Source: an optimization exercise on an open RTL-to-GDS flow (aim: small area). Production flows keep margins and buffers that such runs may drop. In this exercise RTL edits were held to simulation tests only and were not proved equivalent to the original. Some runs may be left out. An edit can pass the tests and still lose a function that they never use.

Run 1, sequential cells coloured by netlist name:
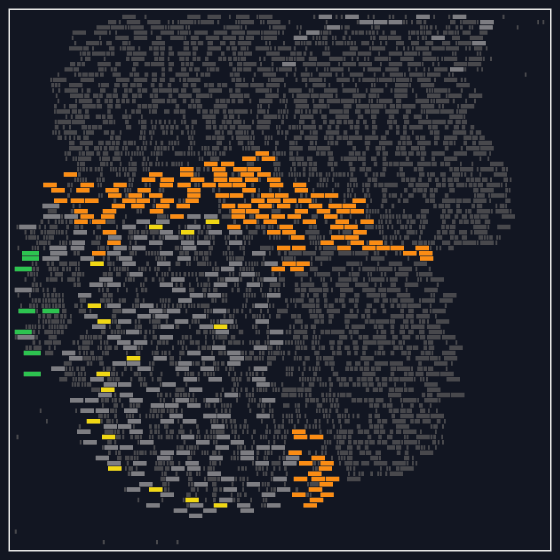
Run 1, clock wires, drivers and flops:
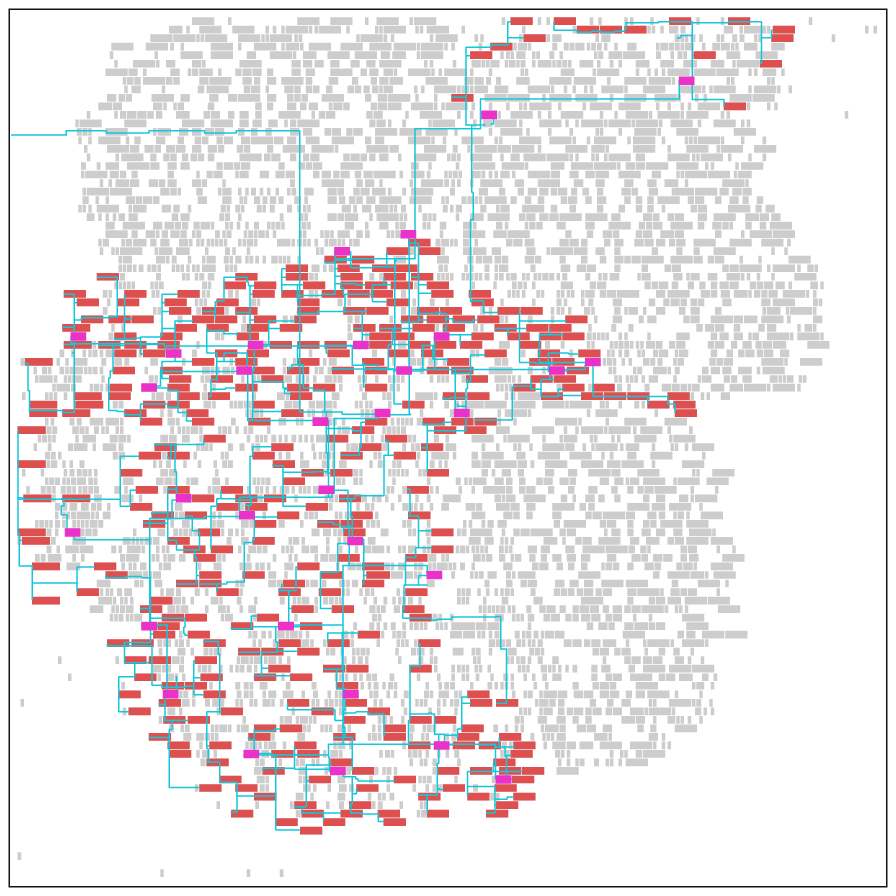
Run 1, routed metal, one colour a layer:
Bar = 100 um. Two of the layers only.
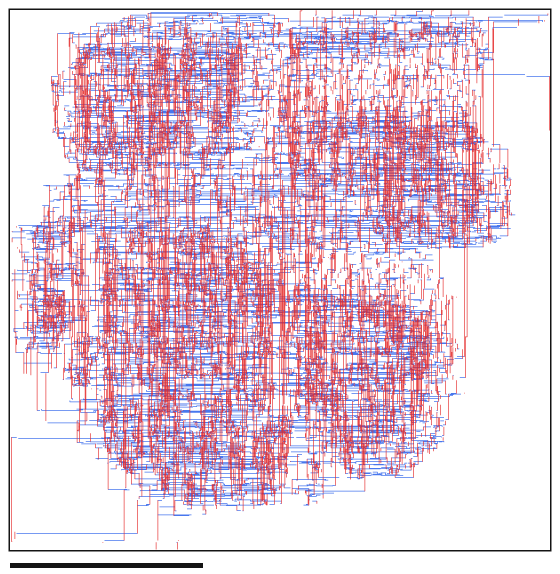
**flow/config.mk**
```make
export PLATFORM = sky130hd
export DESIGN_NAME = con_5x5
export DESIGN_NICKNAME = con_5x5
export VERILOG_FILES = /design/flow/design.v
export SDC_FILE = /design/flow/constraint.sdc
export NUM_CORES = 4
export LEC_CHECK = 0
export ABC_AREA = 1
export CAP_MARGIN = 20
export CORE_MARGIN = 2
export CORE_UTILIZATION = 40
export CTS_BUF_LIST = sky130_fd_sc_hd__clkbuf_8
export CTS_CLUSTER_DIAMETER = 100
export CTS_CLUSTER_SIZE = 14
export SLEW_MARGIN = 20

export BUFFER_PORTS_ARGS = -buffer_cell sky130_fd_sc_hd__buf_1
```
**flow/constraint.sdc**
```tcl
create_clock -name core_clock -period 14.0 [get_ports {clk}]
set_input_delay 2.8000 -clock core_clock [delete_from_list [all_inputs] [get_ports {clk}]]
set_output_delay 2.8000 -clock core_clock [all_outputs]
set_load 0.01 [all_outputs]
```
**flow/design.v**
```verilog
`timescale 1ns/1ns
module con_5x5(
	input rst_n,
	input clk,
	input ena,
	input [15:0] data,
	output reg valid,
	output reg finish,
	output [15:0] result
	);
	reg [3:0] core_num;
	reg [7:0] pics_num;
	reg [1:0] pics_num_add;
	always @(posedge clk or negedge rst_n) begin
		if (!rst_n) begin
			core_num <= 4'h0;
			pics_num <= 8'h0;
			pics_num_add <= 2'b00;
			finish <= 1'b0;
		end
		else if (ena) begin
			if (core_num < 4'h9)
				core_num <= core_num + 1'b1;
			else if (core_num == 4'h9) begin
				pics_num <= pics_num + 1'b1;
				if (pics_num > 8'h8)
					pics_num_add <= (pics_num_add == 2'd3) ? 2'd1 : pics_num_add + 1'b1;
			end
		end
		else if (pics_num > 8'h50 && pics_num < 8'h55) begin
			pics_num <= pics_num + 1'b1;
			case (pics_num_add)
				2'd3: pics_num_add <= 2'd1;
				2'd2: pics_num_add <= 2'd3;
				2'd1: pics_num_add <= 2'd2;
				default: pics_num_add <= 2'd0;
			endcase
			finish <= (pics_num == 8'h54);
		end
		else begin
			pics_num <= 8'h0;
			pics_num_add <= 2'd0;
			core_num <= 4'h9;
			finish <= 1'b0;
		end
	end
	always @(posedge clk or negedge rst_n) begin
		if (!rst_n) valid <= 1'b0;
		else valid <= (pics_num_add == 2'd3);
	end
	reg [15:0] kr [0:2][0:2];
	reg [1:0] kph;
	wire kload = ena && (core_num < 4'h9);
	integer q;
	always @(posedge clk) begin
		for (q = 0; q < 3; q = q + 1) begin
			kr[q][0] <= kr[q][1];
			kr[q][1] <= kr[q][2];
			kr[q][2] <= (kload && core_num >= 3*q && core_num < 3*q+3) ? data : kr[q][0];
		end
		kph <= (kload && core_num == 4'd8) ? 2'd0 : (kph == 2'd0) ? 2'd1 : (kph == 2'd1) ? 2'd2 : 2'd0;
	end
	reg [15:0] b0, b1, b2;
	always @(posedge clk) begin
		b0 <= data;
		b1 <= b0;
		b2 <= b1;
	end
	wire mv = (pics_num_add == 2'd3) ? (pics_num <= 8'd81)
		: (pics_num == 8'd3 || pics_num == 8'd6 || pics_num == 8'd9);
	wire mdown = (pics_num == 8'd24 || pics_num == 8'd39 || pics_num == 8'd54 || pics_num == 8'd69);
	wire mleft = (pics_num >= 8'd27 && pics_num <= 8'd36) || (pics_num >= 8'd57 && pics_num <= 8'd66);
	reg [15:0] pr [0:2][0:2];
	reg [1:0] wo;
	wire [15:0] nw [0:2];
	assign nw[0] = b2;
	assign nw[1] = b1;
	assign nw[2] = b0;
	wire mh = mv && !mdown;                  
	reg [1:0] wo_n;
	always @(*) begin
		wo_n = wo;
		if (pics_num == 8'd3)    
			wo_n = 2'd0;
		else if (mh) begin
			if (mleft)
				wo_n = (wo == 2'd0) ? 2'd1 : (wo == 2'd1) ? 2'd2 : 2'd0;
			else
				wo_n = (wo == 2'd1) ? 2'd0 : (wo == 2'd2) ? 2'd1 : 2'd2;
		end
	end
	reg [1:0] ins;
	always @(*) begin
		if (mleft)    
			ins = (wo_n == 2'd1) ? 2'd2 : (wo_n == 2'd2) ? 2'd1 : 2'd0;
		else          
			ins = (wo_n == 2'd1) ? 2'd1 : (wo_n == 2'd2) ? 2'd0 : 2'd2;
	end
	wire dn = mv && mdown;
	reg [2:0] s_ins;                         
	reg [2:0] s_b0, s_b1, s_b2;              
	reg [2:0] s_rot2;                        
	integer i, s;
	always @(*) begin
		for (s = 0; s < 3; s = s + 1) begin
			s_ins[s] = mh && (ins == s);
			s_b2[s] = dn && (((s + wo) % 3) == 0);
			s_b1[s] = dn && (((s + wo) % 3) == 1);
			s_b0[s] = (dn && (((s + wo) % 3) == 2)) || s_ins[s];
			s_rot2[s] = !dn && !s_ins[s];
		end
	end
	always @(posedge clk) begin
		wo <= wo_n;
		for (s = 0; s < 3; s = s + 1) begin
			for (i = 0; i < 2; i = i + 1)
				pr[i][s] <= ({16{s_ins[s]}} & nw[i])
					| ({16{dn}} & pr[i+1][(s + 1) % 3])
					| ({16{!dn && !s_ins[s]}} & pr[i][(s + 1) % 3]);
			pr[2][s] <= ({16{s_b0[s]}} & b0) | ({16{s_b1[s]}} & b1)
				| ({16{s_b2[s]}} & b2) | ({16{s_rot2[s]}} & pr[2][(s + 1) % 3]);
		end
	end
	reg [1:0] psel;
	reg [1:0] pk;
	always @(*) begin
		case ({kph, pics_num_add})
			{2'd2, 2'd0}, {2'd0, 2'd1}, {2'd1, 2'd2}, {2'd2, 2'd3}: pk = 2'd0;
			{2'd0, 2'd0}, {2'd1, 2'd1}, {2'd2, 2'd2}, {2'd0, 2'd3}: pk = 2'd1;
			default: pk = 2'd2;
		endcase
	end
	always @(posedge clk) begin
		case ({pk, wo_n})
			{2'd0, 2'd0}, {2'd1, 2'd1}, {2'd2, 2'd2}: psel <= 2'd0;
			{2'd1, 2'd0}, {2'd2, 2'd1}, {2'd0, 2'd2}: psel <= 2'd1;
			default: psel <= 2'd2;
		endcase
	end
	reg [15:0] ka [0:2];
	reg [15:0] pa [0:2];
	always @(*) begin
		for (i = 0; i < 3; i = i + 1) begin
			ka[i] = kr[i][0];
			case (psel)
				2'd0: pa[i] = pr[i][0];
				2'd1: pa[i] = pr[i][1];
				default: pa[i] = pr[i][2];
			endcase
		end
	end
	wire [15:0] t0, t1, t2;
	bmul m0(.a(ka[0]), .b(pa[0]), .t(t0));
	bmul m1(.a(ka[1]), .b(pa[1]), .t(t1));
	bmul m2(.a(ka[2]), .b(pa[2]), .t(t2));
	reg [15:0] acc;
	wire keep = pics_num_add[1];
	always @(posedge clk)
		acc <= (keep ? acc : 16'h0) + t0 + t1 + t2;
	assign result = acc;
endmodule
module bmul(input [15:0] a, input [15:0] b, output [15:0] t);
  wire b8000 = b[15] & ~(|b[14:0]);
  wire b4000 = b[14] & ~(|b[13:0]);
  wire one0 = a[0] ^ 1'b0;
  wire two0 = (a[1] & ~a[0] & ~1'b0) | (~a[1] & a[0] & 1'b0);
  wire neg0 = a[1] & ~(b8000 | (two0 & b4000));
  wire w_n1 = neg0 ^ (one0 & b[0]);
  wire w_n2 = neg0 ^ ((one0 & b[1]) | (two0 & b[0]));
  wire w_n3 = neg0 ^ ((one0 & b[2]) | (two0 & b[1]));
  wire w_n4 = neg0 ^ ((one0 & b[3]) | (two0 & b[2]));
  wire w_n5 = neg0 ^ ((one0 & b[4]) | (two0 & b[3]));
  wire w_n6 = neg0 ^ ((one0 & b[5]) | (two0 & b[4]));
  wire w_n7 = neg0 ^ ((one0 & b[6]) | (two0 & b[5]));
  wire w_n8 = neg0 ^ ((one0 & b[7]) | (two0 & b[6]));
  wire w_n9 = neg0 ^ ((one0 & b[8]) | (two0 & b[7]));
  wire w_n10 = neg0 ^ ((one0 & b[9]) | (two0 & b[8]));
  wire w_n11 = neg0 ^ ((one0 & b[10]) | (two0 & b[9]));
  wire w_n12 = neg0 ^ ((one0 & b[11]) | (two0 & b[10]));
  wire w_n13 = neg0 ^ ((one0 & b[12]) | (two0 & b[11]));
  wire w_n14 = neg0 ^ ((one0 & b[13]) | (two0 & b[12]));
  wire w_n15 = neg0 ^ ((one0 & b[14]) | (two0 & b[13]));
  wire w_n16 = ~(neg0 ^ ((one0 & b[15]) | (two0 & b[14])));
  wire one1 = a[2] ^ a[1];
  wire two1 = (a[3] & ~a[2] & ~a[1]) | (~a[3] & a[2] & a[1]);
  wire neg1 = a[3] & ~(b8000 | (two1 & b4000));
  wire w_n17 = neg1 ^ (one1 & b[0]);
  wire w_n18 = neg1 ^ ((one1 & b[1]) | (two1 & b[0]));
  wire w_n19 = neg1 ^ ((one1 & b[2]) | (two1 & b[1]));
  wire w_n20 = neg1 ^ ((one1 & b[3]) | (two1 & b[2]));
  wire w_n21 = neg1 ^ ((one1 & b[4]) | (two1 & b[3]));
  wire w_n22 = neg1 ^ ((one1 & b[5]) | (two1 & b[4]));
  wire w_n23 = neg1 ^ ((one1 & b[6]) | (two1 & b[5]));
  wire w_n24 = neg1 ^ ((one1 & b[7]) | (two1 & b[6]));
  wire w_n25 = neg1 ^ ((one1 & b[8]) | (two1 & b[7]));
  wire w_n26 = neg1 ^ ((one1 & b[9]) | (two1 & b[8]));
  wire w_n27 = neg1 ^ ((one1 & b[10]) | (two1 & b[9]));
  wire w_n28 = neg1 ^ ((one1 & b[11]) | (two1 & b[10]));
  wire w_n29 = neg1 ^ ((one1 & b[12]) | (two1 & b[11]));
  wire w_n30 = neg1 ^ ((one1 & b[13]) | (two1 & b[12]));
  wire w_n31 = neg1 ^ ((one1 & b[14]) | (two1 & b[13]));
  wire w_n32 = ~(neg1 ^ ((one1 & b[15]) | (two1 & b[14])));
  wire one2 = a[4] ^ a[3];
  wire two2 = (a[5] & ~a[4] & ~a[3]) | (~a[5] & a[4] & a[3]);
  wire neg2 = a[5] & ~(b8000 | (two2 & b4000));
  wire w_n33 = neg2 ^ (one2 & b[0]);
  wire w_n34 = neg2 ^ ((one2 & b[1]) | (two2 & b[0]));
  wire w_n35 = neg2 ^ ((one2 & b[2]) | (two2 & b[1]));
  wire w_n36 = neg2 ^ ((one2 & b[3]) | (two2 & b[2]));
  wire w_n37 = neg2 ^ ((one2 & b[4]) | (two2 & b[3]));
  wire w_n38 = neg2 ^ ((one2 & b[5]) | (two2 & b[4]));
  wire w_n39 = neg2 ^ ((one2 & b[6]) | (two2 & b[5]));
  wire w_n40 = neg2 ^ ((one2 & b[7]) | (two2 & b[6]));
  wire w_n41 = neg2 ^ ((one2 & b[8]) | (two2 & b[7]));
  wire w_n42 = neg2 ^ ((one2 & b[9]) | (two2 & b[8]));
  wire w_n43 = neg2 ^ ((one2 & b[10]) | (two2 & b[9]));
  wire w_n44 = neg2 ^ ((one2 & b[11]) | (two2 & b[10]));
  wire w_n45 = neg2 ^ ((one2 & b[12]) | (two2 & b[11]));
  wire w_n46 = neg2 ^ ((one2 & b[13]) | (two2 & b[12]));
  wire w_n47 = neg2 ^ ((one2 & b[14]) | (two2 & b[13]));
  wire w_n48 = ~(neg2 ^ ((one2 & b[15]) | (two2 & b[14])));
  wire one3 = a[6] ^ a[5];
  wire two3 = (a[7] & ~a[6] & ~a[5]) | (~a[7] & a[6] & a[5]);
  wire neg3 = a[7] & ~(b8000 | (two3 & b4000));
  wire w_n49 = neg3 ^ (one3 & b[0]);
  wire w_n50 = neg3 ^ ((one3 & b[1]) | (two3 & b[0]));
  wire w_n51 = neg3 ^ ((one3 & b[2]) | (two3 & b[1]));
  wire w_n52 = neg3 ^ ((one3 & b[3]) | (two3 & b[2]));
  wire w_n53 = neg3 ^ ((one3 & b[4]) | (two3 & b[3]));
  wire w_n54 = neg3 ^ ((one3 & b[5]) | (two3 & b[4]));
  wire w_n55 = neg3 ^ ((one3 & b[6]) | (two3 & b[5]));
  wire w_n56 = neg3 ^ ((one3 & b[7]) | (two3 & b[6]));
  wire w_n57 = neg3 ^ ((one3 & b[8]) | (two3 & b[7]));
  wire w_n58 = neg3 ^ ((one3 & b[9]) | (two3 & b[8]));
  wire w_n59 = neg3 ^ ((one3 & b[10]) | (two3 & b[9]));
  wire w_n60 = neg3 ^ ((one3 & b[11]) | (two3 & b[10]));
  wire w_n61 = neg3 ^ ((one3 & b[12]) | (two3 & b[11]));
  wire w_n62 = neg3 ^ ((one3 & b[13]) | (two3 & b[12]));
  wire w_n63 = neg3 ^ ((one3 & b[14]) | (two3 & b[13]));
  wire w_n64 = ~(neg3 ^ ((one3 & b[15]) | (two3 & b[14])));
  wire one4 = a[8] ^ a[7];
  wire two4 = (a[9] & ~a[8] & ~a[7]) | (~a[9] & a[8] & a[7]);
  wire neg4 = a[9] & ~(b8000 | (two4 & b4000));
  wire w_n65 = neg4 ^ (one4 & b[0]);
  wire w_n66 = neg4 ^ ((one4 & b[1]) | (two4 & b[0]));
  wire w_n67 = neg4 ^ ((one4 & b[2]) | (two4 & b[1]));
  wire w_n68 = neg4 ^ ((one4 & b[3]) | (two4 & b[2]));
  wire w_n69 = neg4 ^ ((one4 & b[4]) | (two4 & b[3]));
  wire w_n70 = neg4 ^ ((one4 & b[5]) | (two4 & b[4]));
  wire w_n71 = neg4 ^ ((one4 & b[6]) | (two4 & b[5]));
  wire w_n72 = neg4 ^ ((one4 & b[7]) | (two4 & b[6]));
  wire w_n73 = neg4 ^ ((one4 & b[8]) | (two4 & b[7]));
  wire w_n74 = neg4 ^ ((one4 & b[9]) | (two4 & b[8]));
  wire w_n75 = neg4 ^ ((one4 & b[10]) | (two4 & b[9]));
  wire w_n76 = neg4 ^ ((one4 & b[11]) | (two4 & b[10]));
  wire w_n77 = neg4 ^ ((one4 & b[12]) | (two4 & b[11]));
  wire w_n78 = neg4 ^ ((one4 & b[13]) | (two4 & b[12]));
  wire w_n79 = neg4 ^ ((one4 & b[14]) | (two4 & b[13]));
  wire w_n80 = ~(neg4 ^ ((one4 & b[15]) | (two4 & b[14])));
  wire one5 = a[10] ^ a[9];
  wire two5 = (a[11] & ~a[10] & ~a[9]) | (~a[11] & a[10] & a[9]);
  wire neg5 = a[11] & ~(b8000 | (two5 & b4000));
  wire w_n81 = neg5 ^ (one5 & b[0]);
  wire w_n82 = neg5 ^ ((one5 & b[1]) | (two5 & b[0]));
  wire w_n83 = neg5 ^ ((one5 & b[2]) | (two5 & b[1]));
  wire w_n84 = neg5 ^ ((one5 & b[3]) | (two5 & b[2]));
  wire w_n85 = neg5 ^ ((one5 & b[4]) | (two5 & b[3]));
  wire w_n86 = neg5 ^ ((one5 & b[5]) | (two5 & b[4]));
  wire w_n87 = neg5 ^ ((one5 & b[6]) | (two5 & b[5]));
  wire w_n88 = neg5 ^ ((one5 & b[7]) | (two5 & b[6]));
  wire w_n89 = neg5 ^ ((one5 & b[8]) | (two5 & b[7]));
  wire w_n90 = neg5 ^ ((one5 & b[9]) | (two5 & b[8]));
  wire w_n91 = neg5 ^ ((one5 & b[10]) | (two5 & b[9]));
  wire w_n92 = neg5 ^ ((one5 & b[11]) | (two5 & b[10]));
  wire w_n93 = neg5 ^ ((one5 & b[12]) | (two5 & b[11]));
  wire w_n94 = neg5 ^ ((one5 & b[13]) | (two5 & b[12]));
  wire w_n95 = neg5 ^ ((one5 & b[14]) | (two5 & b[13]));
  wire w_n96 = ~(neg5 ^ ((one5 & b[15]) | (two5 & b[14])));
  wire one6 = a[12] ^ a[11];
  wire two6 = (a[13] & ~a[12] & ~a[11]) | (~a[13] & a[12] & a[11]);
  wire neg6 = a[13] & ~(b8000 | (two6 & b4000));
  wire w_n97 = neg6 ^ (one6 & b[0]);
  wire w_n98 = neg6 ^ ((one6 & b[1]) | (two6 & b[0]));
  wire w_n99 = neg6 ^ ((one6 & b[2]) | (two6 & b[1]));
  wire w_n100 = neg6 ^ ((one6 & b[3]) | (two6 & b[2]));
  wire w_n101 = neg6 ^ ((one6 & b[4]) | (two6 & b[3]));
  wire w_n102 = neg6 ^ ((one6 & b[5]) | (two6 & b[4]));
  wire w_n103 = neg6 ^ ((one6 & b[6]) | (two6 & b[5]));
  wire w_n104 = neg6 ^ ((one6 & b[7]) | (two6 & b[6]));
  wire w_n105 = neg6 ^ ((one6 & b[8]) | (two6 & b[7]));
  wire w_n106 = neg6 ^ ((one6 & b[9]) | (two6 & b[8]));
  wire w_n107 = neg6 ^ ((one6 & b[10]) | (two6 & b[9]));
  wire w_n108 = neg6 ^ ((one6 & b[11]) | (two6 & b[10]));
  wire w_n109 = neg6 ^ ((one6 & b[12]) | (two6 & b[11]));
  wire w_n110 = neg6 ^ ((one6 & b[13]) | (two6 & b[12]));
  wire w_n111 = neg6 ^ ((one6 & b[14]) | (two6 & b[13]));
  wire w_n112 = ~(neg6 ^ ((one6 & b[15]) | (two6 & b[14])));
  wire one7 = a[14] ^ a[13];
  wire two7 = (a[15] & ~a[14] & ~a[13]) | (~a[15] & a[14] & a[13]);
  wire neg7 = a[15] & ~(b8000 | (two7 & b4000));
  wire w_n113 = neg7 ^ (one7 & b[0]);
  wire w_n114 = neg7 ^ ((one7 & b[1]) | (two7 & b[0]));
  wire w_n115 = neg7 ^ ((one7 & b[2]) | (two7 & b[1]));
  wire w_n116 = neg7 ^ ((one7 & b[3]) | (two7 & b[2]));
  wire w_n117 = neg7 ^ ((one7 & b[4]) | (two7 & b[3]));
  wire w_n118 = neg7 ^ ((one7 & b[5]) | (two7 & b[4]));
  wire w_n119 = neg7 ^ ((one7 & b[6]) | (two7 & b[5]));
  wire w_n120 = neg7 ^ ((one7 & b[7]) | (two7 & b[6]));
  wire w_n121 = neg7 ^ ((one7 & b[8]) | (two7 & b[7]));
  wire w_n122 = neg7 ^ ((one7 & b[9]) | (two7 & b[8]));
  wire w_n123 = neg7 ^ ((one7 & b[10]) | (two7 & b[9]));
  wire w_n124 = neg7 ^ ((one7 & b[11]) | (two7 & b[10]));
  wire w_n125 = neg7 ^ ((one7 & b[12]) | (two7 & b[11]));
  wire w_n126 = neg7 ^ ((one7 & b[13]) | (two7 & b[12]));
  wire w_n127 = neg7 ^ ((one7 & b[14]) | (two7 & b[13]));
  wire w_n128 = ~(neg7 ^ ((one7 & b[15]) | (two7 & b[14])));
  wire w_n129 = w_n11 ^ w_n25;
  wire w_n130 = w_n11 & w_n25;
  wire w_n131 = w_n12 ^ w_n26;
  wire w_n132 = w_n12 & w_n26;
  wire w_n133 = w_n13 ^ w_n27 ^ w_n41;
  wire w_n134 = (w_n13 & w_n27) | (w_n13 & w_n41) | (w_n27 & w_n41);
  wire w_n135 = w_n55 ^ w_n69;
  wire w_n136 = w_n55 & w_n69;
  wire w_n137 = w_n14 ^ w_n28 ^ w_n42;
  wire w_n138 = (w_n14 & w_n28) | (w_n14 & w_n42) | (w_n28 & w_n42);
  wire w_n139 = w_n56 ^ w_n70;
  wire w_n140 = w_n56 & w_n70;
  wire w_n141 = w_n15 ^ w_n29 ^ w_n43;
  wire w_n142 = (w_n15 & w_n29) | (w_n15 & w_n43) | (w_n29 & w_n43);
  wire w_n143 = w_n57 ^ w_n71 ^ w_n85;
  wire w_n144 = (w_n57 & w_n71) | (w_n57 & w_n85) | (w_n71 & w_n85);
  wire w_n145 = w_n99 ^ w_n113;
  wire w_n146 = w_n99 & w_n113;
  wire w_n147 = w_n16 ^ w_n30 ^ w_n44;
  wire w_n148 = (w_n16 & w_n30) | (w_n16 & w_n44) | (w_n30 & w_n44);
  wire w_n149 = w_n58 ^ w_n72 ^ w_n86;
  wire w_n150 = (w_n58 & w_n72) | (w_n58 & w_n86) | (w_n72 & w_n86);
  wire w_n151 = w_n100 ^ w_n114 ^ 1'b1;
  wire w_n152 = (w_n100 & w_n114) | (w_n100 & 1'b1) | (w_n114 & 1'b1);
  wire w_n153 = w_n31 ^ w_n45 ^ w_n59;
  wire w_n154 = (w_n31 & w_n45) | (w_n31 & w_n59) | (w_n45 & w_n59);
  wire w_n155 = w_n73 ^ w_n87 ^ w_n101;
  wire w_n156 = (w_n73 & w_n87) | (w_n73 & w_n101) | (w_n87 & w_n101);
  wire w_n157 = w_n115 ^ 1'b1;
  wire w_n158 = w_n115 & 1'b1;
  wire w_n159 = w_n32 ^ w_n46 ^ w_n60;
  wire w_n160 = (w_n32 & w_n46) | (w_n32 & w_n60) | (w_n46 & w_n60);
  wire w_n161 = w_n74 ^ w_n88 ^ w_n102;
  wire w_n162 = (w_n74 & w_n88) | (w_n74 & w_n102) | (w_n88 & w_n102);
  wire w_n163 = w_n47 ^ w_n61 ^ w_n75;
  wire w_n164 = (w_n47 & w_n61) | (w_n47 & w_n75) | (w_n61 & w_n75);
  wire w_n165 = w_n89 ^ w_n103;
  wire w_n166 = w_n89 & w_n103;
  wire w_n167 = w_n48 ^ w_n62 ^ w_n76;
  wire w_n168 = (w_n48 & w_n62) | (w_n48 & w_n76) | (w_n62 & w_n76);
  wire w_n169 = w_n63 ^ w_n77;
  wire w_n170 = w_n63 & w_n77;
  wire w_n171 = w_n7 ^ w_n21;
  wire w_n172 = w_n7 & w_n21;
  wire w_n173 = w_n8 ^ w_n22;
  wire w_n174 = w_n8 & w_n22;
  wire w_n175 = w_n9 ^ w_n23 ^ w_n37;
  wire w_n176 = (w_n9 & w_n23) | (w_n9 & w_n37) | (w_n23 & w_n37);
  wire w_n177 = w_n51 ^ w_n65;
  wire w_n178 = w_n51 & w_n65;
  wire w_n179 = w_n10 ^ w_n24 ^ w_n38;
  wire w_n180 = (w_n10 & w_n24) | (w_n10 & w_n38) | (w_n24 & w_n38);
  wire w_n181 = w_n52 ^ w_n66;
  wire w_n182 = w_n52 & w_n66;
  wire w_n183 = w_n129 ^ w_n39 ^ w_n53;
  wire w_n184 = (w_n129 & w_n39) | (w_n129 & w_n53) | (w_n39 & w_n53);
  wire w_n185 = w_n67 ^ w_n81 ^ neg5;
  wire w_n186 = (w_n67 & w_n81) | (w_n67 & neg5) | (w_n81 & neg5);
  wire w_n187 = w_n130 ^ w_n131 ^ w_n40;
  wire w_n188 = (w_n130 & w_n131) | (w_n130 & w_n40) | (w_n131 & w_n40);
  wire w_n189 = w_n54 ^ w_n68 ^ w_n82;
  wire w_n190 = (w_n54 & w_n68) | (w_n54 & w_n82) | (w_n68 & w_n82);
  wire w_n191 = w_n132 ^ w_n133 ^ w_n135;
  wire w_n192 = (w_n132 & w_n133) | (w_n132 & w_n135) | (w_n133 & w_n135);
  wire w_n193 = w_n83 ^ w_n97 ^ neg6;
  wire w_n194 = (w_n83 & w_n97) | (w_n83 & neg6) | (w_n97 & neg6);
  wire w_n195 = w_n134 ^ w_n136 ^ w_n137;
  wire w_n196 = (w_n134 & w_n136) | (w_n134 & w_n137) | (w_n136 & w_n137);
  wire w_n197 = w_n139 ^ w_n84 ^ w_n98;
  wire w_n198 = (w_n139 & w_n84) | (w_n139 & w_n98) | (w_n84 & w_n98);
  wire w_n199 = w_n138 ^ w_n140 ^ w_n141;
  wire w_n200 = (w_n138 & w_n140) | (w_n138 & w_n141) | (w_n140 & w_n141);
  wire w_n201 = w_n143 ^ w_n145 ^ neg7;
  wire w_n202 = (w_n143 & w_n145) | (w_n143 & neg7) | (w_n145 & neg7);
  wire w_n203 = w_n142 ^ w_n144 ^ w_n146;
  wire w_n204 = (w_n142 & w_n144) | (w_n142 & w_n146) | (w_n144 & w_n146);
  wire w_n205 = w_n147 ^ w_n149 ^ w_n151;
  wire w_n206 = (w_n147 & w_n149) | (w_n147 & w_n151) | (w_n149 & w_n151);
  wire w_n207 = w_n148 ^ w_n150 ^ w_n152;
  wire w_n208 = (w_n148 & w_n150) | (w_n148 & w_n152) | (w_n150 & w_n152);
  wire w_n209 = w_n153 ^ w_n155 ^ w_n157;
  wire w_n210 = (w_n153 & w_n155) | (w_n153 & w_n157) | (w_n155 & w_n157);
  wire w_n211 = w_n154 ^ w_n156 ^ w_n158;
  wire w_n212 = (w_n154 & w_n156) | (w_n154 & w_n158) | (w_n156 & w_n158);
  wire w_n213 = w_n159 ^ w_n161 ^ w_n116;
  wire w_n214 = (w_n159 & w_n161) | (w_n159 & w_n116) | (w_n161 & w_n116);
  wire w_n215 = w_n160 ^ w_n162 ^ w_n163;
  wire w_n216 = (w_n160 & w_n162) | (w_n160 & w_n163) | (w_n162 & w_n163);
  wire w_n217 = w_n165 ^ w_n117 ^ 1'b1;
  wire w_n218 = (w_n165 & w_n117) | (w_n165 & 1'b1) | (w_n117 & 1'b1);
  wire w_n219 = w_n164 ^ w_n166 ^ w_n167;
  wire w_n220 = (w_n164 & w_n166) | (w_n164 & w_n167) | (w_n166 & w_n167);
  wire w_n221 = w_n90 ^ w_n104 ^ w_n118;
  wire w_n222 = (w_n90 & w_n104) | (w_n90 & w_n118) | (w_n104 & w_n118);
  wire w_n223 = w_n168 ^ w_n169 ^ w_n91;
  wire w_n224 = (w_n168 & w_n169) | (w_n168 & w_n91) | (w_n169 & w_n91);
  wire w_n225 = w_n105 ^ w_n119 ^ 1'b1;
  wire w_n226 = (w_n105 & w_n119) | (w_n105 & 1'b1) | (w_n119 & 1'b1);
  wire w_n227 = w_n170 ^ w_n64 ^ w_n78;
  wire w_n228 = (w_n170 & w_n64) | (w_n170 & w_n78) | (w_n64 & w_n78);
  wire w_n229 = w_n92 ^ w_n106 ^ w_n120;
  wire w_n230 = (w_n92 & w_n106) | (w_n92 & w_n120) | (w_n106 & w_n120);
  wire w_n231 = w_n79 ^ w_n93 ^ w_n107;
  wire w_n232 = (w_n79 & w_n93) | (w_n79 & w_n107) | (w_n93 & w_n107);
  wire w_n233 = w_n121 ^ 1'b1;
  wire w_n234 = w_n121 & 1'b1;
  wire w_n235 = w_n80 ^ w_n94 ^ w_n108;
  wire w_n236 = (w_n80 & w_n94) | (w_n80 & w_n108) | (w_n94 & w_n108);
  wire w_n237 = w_n95 ^ w_n109;
  wire w_n238 = w_n95 & w_n109;
  wire w_n239 = w_n5 ^ w_n19;
  wire w_n240 = w_n5 & w_n19;
  wire w_n241 = w_n6 ^ w_n20;
  wire w_n242 = w_n6 & w_n20;
  wire w_n243 = w_n171 ^ w_n35 ^ w_n49;
  wire w_n244 = (w_n171 & w_n35) | (w_n171 & w_n49) | (w_n35 & w_n49);
  wire w_n245 = w_n172 ^ w_n173 ^ w_n36;
  wire w_n246 = (w_n172 & w_n173) | (w_n172 & w_n36) | (w_n173 & w_n36);
  wire w_n247 = w_n174 ^ w_n175 ^ w_n177;
  wire w_n248 = (w_n174 & w_n175) | (w_n174 & w_n177) | (w_n175 & w_n177);
  wire w_n249 = w_n176 ^ w_n178 ^ w_n179;
  wire w_n250 = (w_n176 & w_n178) | (w_n176 & w_n179) | (w_n178 & w_n179);
  wire w_n251 = w_n180 ^ w_n182 ^ w_n183;
  wire w_n252 = (w_n180 & w_n182) | (w_n180 & w_n183) | (w_n182 & w_n183);
  wire w_n253 = w_n184 ^ w_n186 ^ w_n187;
  wire w_n254 = (w_n184 & w_n186) | (w_n184 & w_n187) | (w_n186 & w_n187);
  wire w_n255 = w_n188 ^ w_n190 ^ w_n191;
  wire w_n256 = (w_n188 & w_n190) | (w_n188 & w_n191) | (w_n190 & w_n191);
  wire w_n257 = w_n192 ^ w_n194 ^ w_n195;
  wire w_n258 = (w_n192 & w_n194) | (w_n192 & w_n195) | (w_n194 & w_n195);
  wire w_n259 = w_n196 ^ w_n198 ^ w_n199;
  wire w_n260 = (w_n196 & w_n198) | (w_n196 & w_n199) | (w_n198 & w_n199);
  wire w_n261 = w_n200 ^ w_n202 ^ w_n203;
  wire w_n262 = (w_n200 & w_n202) | (w_n200 & w_n203) | (w_n202 & w_n203);
  wire w_n263 = w_n204 ^ w_n206 ^ w_n207;
  wire w_n264 = (w_n204 & w_n206) | (w_n204 & w_n207) | (w_n206 & w_n207);
  wire w_n265 = w_n208 ^ w_n210 ^ w_n211;
  wire w_n266 = (w_n208 & w_n210) | (w_n208 & w_n211) | (w_n210 & w_n211);
  wire w_n267 = w_n212 ^ w_n214 ^ w_n215;
  wire w_n268 = (w_n212 & w_n214) | (w_n212 & w_n215) | (w_n214 & w_n215);
  wire w_n269 = w_n216 ^ w_n218 ^ w_n219;
  wire w_n270 = (w_n216 & w_n218) | (w_n216 & w_n219) | (w_n218 & w_n219);
  wire w_n271 = w_n220 ^ w_n222 ^ w_n223;
  wire w_n272 = (w_n220 & w_n222) | (w_n220 & w_n223) | (w_n222 & w_n223);
  wire w_n273 = w_n224 ^ w_n226 ^ w_n227;
  wire w_n274 = (w_n224 & w_n226) | (w_n224 & w_n227) | (w_n226 & w_n227);
  wire w_n275 = w_n228 ^ w_n230 ^ w_n231;
  wire w_n276 = (w_n228 & w_n230) | (w_n228 & w_n231) | (w_n230 & w_n231);
  wire w_n277 = w_n232 ^ w_n234 ^ w_n235;
  wire w_n278 = (w_n232 & w_n234) | (w_n232 & w_n235) | (w_n234 & w_n235);
  wire w_n279 = w_n236 ^ w_n237 ^ w_n123;
  wire w_n280 = (w_n236 & w_n237) | (w_n236 & w_n123) | (w_n237 & w_n123);
  wire w_n281 = w_n238 ^ w_n96 ^ w_n110;
  wire w_n282 = (w_n238 & w_n96) | (w_n238 & w_n110) | (w_n96 & w_n110);
  wire w_n283 = w_n111 ^ w_n125;
  wire w_n284 = w_n111 & w_n125;
  wire w_n285 = w_n3 ^ w_n17;
  wire w_n286 = w_n3 & w_n17;
  wire w_n287 = w_n4 ^ w_n18;
  wire w_n288 = w_n4 & w_n18;
  wire w_n289 = w_n239 ^ w_n33 ^ neg2;
  wire w_n290 = (w_n239 & w_n33) | (w_n239 & neg2) | (w_n33 & neg2);
  wire w_n291 = w_n240 ^ w_n241 ^ w_n34;
  wire w_n292 = (w_n240 & w_n241) | (w_n240 & w_n34) | (w_n241 & w_n34);
  wire w_n293 = w_n242 ^ w_n243 ^ neg3;
  wire w_n294 = (w_n242 & w_n243) | (w_n242 & neg3) | (w_n243 & neg3);
  wire w_n295 = w_n244 ^ w_n245 ^ w_n50;
  wire w_n296 = (w_n244 & w_n245) | (w_n244 & w_n50) | (w_n245 & w_n50);
  wire w_n297 = w_n246 ^ w_n247 ^ neg4;
  wire w_n298 = (w_n246 & w_n247) | (w_n246 & neg4) | (w_n247 & neg4);
  wire w_n299 = w_n248 ^ w_n249 ^ w_n181;
  wire w_n300 = (w_n248 & w_n249) | (w_n248 & w_n181) | (w_n249 & w_n181);
  wire w_n301 = w_n250 ^ w_n251 ^ w_n185;
  wire w_n302 = (w_n250 & w_n251) | (w_n250 & w_n185) | (w_n251 & w_n185);
  wire w_n303 = w_n252 ^ w_n253 ^ w_n189;
  wire w_n304 = (w_n252 & w_n253) | (w_n252 & w_n189) | (w_n253 & w_n189);
  wire w_n305 = w_n254 ^ w_n255 ^ w_n193;
  wire w_n306 = (w_n254 & w_n255) | (w_n254 & w_n193) | (w_n255 & w_n193);
  wire w_n307 = w_n256 ^ w_n257 ^ w_n197;
  wire w_n308 = (w_n256 & w_n257) | (w_n256 & w_n197) | (w_n257 & w_n197);
  wire w_n309 = w_n258 ^ w_n259 ^ w_n201;
  wire w_n310 = (w_n258 & w_n259) | (w_n258 & w_n201) | (w_n259 & w_n201);
  wire w_n311 = w_n260 ^ w_n261 ^ w_n205;
  wire w_n312 = (w_n260 & w_n261) | (w_n260 & w_n205) | (w_n261 & w_n205);
  wire w_n313 = w_n262 ^ w_n263 ^ w_n209;
  wire w_n314 = (w_n262 & w_n263) | (w_n262 & w_n209) | (w_n263 & w_n209);
  wire w_n315 = w_n264 ^ w_n265 ^ w_n213;
  wire w_n316 = (w_n264 & w_n265) | (w_n264 & w_n213) | (w_n265 & w_n213);
  wire w_n317 = w_n266 ^ w_n267 ^ w_n217;
  wire w_n318 = (w_n266 & w_n267) | (w_n266 & w_n217) | (w_n267 & w_n217);
  wire w_n319 = w_n268 ^ w_n269 ^ w_n221;
  wire w_n320 = (w_n268 & w_n269) | (w_n268 & w_n221) | (w_n269 & w_n221);
  wire w_n321 = w_n270 ^ w_n271 ^ w_n225;
  wire w_n322 = (w_n270 & w_n271) | (w_n270 & w_n225) | (w_n271 & w_n225);
  wire w_n323 = w_n272 ^ w_n273 ^ w_n229;
  wire w_n324 = (w_n272 & w_n273) | (w_n272 & w_n229) | (w_n273 & w_n229);
  wire w_n325 = w_n274 ^ w_n275 ^ w_n233;
  wire w_n326 = (w_n274 & w_n275) | (w_n274 & w_n233) | (w_n275 & w_n233);
  wire w_n327 = w_n276 ^ w_n277 ^ w_n122;
  wire w_n328 = (w_n276 & w_n277) | (w_n276 & w_n122) | (w_n277 & w_n122);
  wire w_n329 = w_n278 ^ w_n279 ^ 1'b1;
  wire w_n330 = (w_n278 & w_n279) | (w_n278 & 1'b1) | (w_n279 & 1'b1);
  wire w_n331 = w_n280 ^ w_n281 ^ w_n124;
  wire w_n332 = (w_n280 & w_n281) | (w_n280 & w_n124) | (w_n281 & w_n124);
  wire w_n333 = w_n282 ^ w_n283 ^ 1'b1;
  wire w_n334 = (w_n282 & w_n283) | (w_n282 & 1'b1) | (w_n283 & 1'b1);
  wire w_n335 = w_n284 ^ w_n112 ^ w_n126;
  wire w_n336 = (w_n284 & w_n112) | (w_n284 & w_n126) | (w_n112 & w_n126);
  wire w_n337 = w_n127 ^ 1'b1;
  wire w_n338 = w_n127 & 1'b1;
  wire w_n339 = w_n1 & neg0;
  wire w_n340 = w_n2 & w_n339;
  wire w_n341 = (w_n285 & neg1) | (w_n285 & w_n340) | (neg1 & w_n340);
  wire w_n342 = (w_n286 & w_n287) | (w_n286 & w_n341) | (w_n287 & w_n341);
  wire w_n343 = (w_n288 & w_n289) | (w_n288 & w_n342) | (w_n289 & w_n342);
  wire w_n344 = (w_n290 & w_n291) | (w_n290 & w_n343) | (w_n291 & w_n343);
  wire w_n345 = (w_n292 & w_n293) | (w_n292 & w_n344) | (w_n293 & w_n344);
  wire w_n346 = (w_n294 & w_n295) | (w_n294 & w_n345) | (w_n295 & w_n345);
  wire w_n347 = (w_n296 & w_n297) | (w_n296 & w_n346) | (w_n297 & w_n346);
  wire w_n348 = (w_n298 & w_n299) | (w_n298 & w_n347) | (w_n299 & w_n347);
  wire w_n349 = (w_n300 & w_n301) | (w_n300 & w_n348) | (w_n301 & w_n348);
  wire w_n350 = (w_n302 & w_n303) | (w_n302 & w_n349) | (w_n303 & w_n349);
  wire w_n351 = w_n304 ^ w_n305 ^ w_n350;
  wire w_n352 = (w_n304 & w_n305) | (w_n304 & w_n350) | (w_n305 & w_n350);
  wire w_n353 = w_n306 ^ w_n307 ^ w_n352;
  wire w_n354 = (w_n306 & w_n307) | (w_n306 & w_n352) | (w_n307 & w_n352);
  wire w_n355 = w_n308 ^ w_n309 ^ w_n354;
  wire w_n356 = (w_n308 & w_n309) | (w_n308 & w_n354) | (w_n309 & w_n354);
  wire w_n357 = w_n310 ^ w_n311 ^ w_n356;
  wire w_n358 = (w_n310 & w_n311) | (w_n310 & w_n356) | (w_n311 & w_n356);
  wire w_n359 = w_n312 ^ w_n313 ^ w_n358;
  wire w_n360 = (w_n312 & w_n313) | (w_n312 & w_n358) | (w_n313 & w_n358);
  wire w_n361 = w_n314 ^ w_n315 ^ w_n360;
  wire w_n362 = (w_n314 & w_n315) | (w_n314 & w_n360) | (w_n315 & w_n360);
  wire w_n363 = w_n316 ^ w_n317 ^ w_n362;
  wire w_n364 = (w_n316 & w_n317) | (w_n316 & w_n362) | (w_n317 & w_n362);
  wire w_n365 = w_n318 ^ w_n319 ^ w_n364;
  wire w_n366 = (w_n318 & w_n319) | (w_n318 & w_n364) | (w_n319 & w_n364);
  wire w_n367 = w_n320 ^ w_n321 ^ w_n366;
  wire w_n368 = (w_n320 & w_n321) | (w_n320 & w_n366) | (w_n321 & w_n366);
  wire w_n369 = w_n322 ^ w_n323 ^ w_n368;
  wire w_n370 = (w_n322 & w_n323) | (w_n322 & w_n368) | (w_n323 & w_n368);
  wire w_n371 = w_n324 ^ w_n325 ^ w_n370;
  wire w_n372 = (w_n324 & w_n325) | (w_n324 & w_n370) | (w_n325 & w_n370);
  wire w_n373 = w_n326 ^ w_n327 ^ w_n372;
  wire w_n374 = (w_n326 & w_n327) | (w_n326 & w_n372) | (w_n327 & w_n372);
  wire w_n375 = w_n328 ^ w_n329 ^ w_n374;
  wire w_n376 = (w_n328 & w_n329) | (w_n328 & w_n374) | (w_n329 & w_n374);
  wire w_n377 = w_n330 ^ w_n331 ^ w_n376;
  wire w_n378 = (w_n330 & w_n331) | (w_n330 & w_n376) | (w_n331 & w_n376);
  wire w_n379 = w_n332 ^ w_n333 ^ w_n378;
  wire w_n380 = (w_n332 & w_n333) | (w_n332 & w_n378) | (w_n333 & w_n378);
  wire w_n381 = (w_n334 & w_n335) | (w_n334 & w_n380) | (w_n335 & w_n380);
  wire w_n382 = (w_n336 & w_n337) | (w_n336 & w_n381) | (w_n337 & w_n381);
  wire w_n383 = (w_n338 & w_n128) | (w_n338 & w_n382) | (w_n128 & w_n382);
  wire w_n384 = 1'b1 ^ w_n383;
  assign t = {w_n384, w_n379, w_n377, w_n375, w_n373, w_n371, w_n369, w_n367, w_n365, w_n363, w_n361, w_n359, w_n357, w_n355, w_n353, w_n351};
endmodule
```
**flow/flow/run.sh**
```bash
#!/bin/bash
# Standard layout, except that the port buffers ORFS inserts before global
# placement are the smallest buffer (buf_1) instead of the default choice.
set -e
export BUFFER_PORTS_ARGS="-buffer_cell sky130_fd_sc_hd__buf_1"
printf '\nexport BUFFER_PORTS_ARGS = -buffer_cell sky130_fd_sc_hd__buf_1\n' >> config.mk
bash standard.sh > standard.log 2>&1
```
**flow/standard.sh**
```bash
#!/bin/bash
# synth_recipe.tcl (not shown) runs the flow's synth.tcl, then flattens the netlist and writes it again
# the make line also repeats each setting of config.mk as NAME=value (left out here)
make -C /OpenROAD-flow-scripts/flow DESIGN_CONFIG=/design/flow/config.mk WORK_HOME=/design/flow/orfs CLKGATE_MAP_FILE= SYNTH_SCRIPT=/design/flow/synth_recipe.tcl "${@:-finish}"
```
==> qor.yml, run 1 <==
core_area_um2: 75600
port_buffers: 36
ys_ff_latch: 374
grt_pass1_vias: 24400
ys.flop_type: "dfxtp_1"
route.detailed.drc: 0
ys_warn_count: 9
setup.worst_path.end_class: "register"
yosysSeqAreaShare_pct: 24.9
endpoint: "acc[15]"
netlist_area_um2: 30400
cts-root-buf: "clkbuf_8"
min_period_over_period_pct: 94.2
nNetsFinal: 4082
hpwlAfterDp_um: 64000
gp_congestion: 0.880
grt_max_degree: 94
regToRegStartpoint: "psel[1]"
async_reset_ff_share_pct: 4.28
die_h_um: 280
drtAntennaViolNets: 0
cts_setup_buffers: 0
start_util_pct: 40.2
routed_wl_um: 85700
num_rows: 101
clk_pin_slew_ns: 0.10
drv_cap: 0
crit_path_max_incr_delay_ns: 0.54
crit_path_start_kind: "register"
worst_pin_slew_ns: 1.06
avgSynthCellArea_um2: 8.07
finalCriticalPeriod_ns: 13.19
crit_required_ns: 14.53
clk_path_buf_depth: 3
reg2regPathDepth: 52
crit_family: "adder cells"
syn_nets: 4192
post_cts_resized: 0
numCtsBuffers: 31
cts_tree: "yes"
crit_arrival_ns: 13.72
synth_cell_types: 51
reg2reg_to: "acc[15]"
io_pins: 37
crit_cells: 52
firstDrtPassIters: 5
die_w_um: 280
ff2ff_setup_slack_ns: 0.81
filler_cell_count: 7749
crit_buf_inv: 11
dieArea_um2: 78200
drt_iter0_drc: 2129
hp-class: "reg -> reg"
antenna_found_initial: 6
drive_gt1_share_pct: 3.44
fmax_mhz: 75.8
grt_pass1_wl_um: 138000
status: "timing/DRC/antenna clean"
slowest_stage: "fa_1"
syn_inst: 3766
critical_path.max_fanout: 24
synth_edf_count: 0
synthToLayoutAreaGrowth_pct: 3.66
finalMaxSlewViolations: 0
crit_start: "psel[1]"
hold_viol_final: 0
Notes on 'sequential cells coloured by netlist name' above:
yellow -> b2  # sequential cells 16
green -> pics_num  # sequential cells 8, where middle left
orange -> kr  # sequential cells 144
register area: 7570 um^2

Notes on 'clock wires, drivers and flops' above:
magenta -> clock drivers  # count 31
cyan -> clock wires  # length 4500 um
red -> flip-flops  # count 374
routed clock nets = 32
Worst-Skew Late Latency: 0.68 ns
Clock Skew: 0.0579 ns

Notes on 'routed metal, one colour a layer' above:
blue -> metal 1  # wire length 37.9 mm
red -> metal 2  # wire length 39.6 mm
DR vias: 24900
GR Util All Layers: 22.0%

run 1: layer usage:
| metal | vias up | share of wire [%] | GRT usage [%] | routed length (um) |
|---|---|---|---|---|
| met5 | - | 0.029 | 0 | 25 |
| met4 | 4 | 3.4 | 7.05 | 2910 |
| met3 | 101 | 6.1 | 2.09 | 5240 |
| met2 | 853 | 46 | 36.4 | 39600 |
| met1 | 12100 | 44 | 30.5 | 37900 |
| li1 | 11800 | - | - | - |
run 1: cell usage after synthesis, types with 2 or more instances:
cell type / n / area (um^2)
nand2_1: 760 / 2850
inv_1: 588 / 2210
dfxtp_1: 358 / 7170
o22ai_1: 338 / 2110
fa_1: 306 / 6130
xor2_1: 229 / 2010
nand3_1: 202 / 1010
xnor2_1: 155 / 1360
clkbuf_1: 132 / 495
o21ai_0: 131 / 656
nor2_1: 115 / 432
ha_1: 101 / 1260
a22oi_1: 63 / 473
o211ai_1: 50 / 375
buf_2: 42 / 210
a21oi_1: 41 / 205
nand2_2: 17 / 106
dfrtp_1: 16 / 400
buf_4: 14 / 105
inv_2: 12 / 45.0
nand3_2: 8 / 80.1
nor3_1: 8 / 40.0
or2_2: 6 / 37.5
a211oi_1: 5 / 37.5
buf_1: 5 / 18.8
nand2_4: 5 / 56.3
nand3b_1: 5 / 37.5
nor2_2: 5 / 31.3
nor2_4: 5 / 56.3
o21ai_1: 5 / 25.0
and3_1: 4 / 25.0
buf_6: 4 / 45.0
o221ai_1: 4 / 35.0
a21oi_4: 3 / 48.8
and2_1: 3 / 18.8
clkinv_1: 2 / 7.51
nor4_1: 2 / 12.5
nor4_4: 2 / 42.5
o21a_1: 2 / 15.0
or2_1: 2 / 12.5
run 1: layout make-up:
type	count	area (um^2)	area share, %
Multi-Input combinational cell	2592	19700	62.5
Inverter	602	2260	7.17
Clock inverter	8	48.8	0.155
Antenna cell	1	2.50	0.00794
Tap cell	978	1220	3.88
Clock buffer	31	427	1.35
Sequential cell	374	7570	24.0
Timing Repair Buffer	55	278	0.882
run 1: how the worst min path moves through the flow:
stage / startpoint / end / cells past startpoint
6_report: kr[7][1] / kr[6][1] / 0
5_1_grt: kr[2][9] / kr[1][9] / 0
4_1_cts: kr[7][1] / kr[6][1] / 0
3_5_place_dp: kr[2][5] / kr[1][5] / 0
3_3_place_gp: kr[4][13] / kr[3][13] / 0
2_1_floorplan: kr[1][0] / kr[0][0] / 0
run 1: through the flow:
stage	setup WS [ns]	area (um^2)	hold WS (ns)	utilization [%]	std cells
6_report	0.811	31500	0.287	41.7	4641
3_5_place_dp	0.915	31000	0.312	41.0	4601
3_3_place_gp	0.997	31000	0.310	41.0	4601
5_1_grt	0.0377	31500	0.330	41.7	4641
2_1_floorplan	2.52	30400	0.310	-	3766
4_1_cts	0.850	31500	0.306	41.7	4640
run 1: cells in the final DEF, fill, tap and decap left out, drive strengths merged, types with 31 or more instances in the layout:
cell / n
a21oi: 44
a22oi: 63
buf: 55
clkbuf: 31
dfxtp: 358
fa: 306
ha: 101
inv: 603
nand2: 782
nand3: 210
nor2: 125
o211ai: 51
o21ai: 136
o22ai: 338
xnor2: 155
xor2: 230
run 1: state kept, by name (all words and copies together), names as in the netlist:
signal and count:
kr 144, b0 16, pics_num 8, pics_num_add 2
b1 16, acc 16, psel 2, core_num 4
b2 16, pr 144, wo 2, finish 1
kph 2, valid 1
run 1: cell families after synthesis:
kind of cell	Yosys count	share of synthesized area (%)
xor gates and xnor gates	385	11.1
DFF	374	24.9
adders and majority gates	407	24.3
and+or+nand+nor	1152	16.0
AOI/OAI and AO/OA	648	13.3
buffers and inverters	800	10.3
==> run 2: changes to the inputs <==
==> flow/flow/run.sh (replaced) <==
#!/bin/bash
# Standard layout, except that the port buffers ORFS inserts before global
# placement are the smallest buffer (buf_1) instead of the default choice,
# and clock tree synthesis adds no dummy loads.
set -e
printf '\nexport BUFFER_PORTS_ARGS = -buffer_cell sky130_fd_sc_hd__buf_1\n' >> config.mk
printf 'export CTS_ARGS = -sink_clustering_enable -repair_clock_nets -sink_clustering_size 14 -sink_clustering_max_diameter 100 -buf_list sky130_fd_sc_hd__clkbuf_8 -dont_use_dummy_load\n' >> config.mk
bash standard.sh > standard.log 2>&1
--- a/flow/config.mk
+++ b/flow/config.mk
@@ -15,3 +15,4 @@
 export SLEW_MARGIN = 20
 
 export BUFFER_PORTS_ARGS = -buffer_cell sky130_fd_sc_hd__buf_1
+export CTS_ARGS = -sink_clustering_enable -repair_clock_nets -sink_clustering_size 14 -sink_clustering_max_diameter 100 -buf_list sky130_fd_sc_hd__clkbuf_8 -dont_use_dummy_load
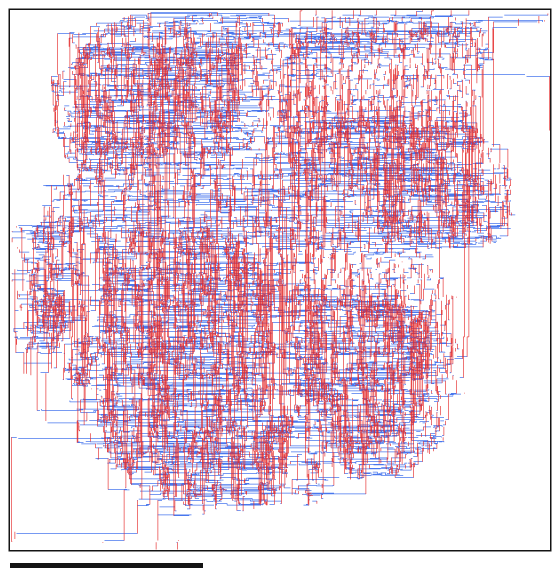
Run 2: routed metal, one colour a layer
Bar = 100 um. Two of the layers only.
red -> metal 2  # wire length 39.7 mm
blue -> metal 1  # wire length 38.2 mm
Post-Route WL: 85800 um
routed len/inst: 18.5 um
DR vias: 24800

==> run 2 against run 1 <==
Against the previous run: critical endpoint unchanged; first-iteration DRC count rose by 4.4%; non-clock buffer count unchanged; worst setup slack worse by 0.046 ns; clock skew grew 0.036 ns; area after synthesis is the same; global-route usage stayed put; critical path type unchanged.
==> qor.yml, run 2 <==
yosysMostFrequentCell: "nand2_1"
clk_latency_ns: 0.67  # about the same
hold_viol_final: 0  # unchanged
ys_warn_count: 9  # unchanged
setup.worst_path.end_class: "register"
setup_viol: 0
finalCriticalPeriod_ns: 13.24  # +0.0463 ns
grt_pass1_wl_um: 138000  # about the same
core_area_um2: 75600  # unchanged
die_w_um: 280  # unchanged
drt_iter0_drc: 2222  # +4.4%
layout_commonest_cell: "nand2_1"
yosys-top-cells-count: "760 x nand2_1, 588 x inv_1, 358 x dfxtp_1"
route.detailed.drc: 0  # unchanged
drv_cap: 0  # unchanged
crit_path_max_incr_delay_ns: 0.54  # about the same
synth_edf_count: 0  # unchanged
gp_congestion: 0.880  # unchanged
cts_tree: "yes"
status: "timing/DRC/antenna clean"
slowest_stage: "fa_1"
netlist_area_um2: 30400  # unchanged
grt_pass1_vias: 24300  # -0.025%
ff2ff_setup_slack_ns: 0.76  # -0.05 ns
fin_skew_ns: 0.0938  # +0.0359 ns
fmax_mhz: 75.6  # -0.35%
io_pins: 37  # unchanged
avgSynthCellArea_um2: 8.07  # unchanged
drtAntennaViolNets: 0  # unchanged
cts_setup_buffers: 0  # unchanged
final_cell_mix: "758 x nand2_1, 585 x inv_1, 357 x dfxtp_1"
critical_path.max_fanout: 24  # unchanged
synth_cell_types: 51  # unchanged
reg2regPathDepth: 52  # unchanged
endpoint: "acc[15]"
yosysTopAreaCell: "dfxtp_1"
crit_start: "psel[1]"
ys_ff_latch: 374  # unchanged
dieArea_um2: 78200  # unchanged
dp_slack_ns: 0.915  # unchanged
reg2reg_to: "acc[15]"
clk_path_buf_depth: 3  # unchanged
nNetsFinal: 4083  # +0.024%
die_h_um: 280  # unchanged
syn_nets: 4192  # unchanged
cts-root-buf: "clkbuf_8"
yosys-top-cells-area: "dfxtp_1 24%, fa_1 20%, nand2_1 9.4%, inv_1 7.3%, o22ai_1 7.0%"
grt_max_degree: 94  # unchanged
setup_ws_ns: 0.765  # -0.0463 ns
drive_gt1_share_pct: 3.37  # -0.075 points
start_util_pct: 40.2  # unchanged
finalMaxSlewViolations: 0  # unchanged
hp-class: "reg -> reg"
largestRegisters: "kr: 144 flops, pr: 144 flops"
numCtsBuffers: 31  # unchanged
antenna_found_initial: 6  # unchanged
syn_inst: 3766  # unchanged
worst_pin_slew_ns: 1.05  # -0.0110 ns
crit_required_ns: 14.48  # -0.05 ns
synth_top_cell_area_share_pct: 23.6  # unchanged
async_reset_ff_share_pct: 4.28  # unchanged
grt.total_usage_pct: 22.0  # unchanged
hpwlAfterDp_um: 64000  # unchanged
ys.flop_type: "dfxtp_1"
clk_pin_slew_ns: 0.10  # about the same
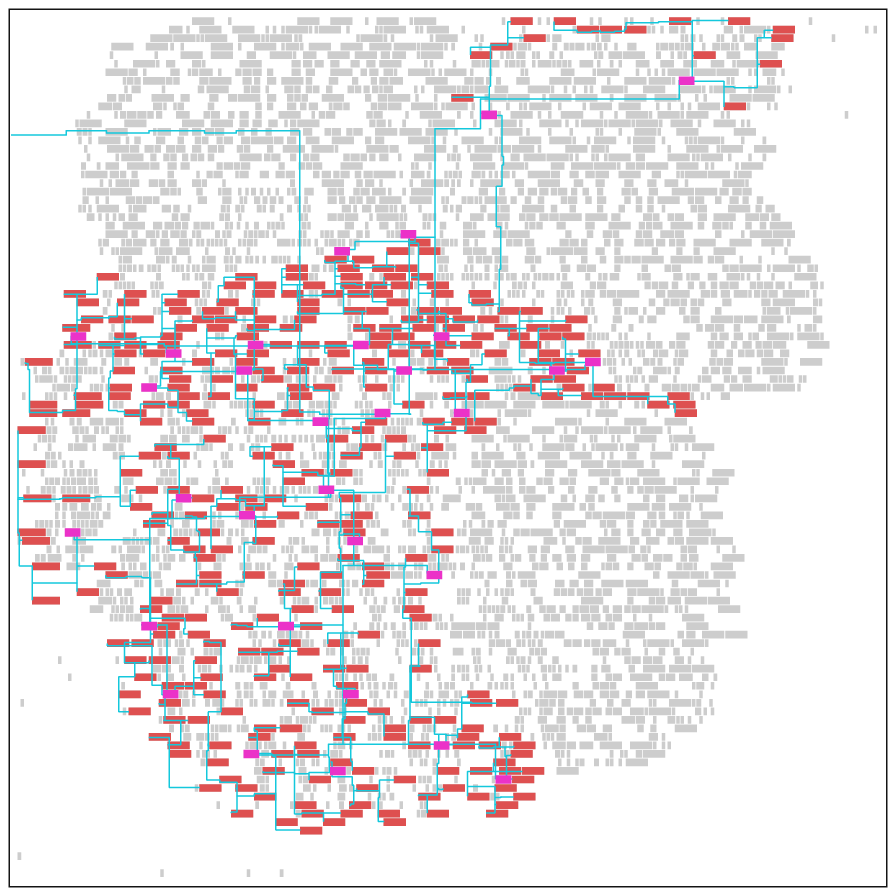
Run 2: clock wires, drivers and flops
cyan -> clock wires  # length 4480 um
magenta -> clock drivers  # count 31
red -> flip-flops  # count 374
routed clock nets = 32

## run 2: kinds of logic after synthesis
kind of cell / after synthesis / share of synthesized area (%)
AOI/OAI and AO/OA: 648 / 13.3
xor gates and xnor gates: 385 / 11.1
and+or+nand+nor: 1152 / 16.0
adders and majority gates: 407 / 24.3
DFF: 374 / 24.9
buffers and inverters: 800 / 10.3
## run 2: final cells by class
| cell class | count | area (um^2) |
|---|---|---|
| Fill cell | 7757 | 44100 |
| Sequential cell | 374 | 7570 |
| Inverter | 602 | 2260 |
| Tap cell | 978 | 1220 |
| Multi-Input combinational cell | 2593 | 19700 |
| Clock buffer | 31 | 427 |
| Antenna cell | 1 | 2.50 |
| Timing Repair Buffer | 55 | 278 |
## run 2: what timing repair did
action	in CTS	in global routing
resized for setup	0	1
setup endpoints to repair	0	1
endpoints found under the hold margin	0	0
## run 2: worst min-delay path by stage
stage	cells after the start	slack [ns]	start	to
global route	0	0.30	kr[7][3]	kr[6][3]
floorplan	0	0.31	kr[1][0]	kr[0][0]
detailed placement	0	0.31	kr[2][5]	kr[1][5]
CTS	0	0.28	kr[7][1]	kr[6][1]
global placement	0	0.31	kr[4][13]	kr[3][13]
finish	0	0.26	kr[7][1]	kr[6][1]
## run 2: critical path: cells and delay by family (launching register included)
kind                     cells  cell delay, ns
adder cells (fa/ha/maj)     22            8.34
XOR/XNOR                     2            0.44
AND/OR/NAND/NOR             15            2.17
flip-flops                   1            0.51
AO/OA/AOI/OAI                2            0.24
buffers and inverters       11            1.35
## run 2: stage by stage
step / hold slack, ns / utilization, % / instance area (um^2) / cells
global placement: 0.310 / 41.0 / 31000 / 4601
CTS: 0.276 / 41.6 / 31400 / 4632
detailed placement: 0.312 / 41.0 / 31000 / 4601
global route: 0.296 / 41.6 / 31500 / 4634
floorplan: 0.310 / - / 30400 / 3766
finish: 0.256 / 41.6 / 31500 / 4634
## run 2: routing by layer
| layer | routed length (um) | track usage (%) |
|---|---|---|
| met5 | 25 | 0 |
| met4 | 2910 | 7.10 |
| met3 | 5020 | 2.07 |
| met2 | 39700 | 36.4 |
| met1 | 38200 | 30.4 |
==> run 3: changes to the inputs <==
--- a/flow/design.v
+++ b/flow/design.v
@@ -11,6 +11,20 @@
 	reg [3:0] core_num;
 	reg [7:0] pics_num;
 	reg [1:0] pics_num_add;
+	wire [7:0] pics_inc;
+	wire [3:0] core_inc;
+	assign pics_inc[0] = ~pics_num[0];
+	assign pics_inc[1] = pics_num[1] ^ pics_num[0];
+	assign pics_inc[2] = pics_num[2] ^ (&pics_num[1:0]);
+	assign pics_inc[3] = pics_num[3] ^ (&pics_num[2:0]);
+	assign pics_inc[4] = pics_num[4] ^ (&pics_num[3:0]);
+	assign pics_inc[5] = pics_num[5] ^ (&pics_num[4:0]);
+	assign pics_inc[6] = pics_num[6] ^ (&pics_num[5:0]);
+	assign pics_inc[7] = pics_num[7] ^ (&pics_num[6:0]);
+	assign core_inc[0] = ~core_num[0];
+	assign core_inc[1] = core_num[1] ^ core_num[0];
+	assign core_inc[2] = core_num[2] ^ (&core_num[1:0]);
+	assign core_inc[3] = core_num[3] ^ (&core_num[2:0]);
 	always @(posedge clk or negedge rst_n) begin
 		if (!rst_n) begin
 			core_num <= 4'h0;
@@ -20,15 +34,15 @@
 		end
 		else if (ena) begin
 			if (core_num < 4'h9)
-				core_num <= core_num + 1'b1;
+				core_num <= core_inc;
 			else if (core_num == 4'h9) begin
-				pics_num <= pics_num + 1'b1;
+				pics_num <= pics_inc;
 				if (pics_num > 8'h8)
 					pics_num_add <= (pics_num_add == 2'd3) ? 2'd1 : pics_num_add + 1'b1;
 			end
 		end
 		else if (pics_num > 8'h50 && pics_num < 8'h55) begin
-			pics_num <= pics_num + 1'b1;
+			pics_num <= pics_inc;
 			case (pics_num_add)
 				2'd3: pics_num_add <= 2'd1;
 				2'd2: pics_num_add <= 2'd3;
@@ -155,8 +169,10 @@
 	bmul m2(.a(ka[2]), .b(pa[2]), .t(t2));
 	reg [15:0] acc;
 	wire keep = pics_num_add[1];
+	wire [15:0] accn;
+	add4 sum4(.a({16{keep}} & acc), .b(t0), .c(t1), .d(t2), .y(accn));
 	always @(posedge clk)
-		acc <= (keep ? acc : 16'h0) + t0 + t1 + t2;
+		acc <= accn;
 	assign result = acc;
 endmodule
 module bmul(input [15:0] a, input [15:0] b, output [15:0] t);
@@ -572,3 +588,97 @@
   wire w_n384 = 1'b1 ^ w_n383;
   assign t = {w_n384, w_n379, w_n377, w_n375, w_n373, w_n371, w_n369, w_n367, w_n365, w_n363, w_n361, w_n359, w_n357, w_n355, w_n353, w_n351};
 endmodule
+module add4(input [15:0] a, input [15:0] b, input [15:0] c, input [15:0] d, output [15:0] y);
+  wire s1_0 = a[0] ^ b[0] ^ c[0];
+  wire c1_0 = (a[0] & b[0]) | (a[0] & c[0]) | (b[0] & c[0]);
+  wire s1_1 = a[1] ^ b[1] ^ c[1];
+  wire c1_1 = (a[1] & b[1]) | (a[1] & c[1]) | (b[1] & c[1]);
+  wire s1_2 = a[2] ^ b[2] ^ c[2];
+  wire c1_2 = (a[2] & b[2]) | (a[2] & c[2]) | (b[2] & c[2]);
+  wire s1_3 = a[3] ^ b[3] ^ c[3];
+  wire c1_3 = (a[3] & b[3]) | (a[3] & c[3]) | (b[3] & c[3]);
+  wire s1_4 = a[4] ^ b[4] ^ c[4];
+  wire c1_4 = (a[4] & b[4]) | (a[4] & c[4]) | (b[4] & c[4]);
+  wire s1_5 = a[5] ^ b[5] ^ c[5];
+  wire c1_5 = (a[5] & b[5]) | (a[5] & c[5]) | (b[5] & c[5]);
+  wire s1_6 = a[6] ^ b[6] ^ c[6];
+  wire c1_6 = (a[6] & b[6]) | (a[6] & c[6]) | (b[6] & c[6]);
+  wire s1_7 = a[7] ^ b[7] ^ c[7];
+  wire c1_7 = (a[7] & b[7]) | (a[7] & c[7]) | (b[7] & c[7]);
+  wire s1_8 = a[8] ^ b[8] ^ c[8];
+  wire c1_8 = (a[8] & b[8]) | (a[8] & c[8]) | (b[8] & c[8]);
+  wire s1_9 = a[9] ^ b[9] ^ c[9];
+  wire c1_9 = (a[9] & b[9]) | (a[9] & c[9]) | (b[9] & c[9]);
+  wire s1_10 = a[10] ^ b[10] ^ c[10];
+  wire c1_10 = (a[10] & b[10]) | (a[10] & c[10]) | (b[10] & c[10]);
+  wire s1_11 = a[11] ^ b[11] ^ c[11];
+  wire c1_11 = (a[11] & b[11]) | (a[11] & c[11]) | (b[11] & c[11]);
+  wire s1_12 = a[12] ^ b[12] ^ c[12];
+  wire c1_12 = (a[12] & b[12]) | (a[12] & c[12]) | (b[12] & c[12]);
+  wire s1_13 = a[13] ^ b[13] ^ c[13];
+  wire c1_13 = (a[13] & b[13]) | (a[13] & c[13]) | (b[13] & c[13]);
+  wire s1_14 = a[14] ^ b[14] ^ c[14];
+  wire c1_14 = (a[14] & b[14]) | (a[14] & c[14]) | (b[14] & c[14]);
+  wire s1_15 = a[15] ^ b[15] ^ c[15];
+  wire s2_0 = s1_0 ^ d[0];
+  wire c2_0 = s1_0 & d[0];
+  wire s2_1 = s1_1 ^ c1_0 ^ d[1];
+  wire c2_1 = (s1_1 & c1_0) | (s1_1 & d[1]) | (c1_0 & d[1]);
+  wire s2_2 = s1_2 ^ c1_1 ^ d[2];
+  wire c2_2 = (s1_2 & c1_1) | (s1_2 & d[2]) | (c1_1 & d[2]);
+  wire s2_3 = s1_3 ^ c1_2 ^ d[3];
+  wire c2_3 = (s1_3 & c1_2) | (s1_3 & d[3]) | (c1_2 & d[3]);
+  wire s2_4 = s1_4 ^ c1_3 ^ d[4];
+  wire c2_4 = (s1_4 & c1_3) | (s1_4 & d[4]) | (c1_3 & d[4]);
+  wire s2_5 = s1_5 ^ c1_4 ^ d[5];
+  wire c2_5 = (s1_5 & c1_4) | (s1_5 & d[5]) | (c1_4 & d[5]);
+  wire s2_6 = s1_6 ^ c1_5 ^ d[6];
+  wire c2_6 = (s1_6 & c1_5) | (s1_6 & d[6]) | (c1_5 & d[6]);
+  wire s2_7 = s1_7 ^ c1_6 ^ d[7];
+  wire c2_7 = (s1_7 & c1_6) | (s1_7 & d[7]) | (c1_6 & d[7]);
+  wire s2_8 = s1_8 ^ c1_7 ^ d[8];
+  wire c2_8 = (s1_8 & c1_7) | (s1_8 & d[8]) | (c1_7 & d[8]);
+  wire s2_9 = s1_9 ^ c1_8 ^ d[9];
+  wire c2_9 = (s1_9 & c1_8) | (s1_9 & d[9]) | (c1_8 & d[9]);
+  wire s2_10 = s1_10 ^ c1_9 ^ d[10];
+  wire c2_10 = (s1_10 & c1_9) | (s1_10 & d[10]) | (c1_9 & d[10]);
+  wire s2_11 = s1_11 ^ c1_10 ^ d[11];
+  wire c2_11 = (s1_11 & c1_10) | (s1_11 & d[11]) | (c1_10 & d[11]);
+  wire s2_12 = s1_12 ^ c1_11 ^ d[12];
+  wire c2_12 = (s1_12 & c1_11) | (s1_12 & d[12]) | (c1_11 & d[12]);
+  wire s2_13 = s1_13 ^ c1_12 ^ d[13];
+  wire c2_13 = (s1_13 & c1_12) | (s1_13 & d[13]) | (c1_12 & d[13]);
+  wire s2_14 = s1_14 ^ c1_13 ^ d[14];
+  wire c2_14 = (s1_14 & c1_13) | (s1_14 & d[14]) | (c1_13 & d[14]);
+  wire s2_15 = s1_15 ^ c1_14 ^ d[15];
+  assign y[0] = s2_0;
+  assign y[1] = s2_1 ^ c2_0;
+  wire r_2 = s2_1 & c2_0;
+  assign y[2] = s2_2 ^ c2_1 ^ r_2;
+  wire r_3 = (s2_2 & c2_1) | (s2_2 & r_2) | (c2_1 & r_2);
+  assign y[3] = s2_3 ^ c2_2 ^ r_3;
+  wire r_4 = (s2_3 & c2_2) | (s2_3 & r_3) | (c2_2 & r_3);
+  assign y[4] = s2_4 ^ c2_3 ^ r_4;
+  wire r_5 = (s2_4 & c2_3) | (s2_4 & r_4) | (c2_3 & r_4);
+  assign y[5] = s2_5 ^ c2_4 ^ r_5;
+  wire r_6 = (s2_5 & c2_4) | (s2_5 & r_5) | (c2_4 & r_5);
+  assign y[6] = s2_6 ^ c2_5 ^ r_6;
+  wire r_7 = (s2_6 & c2_5) | (s2_6 & r_6) | (c2_5 & r_6);
+  assign y[7] = s2_7 ^ c2_6 ^ r_7;
+  wire r_8 = (s2_7 & c2_6) | (s2_7 & r_7) | (c2_6 & r_7);
+  assign y[8] = s2_8 ^ c2_7 ^ r_8;
+  wire r_9 = (s2_8 & c2_7) | (s2_8 & r_8) | (c2_7 & r_8);
+  assign y[9] = s2_9 ^ c2_8 ^ r_9;
+  wire r_10 = (s2_9 & c2_8) | (s2_9 & r_9) | (c2_8 & r_9);
+  assign y[10] = s2_10 ^ c2_9 ^ r_10;
+  wire r_11 = (s2_10 & c2_9) | (s2_10 & r_10) | (c2_9 & r_10);
+  assign y[11] = s2_11 ^ c2_10 ^ r_11;
+  wire r_12 = (s2_11 & c2_10) | (s2_11 & r_11) | (c2_10 & r_11);
+  assign y[12] = s2_12 ^ c2_11 ^ r_12;
+  wire r_13 = (s2_12 & c2_11) | (s2_12 & r_12) | (c2_11 & r_12);
+  assign y[13] = s2_13 ^ c2_12 ^ r_13;
+  wire r_14 = (s2_13 & c2_12) | (s2_13 & r_13) | (c2_12 & r_13);
+  assign y[14] = s2_14 ^ c2_13 ^ r_14;
+  wire r_15 = (s2_14 & c2_13) | (s2_14 & r_14) | (c2_13 & r_14);
+  assign y[15] = s2_15 ^ c2_14 ^ r_15;
+endmodule
==> flow/run.sh (new file) <==
#!/bin/bash
# synth_recipe.tcl (not shown) runs the flow's synth.tcl, then flattens the netlist and writes it again
# the make line also repeats each setting of config.mk as NAME=value (left out here)
make -C /OpenROAD-flow-scripts/flow DESIGN_CONFIG=/design/flow/config.mk WORK_HOME=/design/flow/orfs CLKGATE_MAP_FILE= SYNTH_SCRIPT=/design/flow/synth_recipe.tcl finish
==> flow/config.mk (replaced) <==
export PLATFORM = sky130hd
export DESIGN_NAME = con_5x5
export DESIGN_NICKNAME = con_5x5
export VERILOG_FILES = /design/flow/design.v
export SDC_FILE = /design/flow/constraint.sdc
export NUM_CORES = 4
export LEC_CHECK = 0
export ABC_AREA = 1
export CAP_MARGIN = 20
export CORE_MARGIN = 2
export CORE_UTILIZATION = 40
export CTS_CLUSTER_DIAMETER = 150
export CTS_CLUSTER_SIZE = 20
export SLEW_MARGIN = 20
removed: flow/flow/run.sh
removed: flow/standard.sh
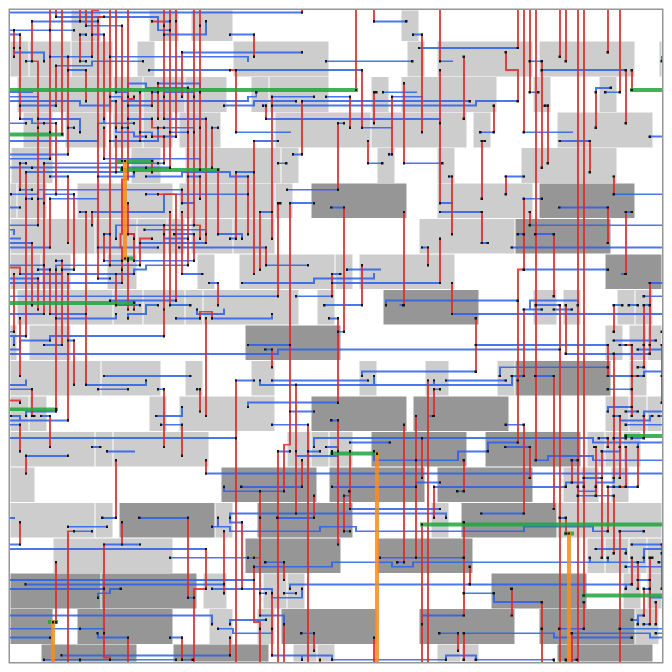
Run 3: close-up of the layout
Region (114, 170) to (164, 220) um. Cells in grey, sequential cells in the stronger grey; small squares are vias.
blue -> metal 1
green -> metal 3
red -> metal 2
orange -> metal 4
cells with their middle in the window = 150
netlist names of flops here include = kr (29)
sequential cells in the window = 29
most frequent = dfxtp_1 (29), inv_1 (26), fa_1 (24)

==> run 3 against run 2 <==
Against the previous run: still clean on timing, DRC and antenna; cell count up 0.95%; clock skew down 0.057 ns; area after synthesis down 0.52%; synthesized cell count up 0.50%; critical path depth down 5; sequential share of layout area down 0.45 points; die area down 0.51%; largest cell class unchanged.
==> qor.yml, run 3 <==
overflow: 0
finalMaxSlewViolations: 0  # unchanged
stdcell_count: 4678  # +0.95%
ys_warn_count: 9  # unchanged
gp_congestion: 0.889  # +1.1%
io_pins: 37  # unchanged
synth_top_cell_area_share_pct: 23.7  # +0.12 points
layout_commonest_cell: "nand2_1"
hpwlAfterDp_um: 64800  # +1.2%
setup.worst_path.end_class: "register"
worst_pin_slew_ns: 1.14  # +0.0972 ns
final_cell_mix: "827 x nand2_1, 616 x inv_1, 357 x dfxtp_1"
vias: 24500  # -1.1%
regToRegStartpoint: "psel[1]"
crit_type: "reg -> reg"
synth_edf_count: 0  # unchanged
route.detailed.drc: 0  # unchanged
status: "timing/DRC/antenna clean"
synth_cell_types: 50  # -2.0%
dp.cells: 4646  # +0.98%
firstDrtPassIters: 6
reg2regPathDepth: 47  # -9.6%
hp-class: "reg -> reg"
clk_path_buf_depth: 3  # unchanged
grt_max_degree: 97  # +3.2%
reg2reg_to: "acc[15]"
crit_start: "psel[1]"
slowest_stage: "dfxtp_2"
cts_htree_levels: 1
yosys-top-cells-area: "dfxtp_1 24%, fa_1 21%, nand2_1 10%, inv_1 7.6%, o22ai_1 7.1%"
nNetsFinal: 4127  # +1.1%
cts-root-buf: "clkbuf_16"
routedWlPerCell_um: 18.6  # +0.32%
avgSynthCellArea_um2: 7.99  # -1.0%
netlist_area_um2: 30200  # -0.52%
routed_wl_um: 86900  # +1.3%
async_reset_ff_share_pct: 4.28  # unchanged
min_period_over_period_pct: 94.5
fmax_mhz: 75.6  # about the same
hold_path_end: "kr[4][15]"
vias_per_cell: 5.24
finalSetupTns_ns: 0
crit_required_ns: 14.48  # about the same
start_util_pct: 40.5  # +0.26 points
cts_tree: "yes"
ys_ff_latch: 374  # unchanged
crit_path_start_kind: "register"
final_util_pct: 42.9  # +1.3 points
drt_iter0_drc: 2379  # +7.1%
worstHoldPathCells: 0  # unchanged
port_buffers: 36
yosysSeqAreaShare_pct: 25.0
grt_pass1_wl_um: 137000  # -0.63%
crit_path_max_incr_delay_ns: 0.64  # +0.10 ns
dieArea_um2: 77800  # -0.51%
maxSlewHeadroom_pct: 23.7
drtAntennaViolNets: 0  # unchanged
yosysTopAreaCell: "dfxtp_1"
finalCriticalPeriod_ns: 13.22  # -0.0117 ns
numCtsBuffers: 22  # -29%
ys.flop_type: "dfxtp_1"
numClockSinks: 374
cts_setup_buffers: 0  # unchanged
crit_arrival_ns: 13.70
critical_path.max_fanout: 22  # -8.3%
core_area_um2: 74700  # -1.2%
syn_inst: 3785  # +0.50%
num_rows: 100
yosys-top-cells-count: "828 x nand2_1, 616 x inv_1, 358 x dfxtp_1"
setup_viol: 0  # unchanged
filler_cell_count: 7522  # -3.0%
timing.hold.ws_ns: 0.322  # +0.0661 ns
hp-start: "kr[5][15]"
drive_gt1_share_pct: 3.91  # +0.55 points
largestRegisters: "kr: 144 flops, pr: 144 flops"
syn_nets: 4211  # +0.45%
hold_viol_final: 0  # unchanged
grt_pass1_vias: 23600  # -3.2%
grt.total_usage_pct: 22.3  # +0.22 points
rsz0062_at_grt: "no"
die_h_um: 279  # -0.26%
ff2ff_setup_slack_ns: 0.78  # about the same
worst_path_most_repeated_cell: "fa_1"
yosysMostFrequentCell: "nand2_1"
drv_cap: 0  # unchanged
synthToLayoutAreaGrowth_pct: 6.05
antenna_found_initial: 1  # -5
clk_pin_slew_ns: 0.09  # about the same
die_w_um: 279  # -0.26%
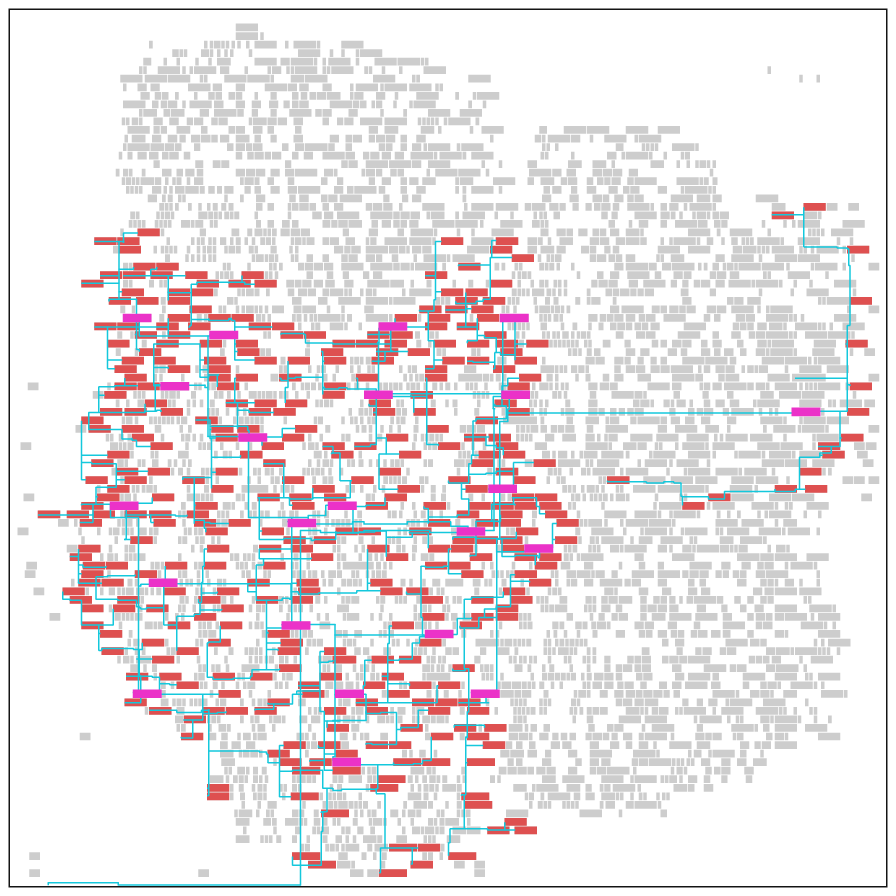
Run 3: clock wires, drivers and flops
cyan -> clock wires  # length 4290 um
red -> flip-flops  # count 374
magenta -> clock drivers  # count 22
routed clock nets = 23
Clock Skew: 0.0367 ns
Worst-Skew Late Latency: 0.59 ns

## run 3: logic make-up after synthesis
kind of cell,after synthesis,share of synthesized area [%]
buffers and inverters,824,10.6
AOI/OAI and AO/OA,563,11.4
DFF,374,25.0
adders and majority gates,407,24.7
xor gates and xnor gates,375,10.9
and+or+nand+nor,1242,17.3
## run 3: timing repair
item	4_1_cts	5_1_grt
endpoints found under the setup margin	0	1
resized for setup	0	1
hold buffers	0	0
## run 3: layout make-up
class	instances	area (um^2)	area share, %
clock inverter	2	60.1	0.187
antenna	4	10.0	0.0312
sequential	374	7570	23.6
clock buffer	26	576	1.80
multi-input combinational	2587	19500	60.8
tap	969	1210	3.78
inverter	622	2330	7.28
timing repair buffer	94	816	2.54
## run 3: worst max-delay path: cells and delay by family (launching register included)
family | cells | cell delay [ns]
flip-flops | 1 | 0.64
AND/OR/NAND/NOR | 12 | 1.89
adder cells (fa/ha/maj) | 22 | 9.32
XOR/XNOR | 2 | 0.31
buffers and inverters | 9 | 0.75
AO/OA/AOI/OAI | 2 | 0.18
## run 3: through the flow
step / setup slack [ns] / area (um^2)
finish: 0.777 / 32100
global route: 0.117 / 32100
CTS: 0.648 / 32000
detailed placement: 0.686 / 31400
global placement: 0.531 / 31400
floorplan: 1.94 / 30200
## run 3: layer usage
layer	GRT usage (%)	part of all wire [%]	up-vias	wire [um]
li1	-	-	11800	-
met1	32.3	46	11800	40200
met2	34.9	44	834	38600
met3	2.75	6.7	96	5850
met4	6.05	2.5	0	2160
met5	0	0	-	0
## run 3: worst max path at each step
| stage | endpoint | slack (ns) | cells past startpoint |
|---|---|---|---|
| floorplan | acc[15] | 1.94 | 50 |
| global placement | acc[15] | 0.53 | 47 |
| detailed placement | acc[15] | 0.69 | 44 |
| CTS | acc[15] | 0.65 | 50 |
| global route | acc[15] | 0.12 | 49 |
| finish | acc[15] | 0.78 | 47 |
==> run 4: changes to the inputs <==
--- a/flow/config.mk
+++ b/flow/config.mk
@@ -9,6 +9,7 @@
 export CAP_MARGIN = 20
 export CORE_MARGIN = 2
 export CORE_UTILIZATION = 40
-export CTS_CLUSTER_DIAMETER = 150
-export CTS_CLUSTER_SIZE = 20
+export CTS_BUF_LIST = sky130_fd_sc_hd__clkbuf_8
+export CTS_CLUSTER_DIAMETER = 100
+export CTS_CLUSTER_SIZE = 14
 export SLEW_MARGIN = 20
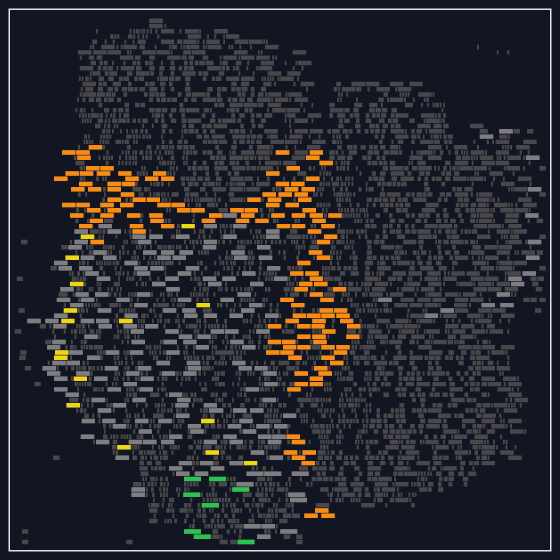
Run 4: sequential cells coloured by netlist name
yellow -> b2  # sequential cells 16
green -> pics_num  # sequential cells 8
orange -> kr  # sequential cells 144
sequential cell area share: 23.7%
fin util: 42.7%

==> run 4 against run 3 <==
Against the previous run: maximum frequency barely moved; die area did not move; clock-buffer cell count rose by 4; global-route usage rose by 0.054 points; critical endpoint unchanged.
==> qor.yml, run 4 <==
syn_nets: 4211  # unchanged
crit_type: "reg -> reg"
ys_warn_count: 9  # unchanged
antenna_found_initial: 2  # +1
crit_path_start_kind: "register"
fin_area_um2: 31900  # -0.58%
synthToLayoutAreaGrowth_pct: 5.44
grt_max_degree: 97  # unchanged
syn_inst: 3785  # unchanged
regToRegStartpoint: "psel[1]"
die_h_um: 279  # unchanged
crit_arrival_ns: 13.75  # +0.05 ns
die_w_um: 279  # unchanged
grt_pass1_vias: 23600  # +0.089%
cts_hold_buf: 0  # unchanged
finalMaxSlewViolations: 0  # unchanged
async_reset_ff_share_pct: 4.28  # unchanged
io_pins: 37  # unchanged
worst_path_most_repeated_cell: "fa_1"
filler_cell_count: 7547  # +0.33%
largestRegisters: "kr: 144 flops, pr: 144 flops"
synth_edf_count: 0  # unchanged
grt.total_usage_pct: 22.3  # +0.054 points
worstHoldPathCells: 0  # unchanged
vias_per_cell: 5.24  # about the same
finalSetupTns_ns: 0  # unchanged
firstDrtPassIters: 7  # +1
avgSynthCellArea_um2: 7.99  # unchanged
crit_path_max_incr_delay_ns: 0.63  # about the same
hpwlAfterDp_um: 64800  # unchanged
routed_wl_um: 87100  # +0.31%
cts_htree_levels: 1  # unchanged
timing.hold.ws_ns: 0.318  # -0.00387 ns
status: "timing/DRC/antenna clean"
worst_pin_slew_ns: 1.14  # -0.00167 ns
clk_pin_slew_ns: 0.09  # about the same
clk_path_buf_depth: 3  # unchanged
fmax_mhz: 75.7  # about the same
synth_cell_types: 50  # unchanged
post_cts_resized: 0  # unchanged
yosysSeqAreaShare_pct: 25.0  # unchanged
grtUsageMet1_pct: 32.3  # +0.036 points
gp_congestion: 0.889  # unchanged
use_met3_pct: 2.89  # +0.13 points
grt.busiest_layer: "met2"
critical_path.max_fanout: 22  # unchanged
register_area_um2: 7570  # unchanged
rsz0062_at_grt: "no"
routedWlPerCell_um: 18.6  # +0.14%
port_buffers: 36  # unchanged
cts_tree: "yes"
reg2regPathDepth: 47  # unchanged
final_cell_mix: "827 x nand2_1, 621 x inv_1, 357 x dfxtp_1"
setup_viol: 0  # unchanged
drt_iter0_drc: 2519  # +5.9%
grt_use_met2_pct: 34.9  # about the same
finalCriticalPeriod_ns: 13.21  # -0.0107 ns
ff2ff_setup_slack_ns: 0.79  # about the same
netlist_area_um2: 30200  # unchanged
multi_input_area_um2: 19500  # unchanged
hold_viol_final: 0  # unchanged
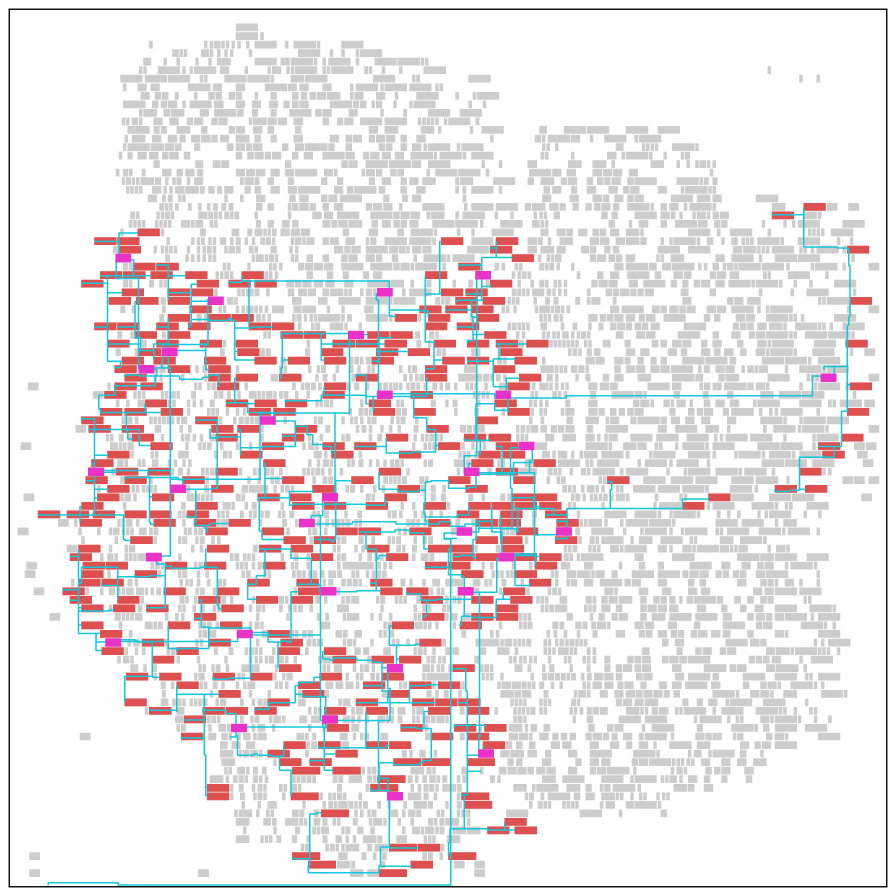
Run 4: clock wires, drivers and flops
magenta -> clock drivers  # count 30
red -> flip-flops  # count 374
cyan -> clock wires  # length 4530 um
routed clock nets = 31
Clock Skew: 0.0719 ns
Worst-Skew Late Latency: 0.69 ns

run 4: worst max path at each step:
stage | from | end | slack [ns]
6_report | psel[1] | acc[15] | 0.79
5_1_grt | psel[1] | acc[15] | 0.08
2_1_floorplan | psel[1] | acc[15] | 1.94
4_1_cts | psel[0] | acc[15] | 0.63
3_3_place_gp | psel[1] | acc[15] | 0.53
3_5_place_dp | psel[0] | acc[15] | 0.69
run 4: final cells by class:
type,count,area share [%]
repair buffers,94,2.56
multi-input cells,2587,61.1
inverters,622,7.32
well taps,969,3.80
flip-flops and latches,374,23.7
clock inverters,7,0.126
clock buffers,30,1.30
diodes,3,0.0236
run 4: cells by family (layout without fill, tap and decap cells):
logic type / after synthesis / in the layout / synth area share (%)
compound gates: 563 / 563 / 11.4
xor+xnor: 375 / 375 / 10.9
fa+ha+maj: 407 / 407 / 24.7
buf+inv: 824 / 753 / 10.6
flops: 374 / 374 / 25.0
other cells: 0 / 3 / 0
simple gates: 1242 / 1242 / 17.3
run 4: per-stage QoR:
step / utilization [%] / setup slack [ns]
2_1_floorplan: - / 1.94
3_3_place_gp: 42.0 / 0.531
4_1_cts: 42.7 / 0.626
5_1_grt: 42.7 / 0.0845
3_5_place_dp: 42.0 / 0.686
6_report: 42.7 / 0.787
run 4: critical path: cells and delay by family, from the launching register on:
family | cells | cell delay [ns]
AO/OA/AOI/OAI | 2 | 0.18
AND/OR/NAND/NOR | 12 | 1.89
XOR/XNOR | 2 | 0.32
flip-flops | 1 | 0.63
buffers and inverters | 9 | 0.74
adder cells (fa/ha/maj) | 22 | 9.29
run 4: layer usage:
metal  vias to the layer above  part of all wire [%]
met5                         -                     0
met4                         0                   2.7
met3                       112                   7.1
met2                       887                    44
met1                     11800                    46
li1                      11800                     -

==> static timing again, ports no longer ideal <==
The results above use ideal ports. As a check the final layouts listed here were re-extracted and re-timed, cells and wires unchanged. Step 1 assumes that a clkbuf_16 drives the clock port and a buf_2 every other input. Step 2 adds t to the input delays and takes it off the output delays; t is the mean of the earliest and latest rising clock arrival at the registers after step 1. Input paths then give back, and output paths get back, about the clock's delay inside the block. Three values: ideal ports, drivers, drivers and shift; two values: the first two.
| run | t, ns | slack for setup (ns) | hold slack, ns |
|---|---|---|---|
| run 1 | 0.703 | 0.811 / 0.811 / 0.811 | 0.287 / 0.287 / 0.287 |
| run 2 | 0.680 | 0.765 / 0.765 / 0.765 | 0.256 / 0.256 / 0.256 |
| run 3 | 0.627 | 0.777 / 0.777 / 0.777 | 0.322 / 0.322 / 0.322 |
| run 4 | 0.710 | 0.787 / 0.787 / 0.787 | 0.318 / 0.318 / 0.318 |
After both steps every run listed still meets setup and hold.
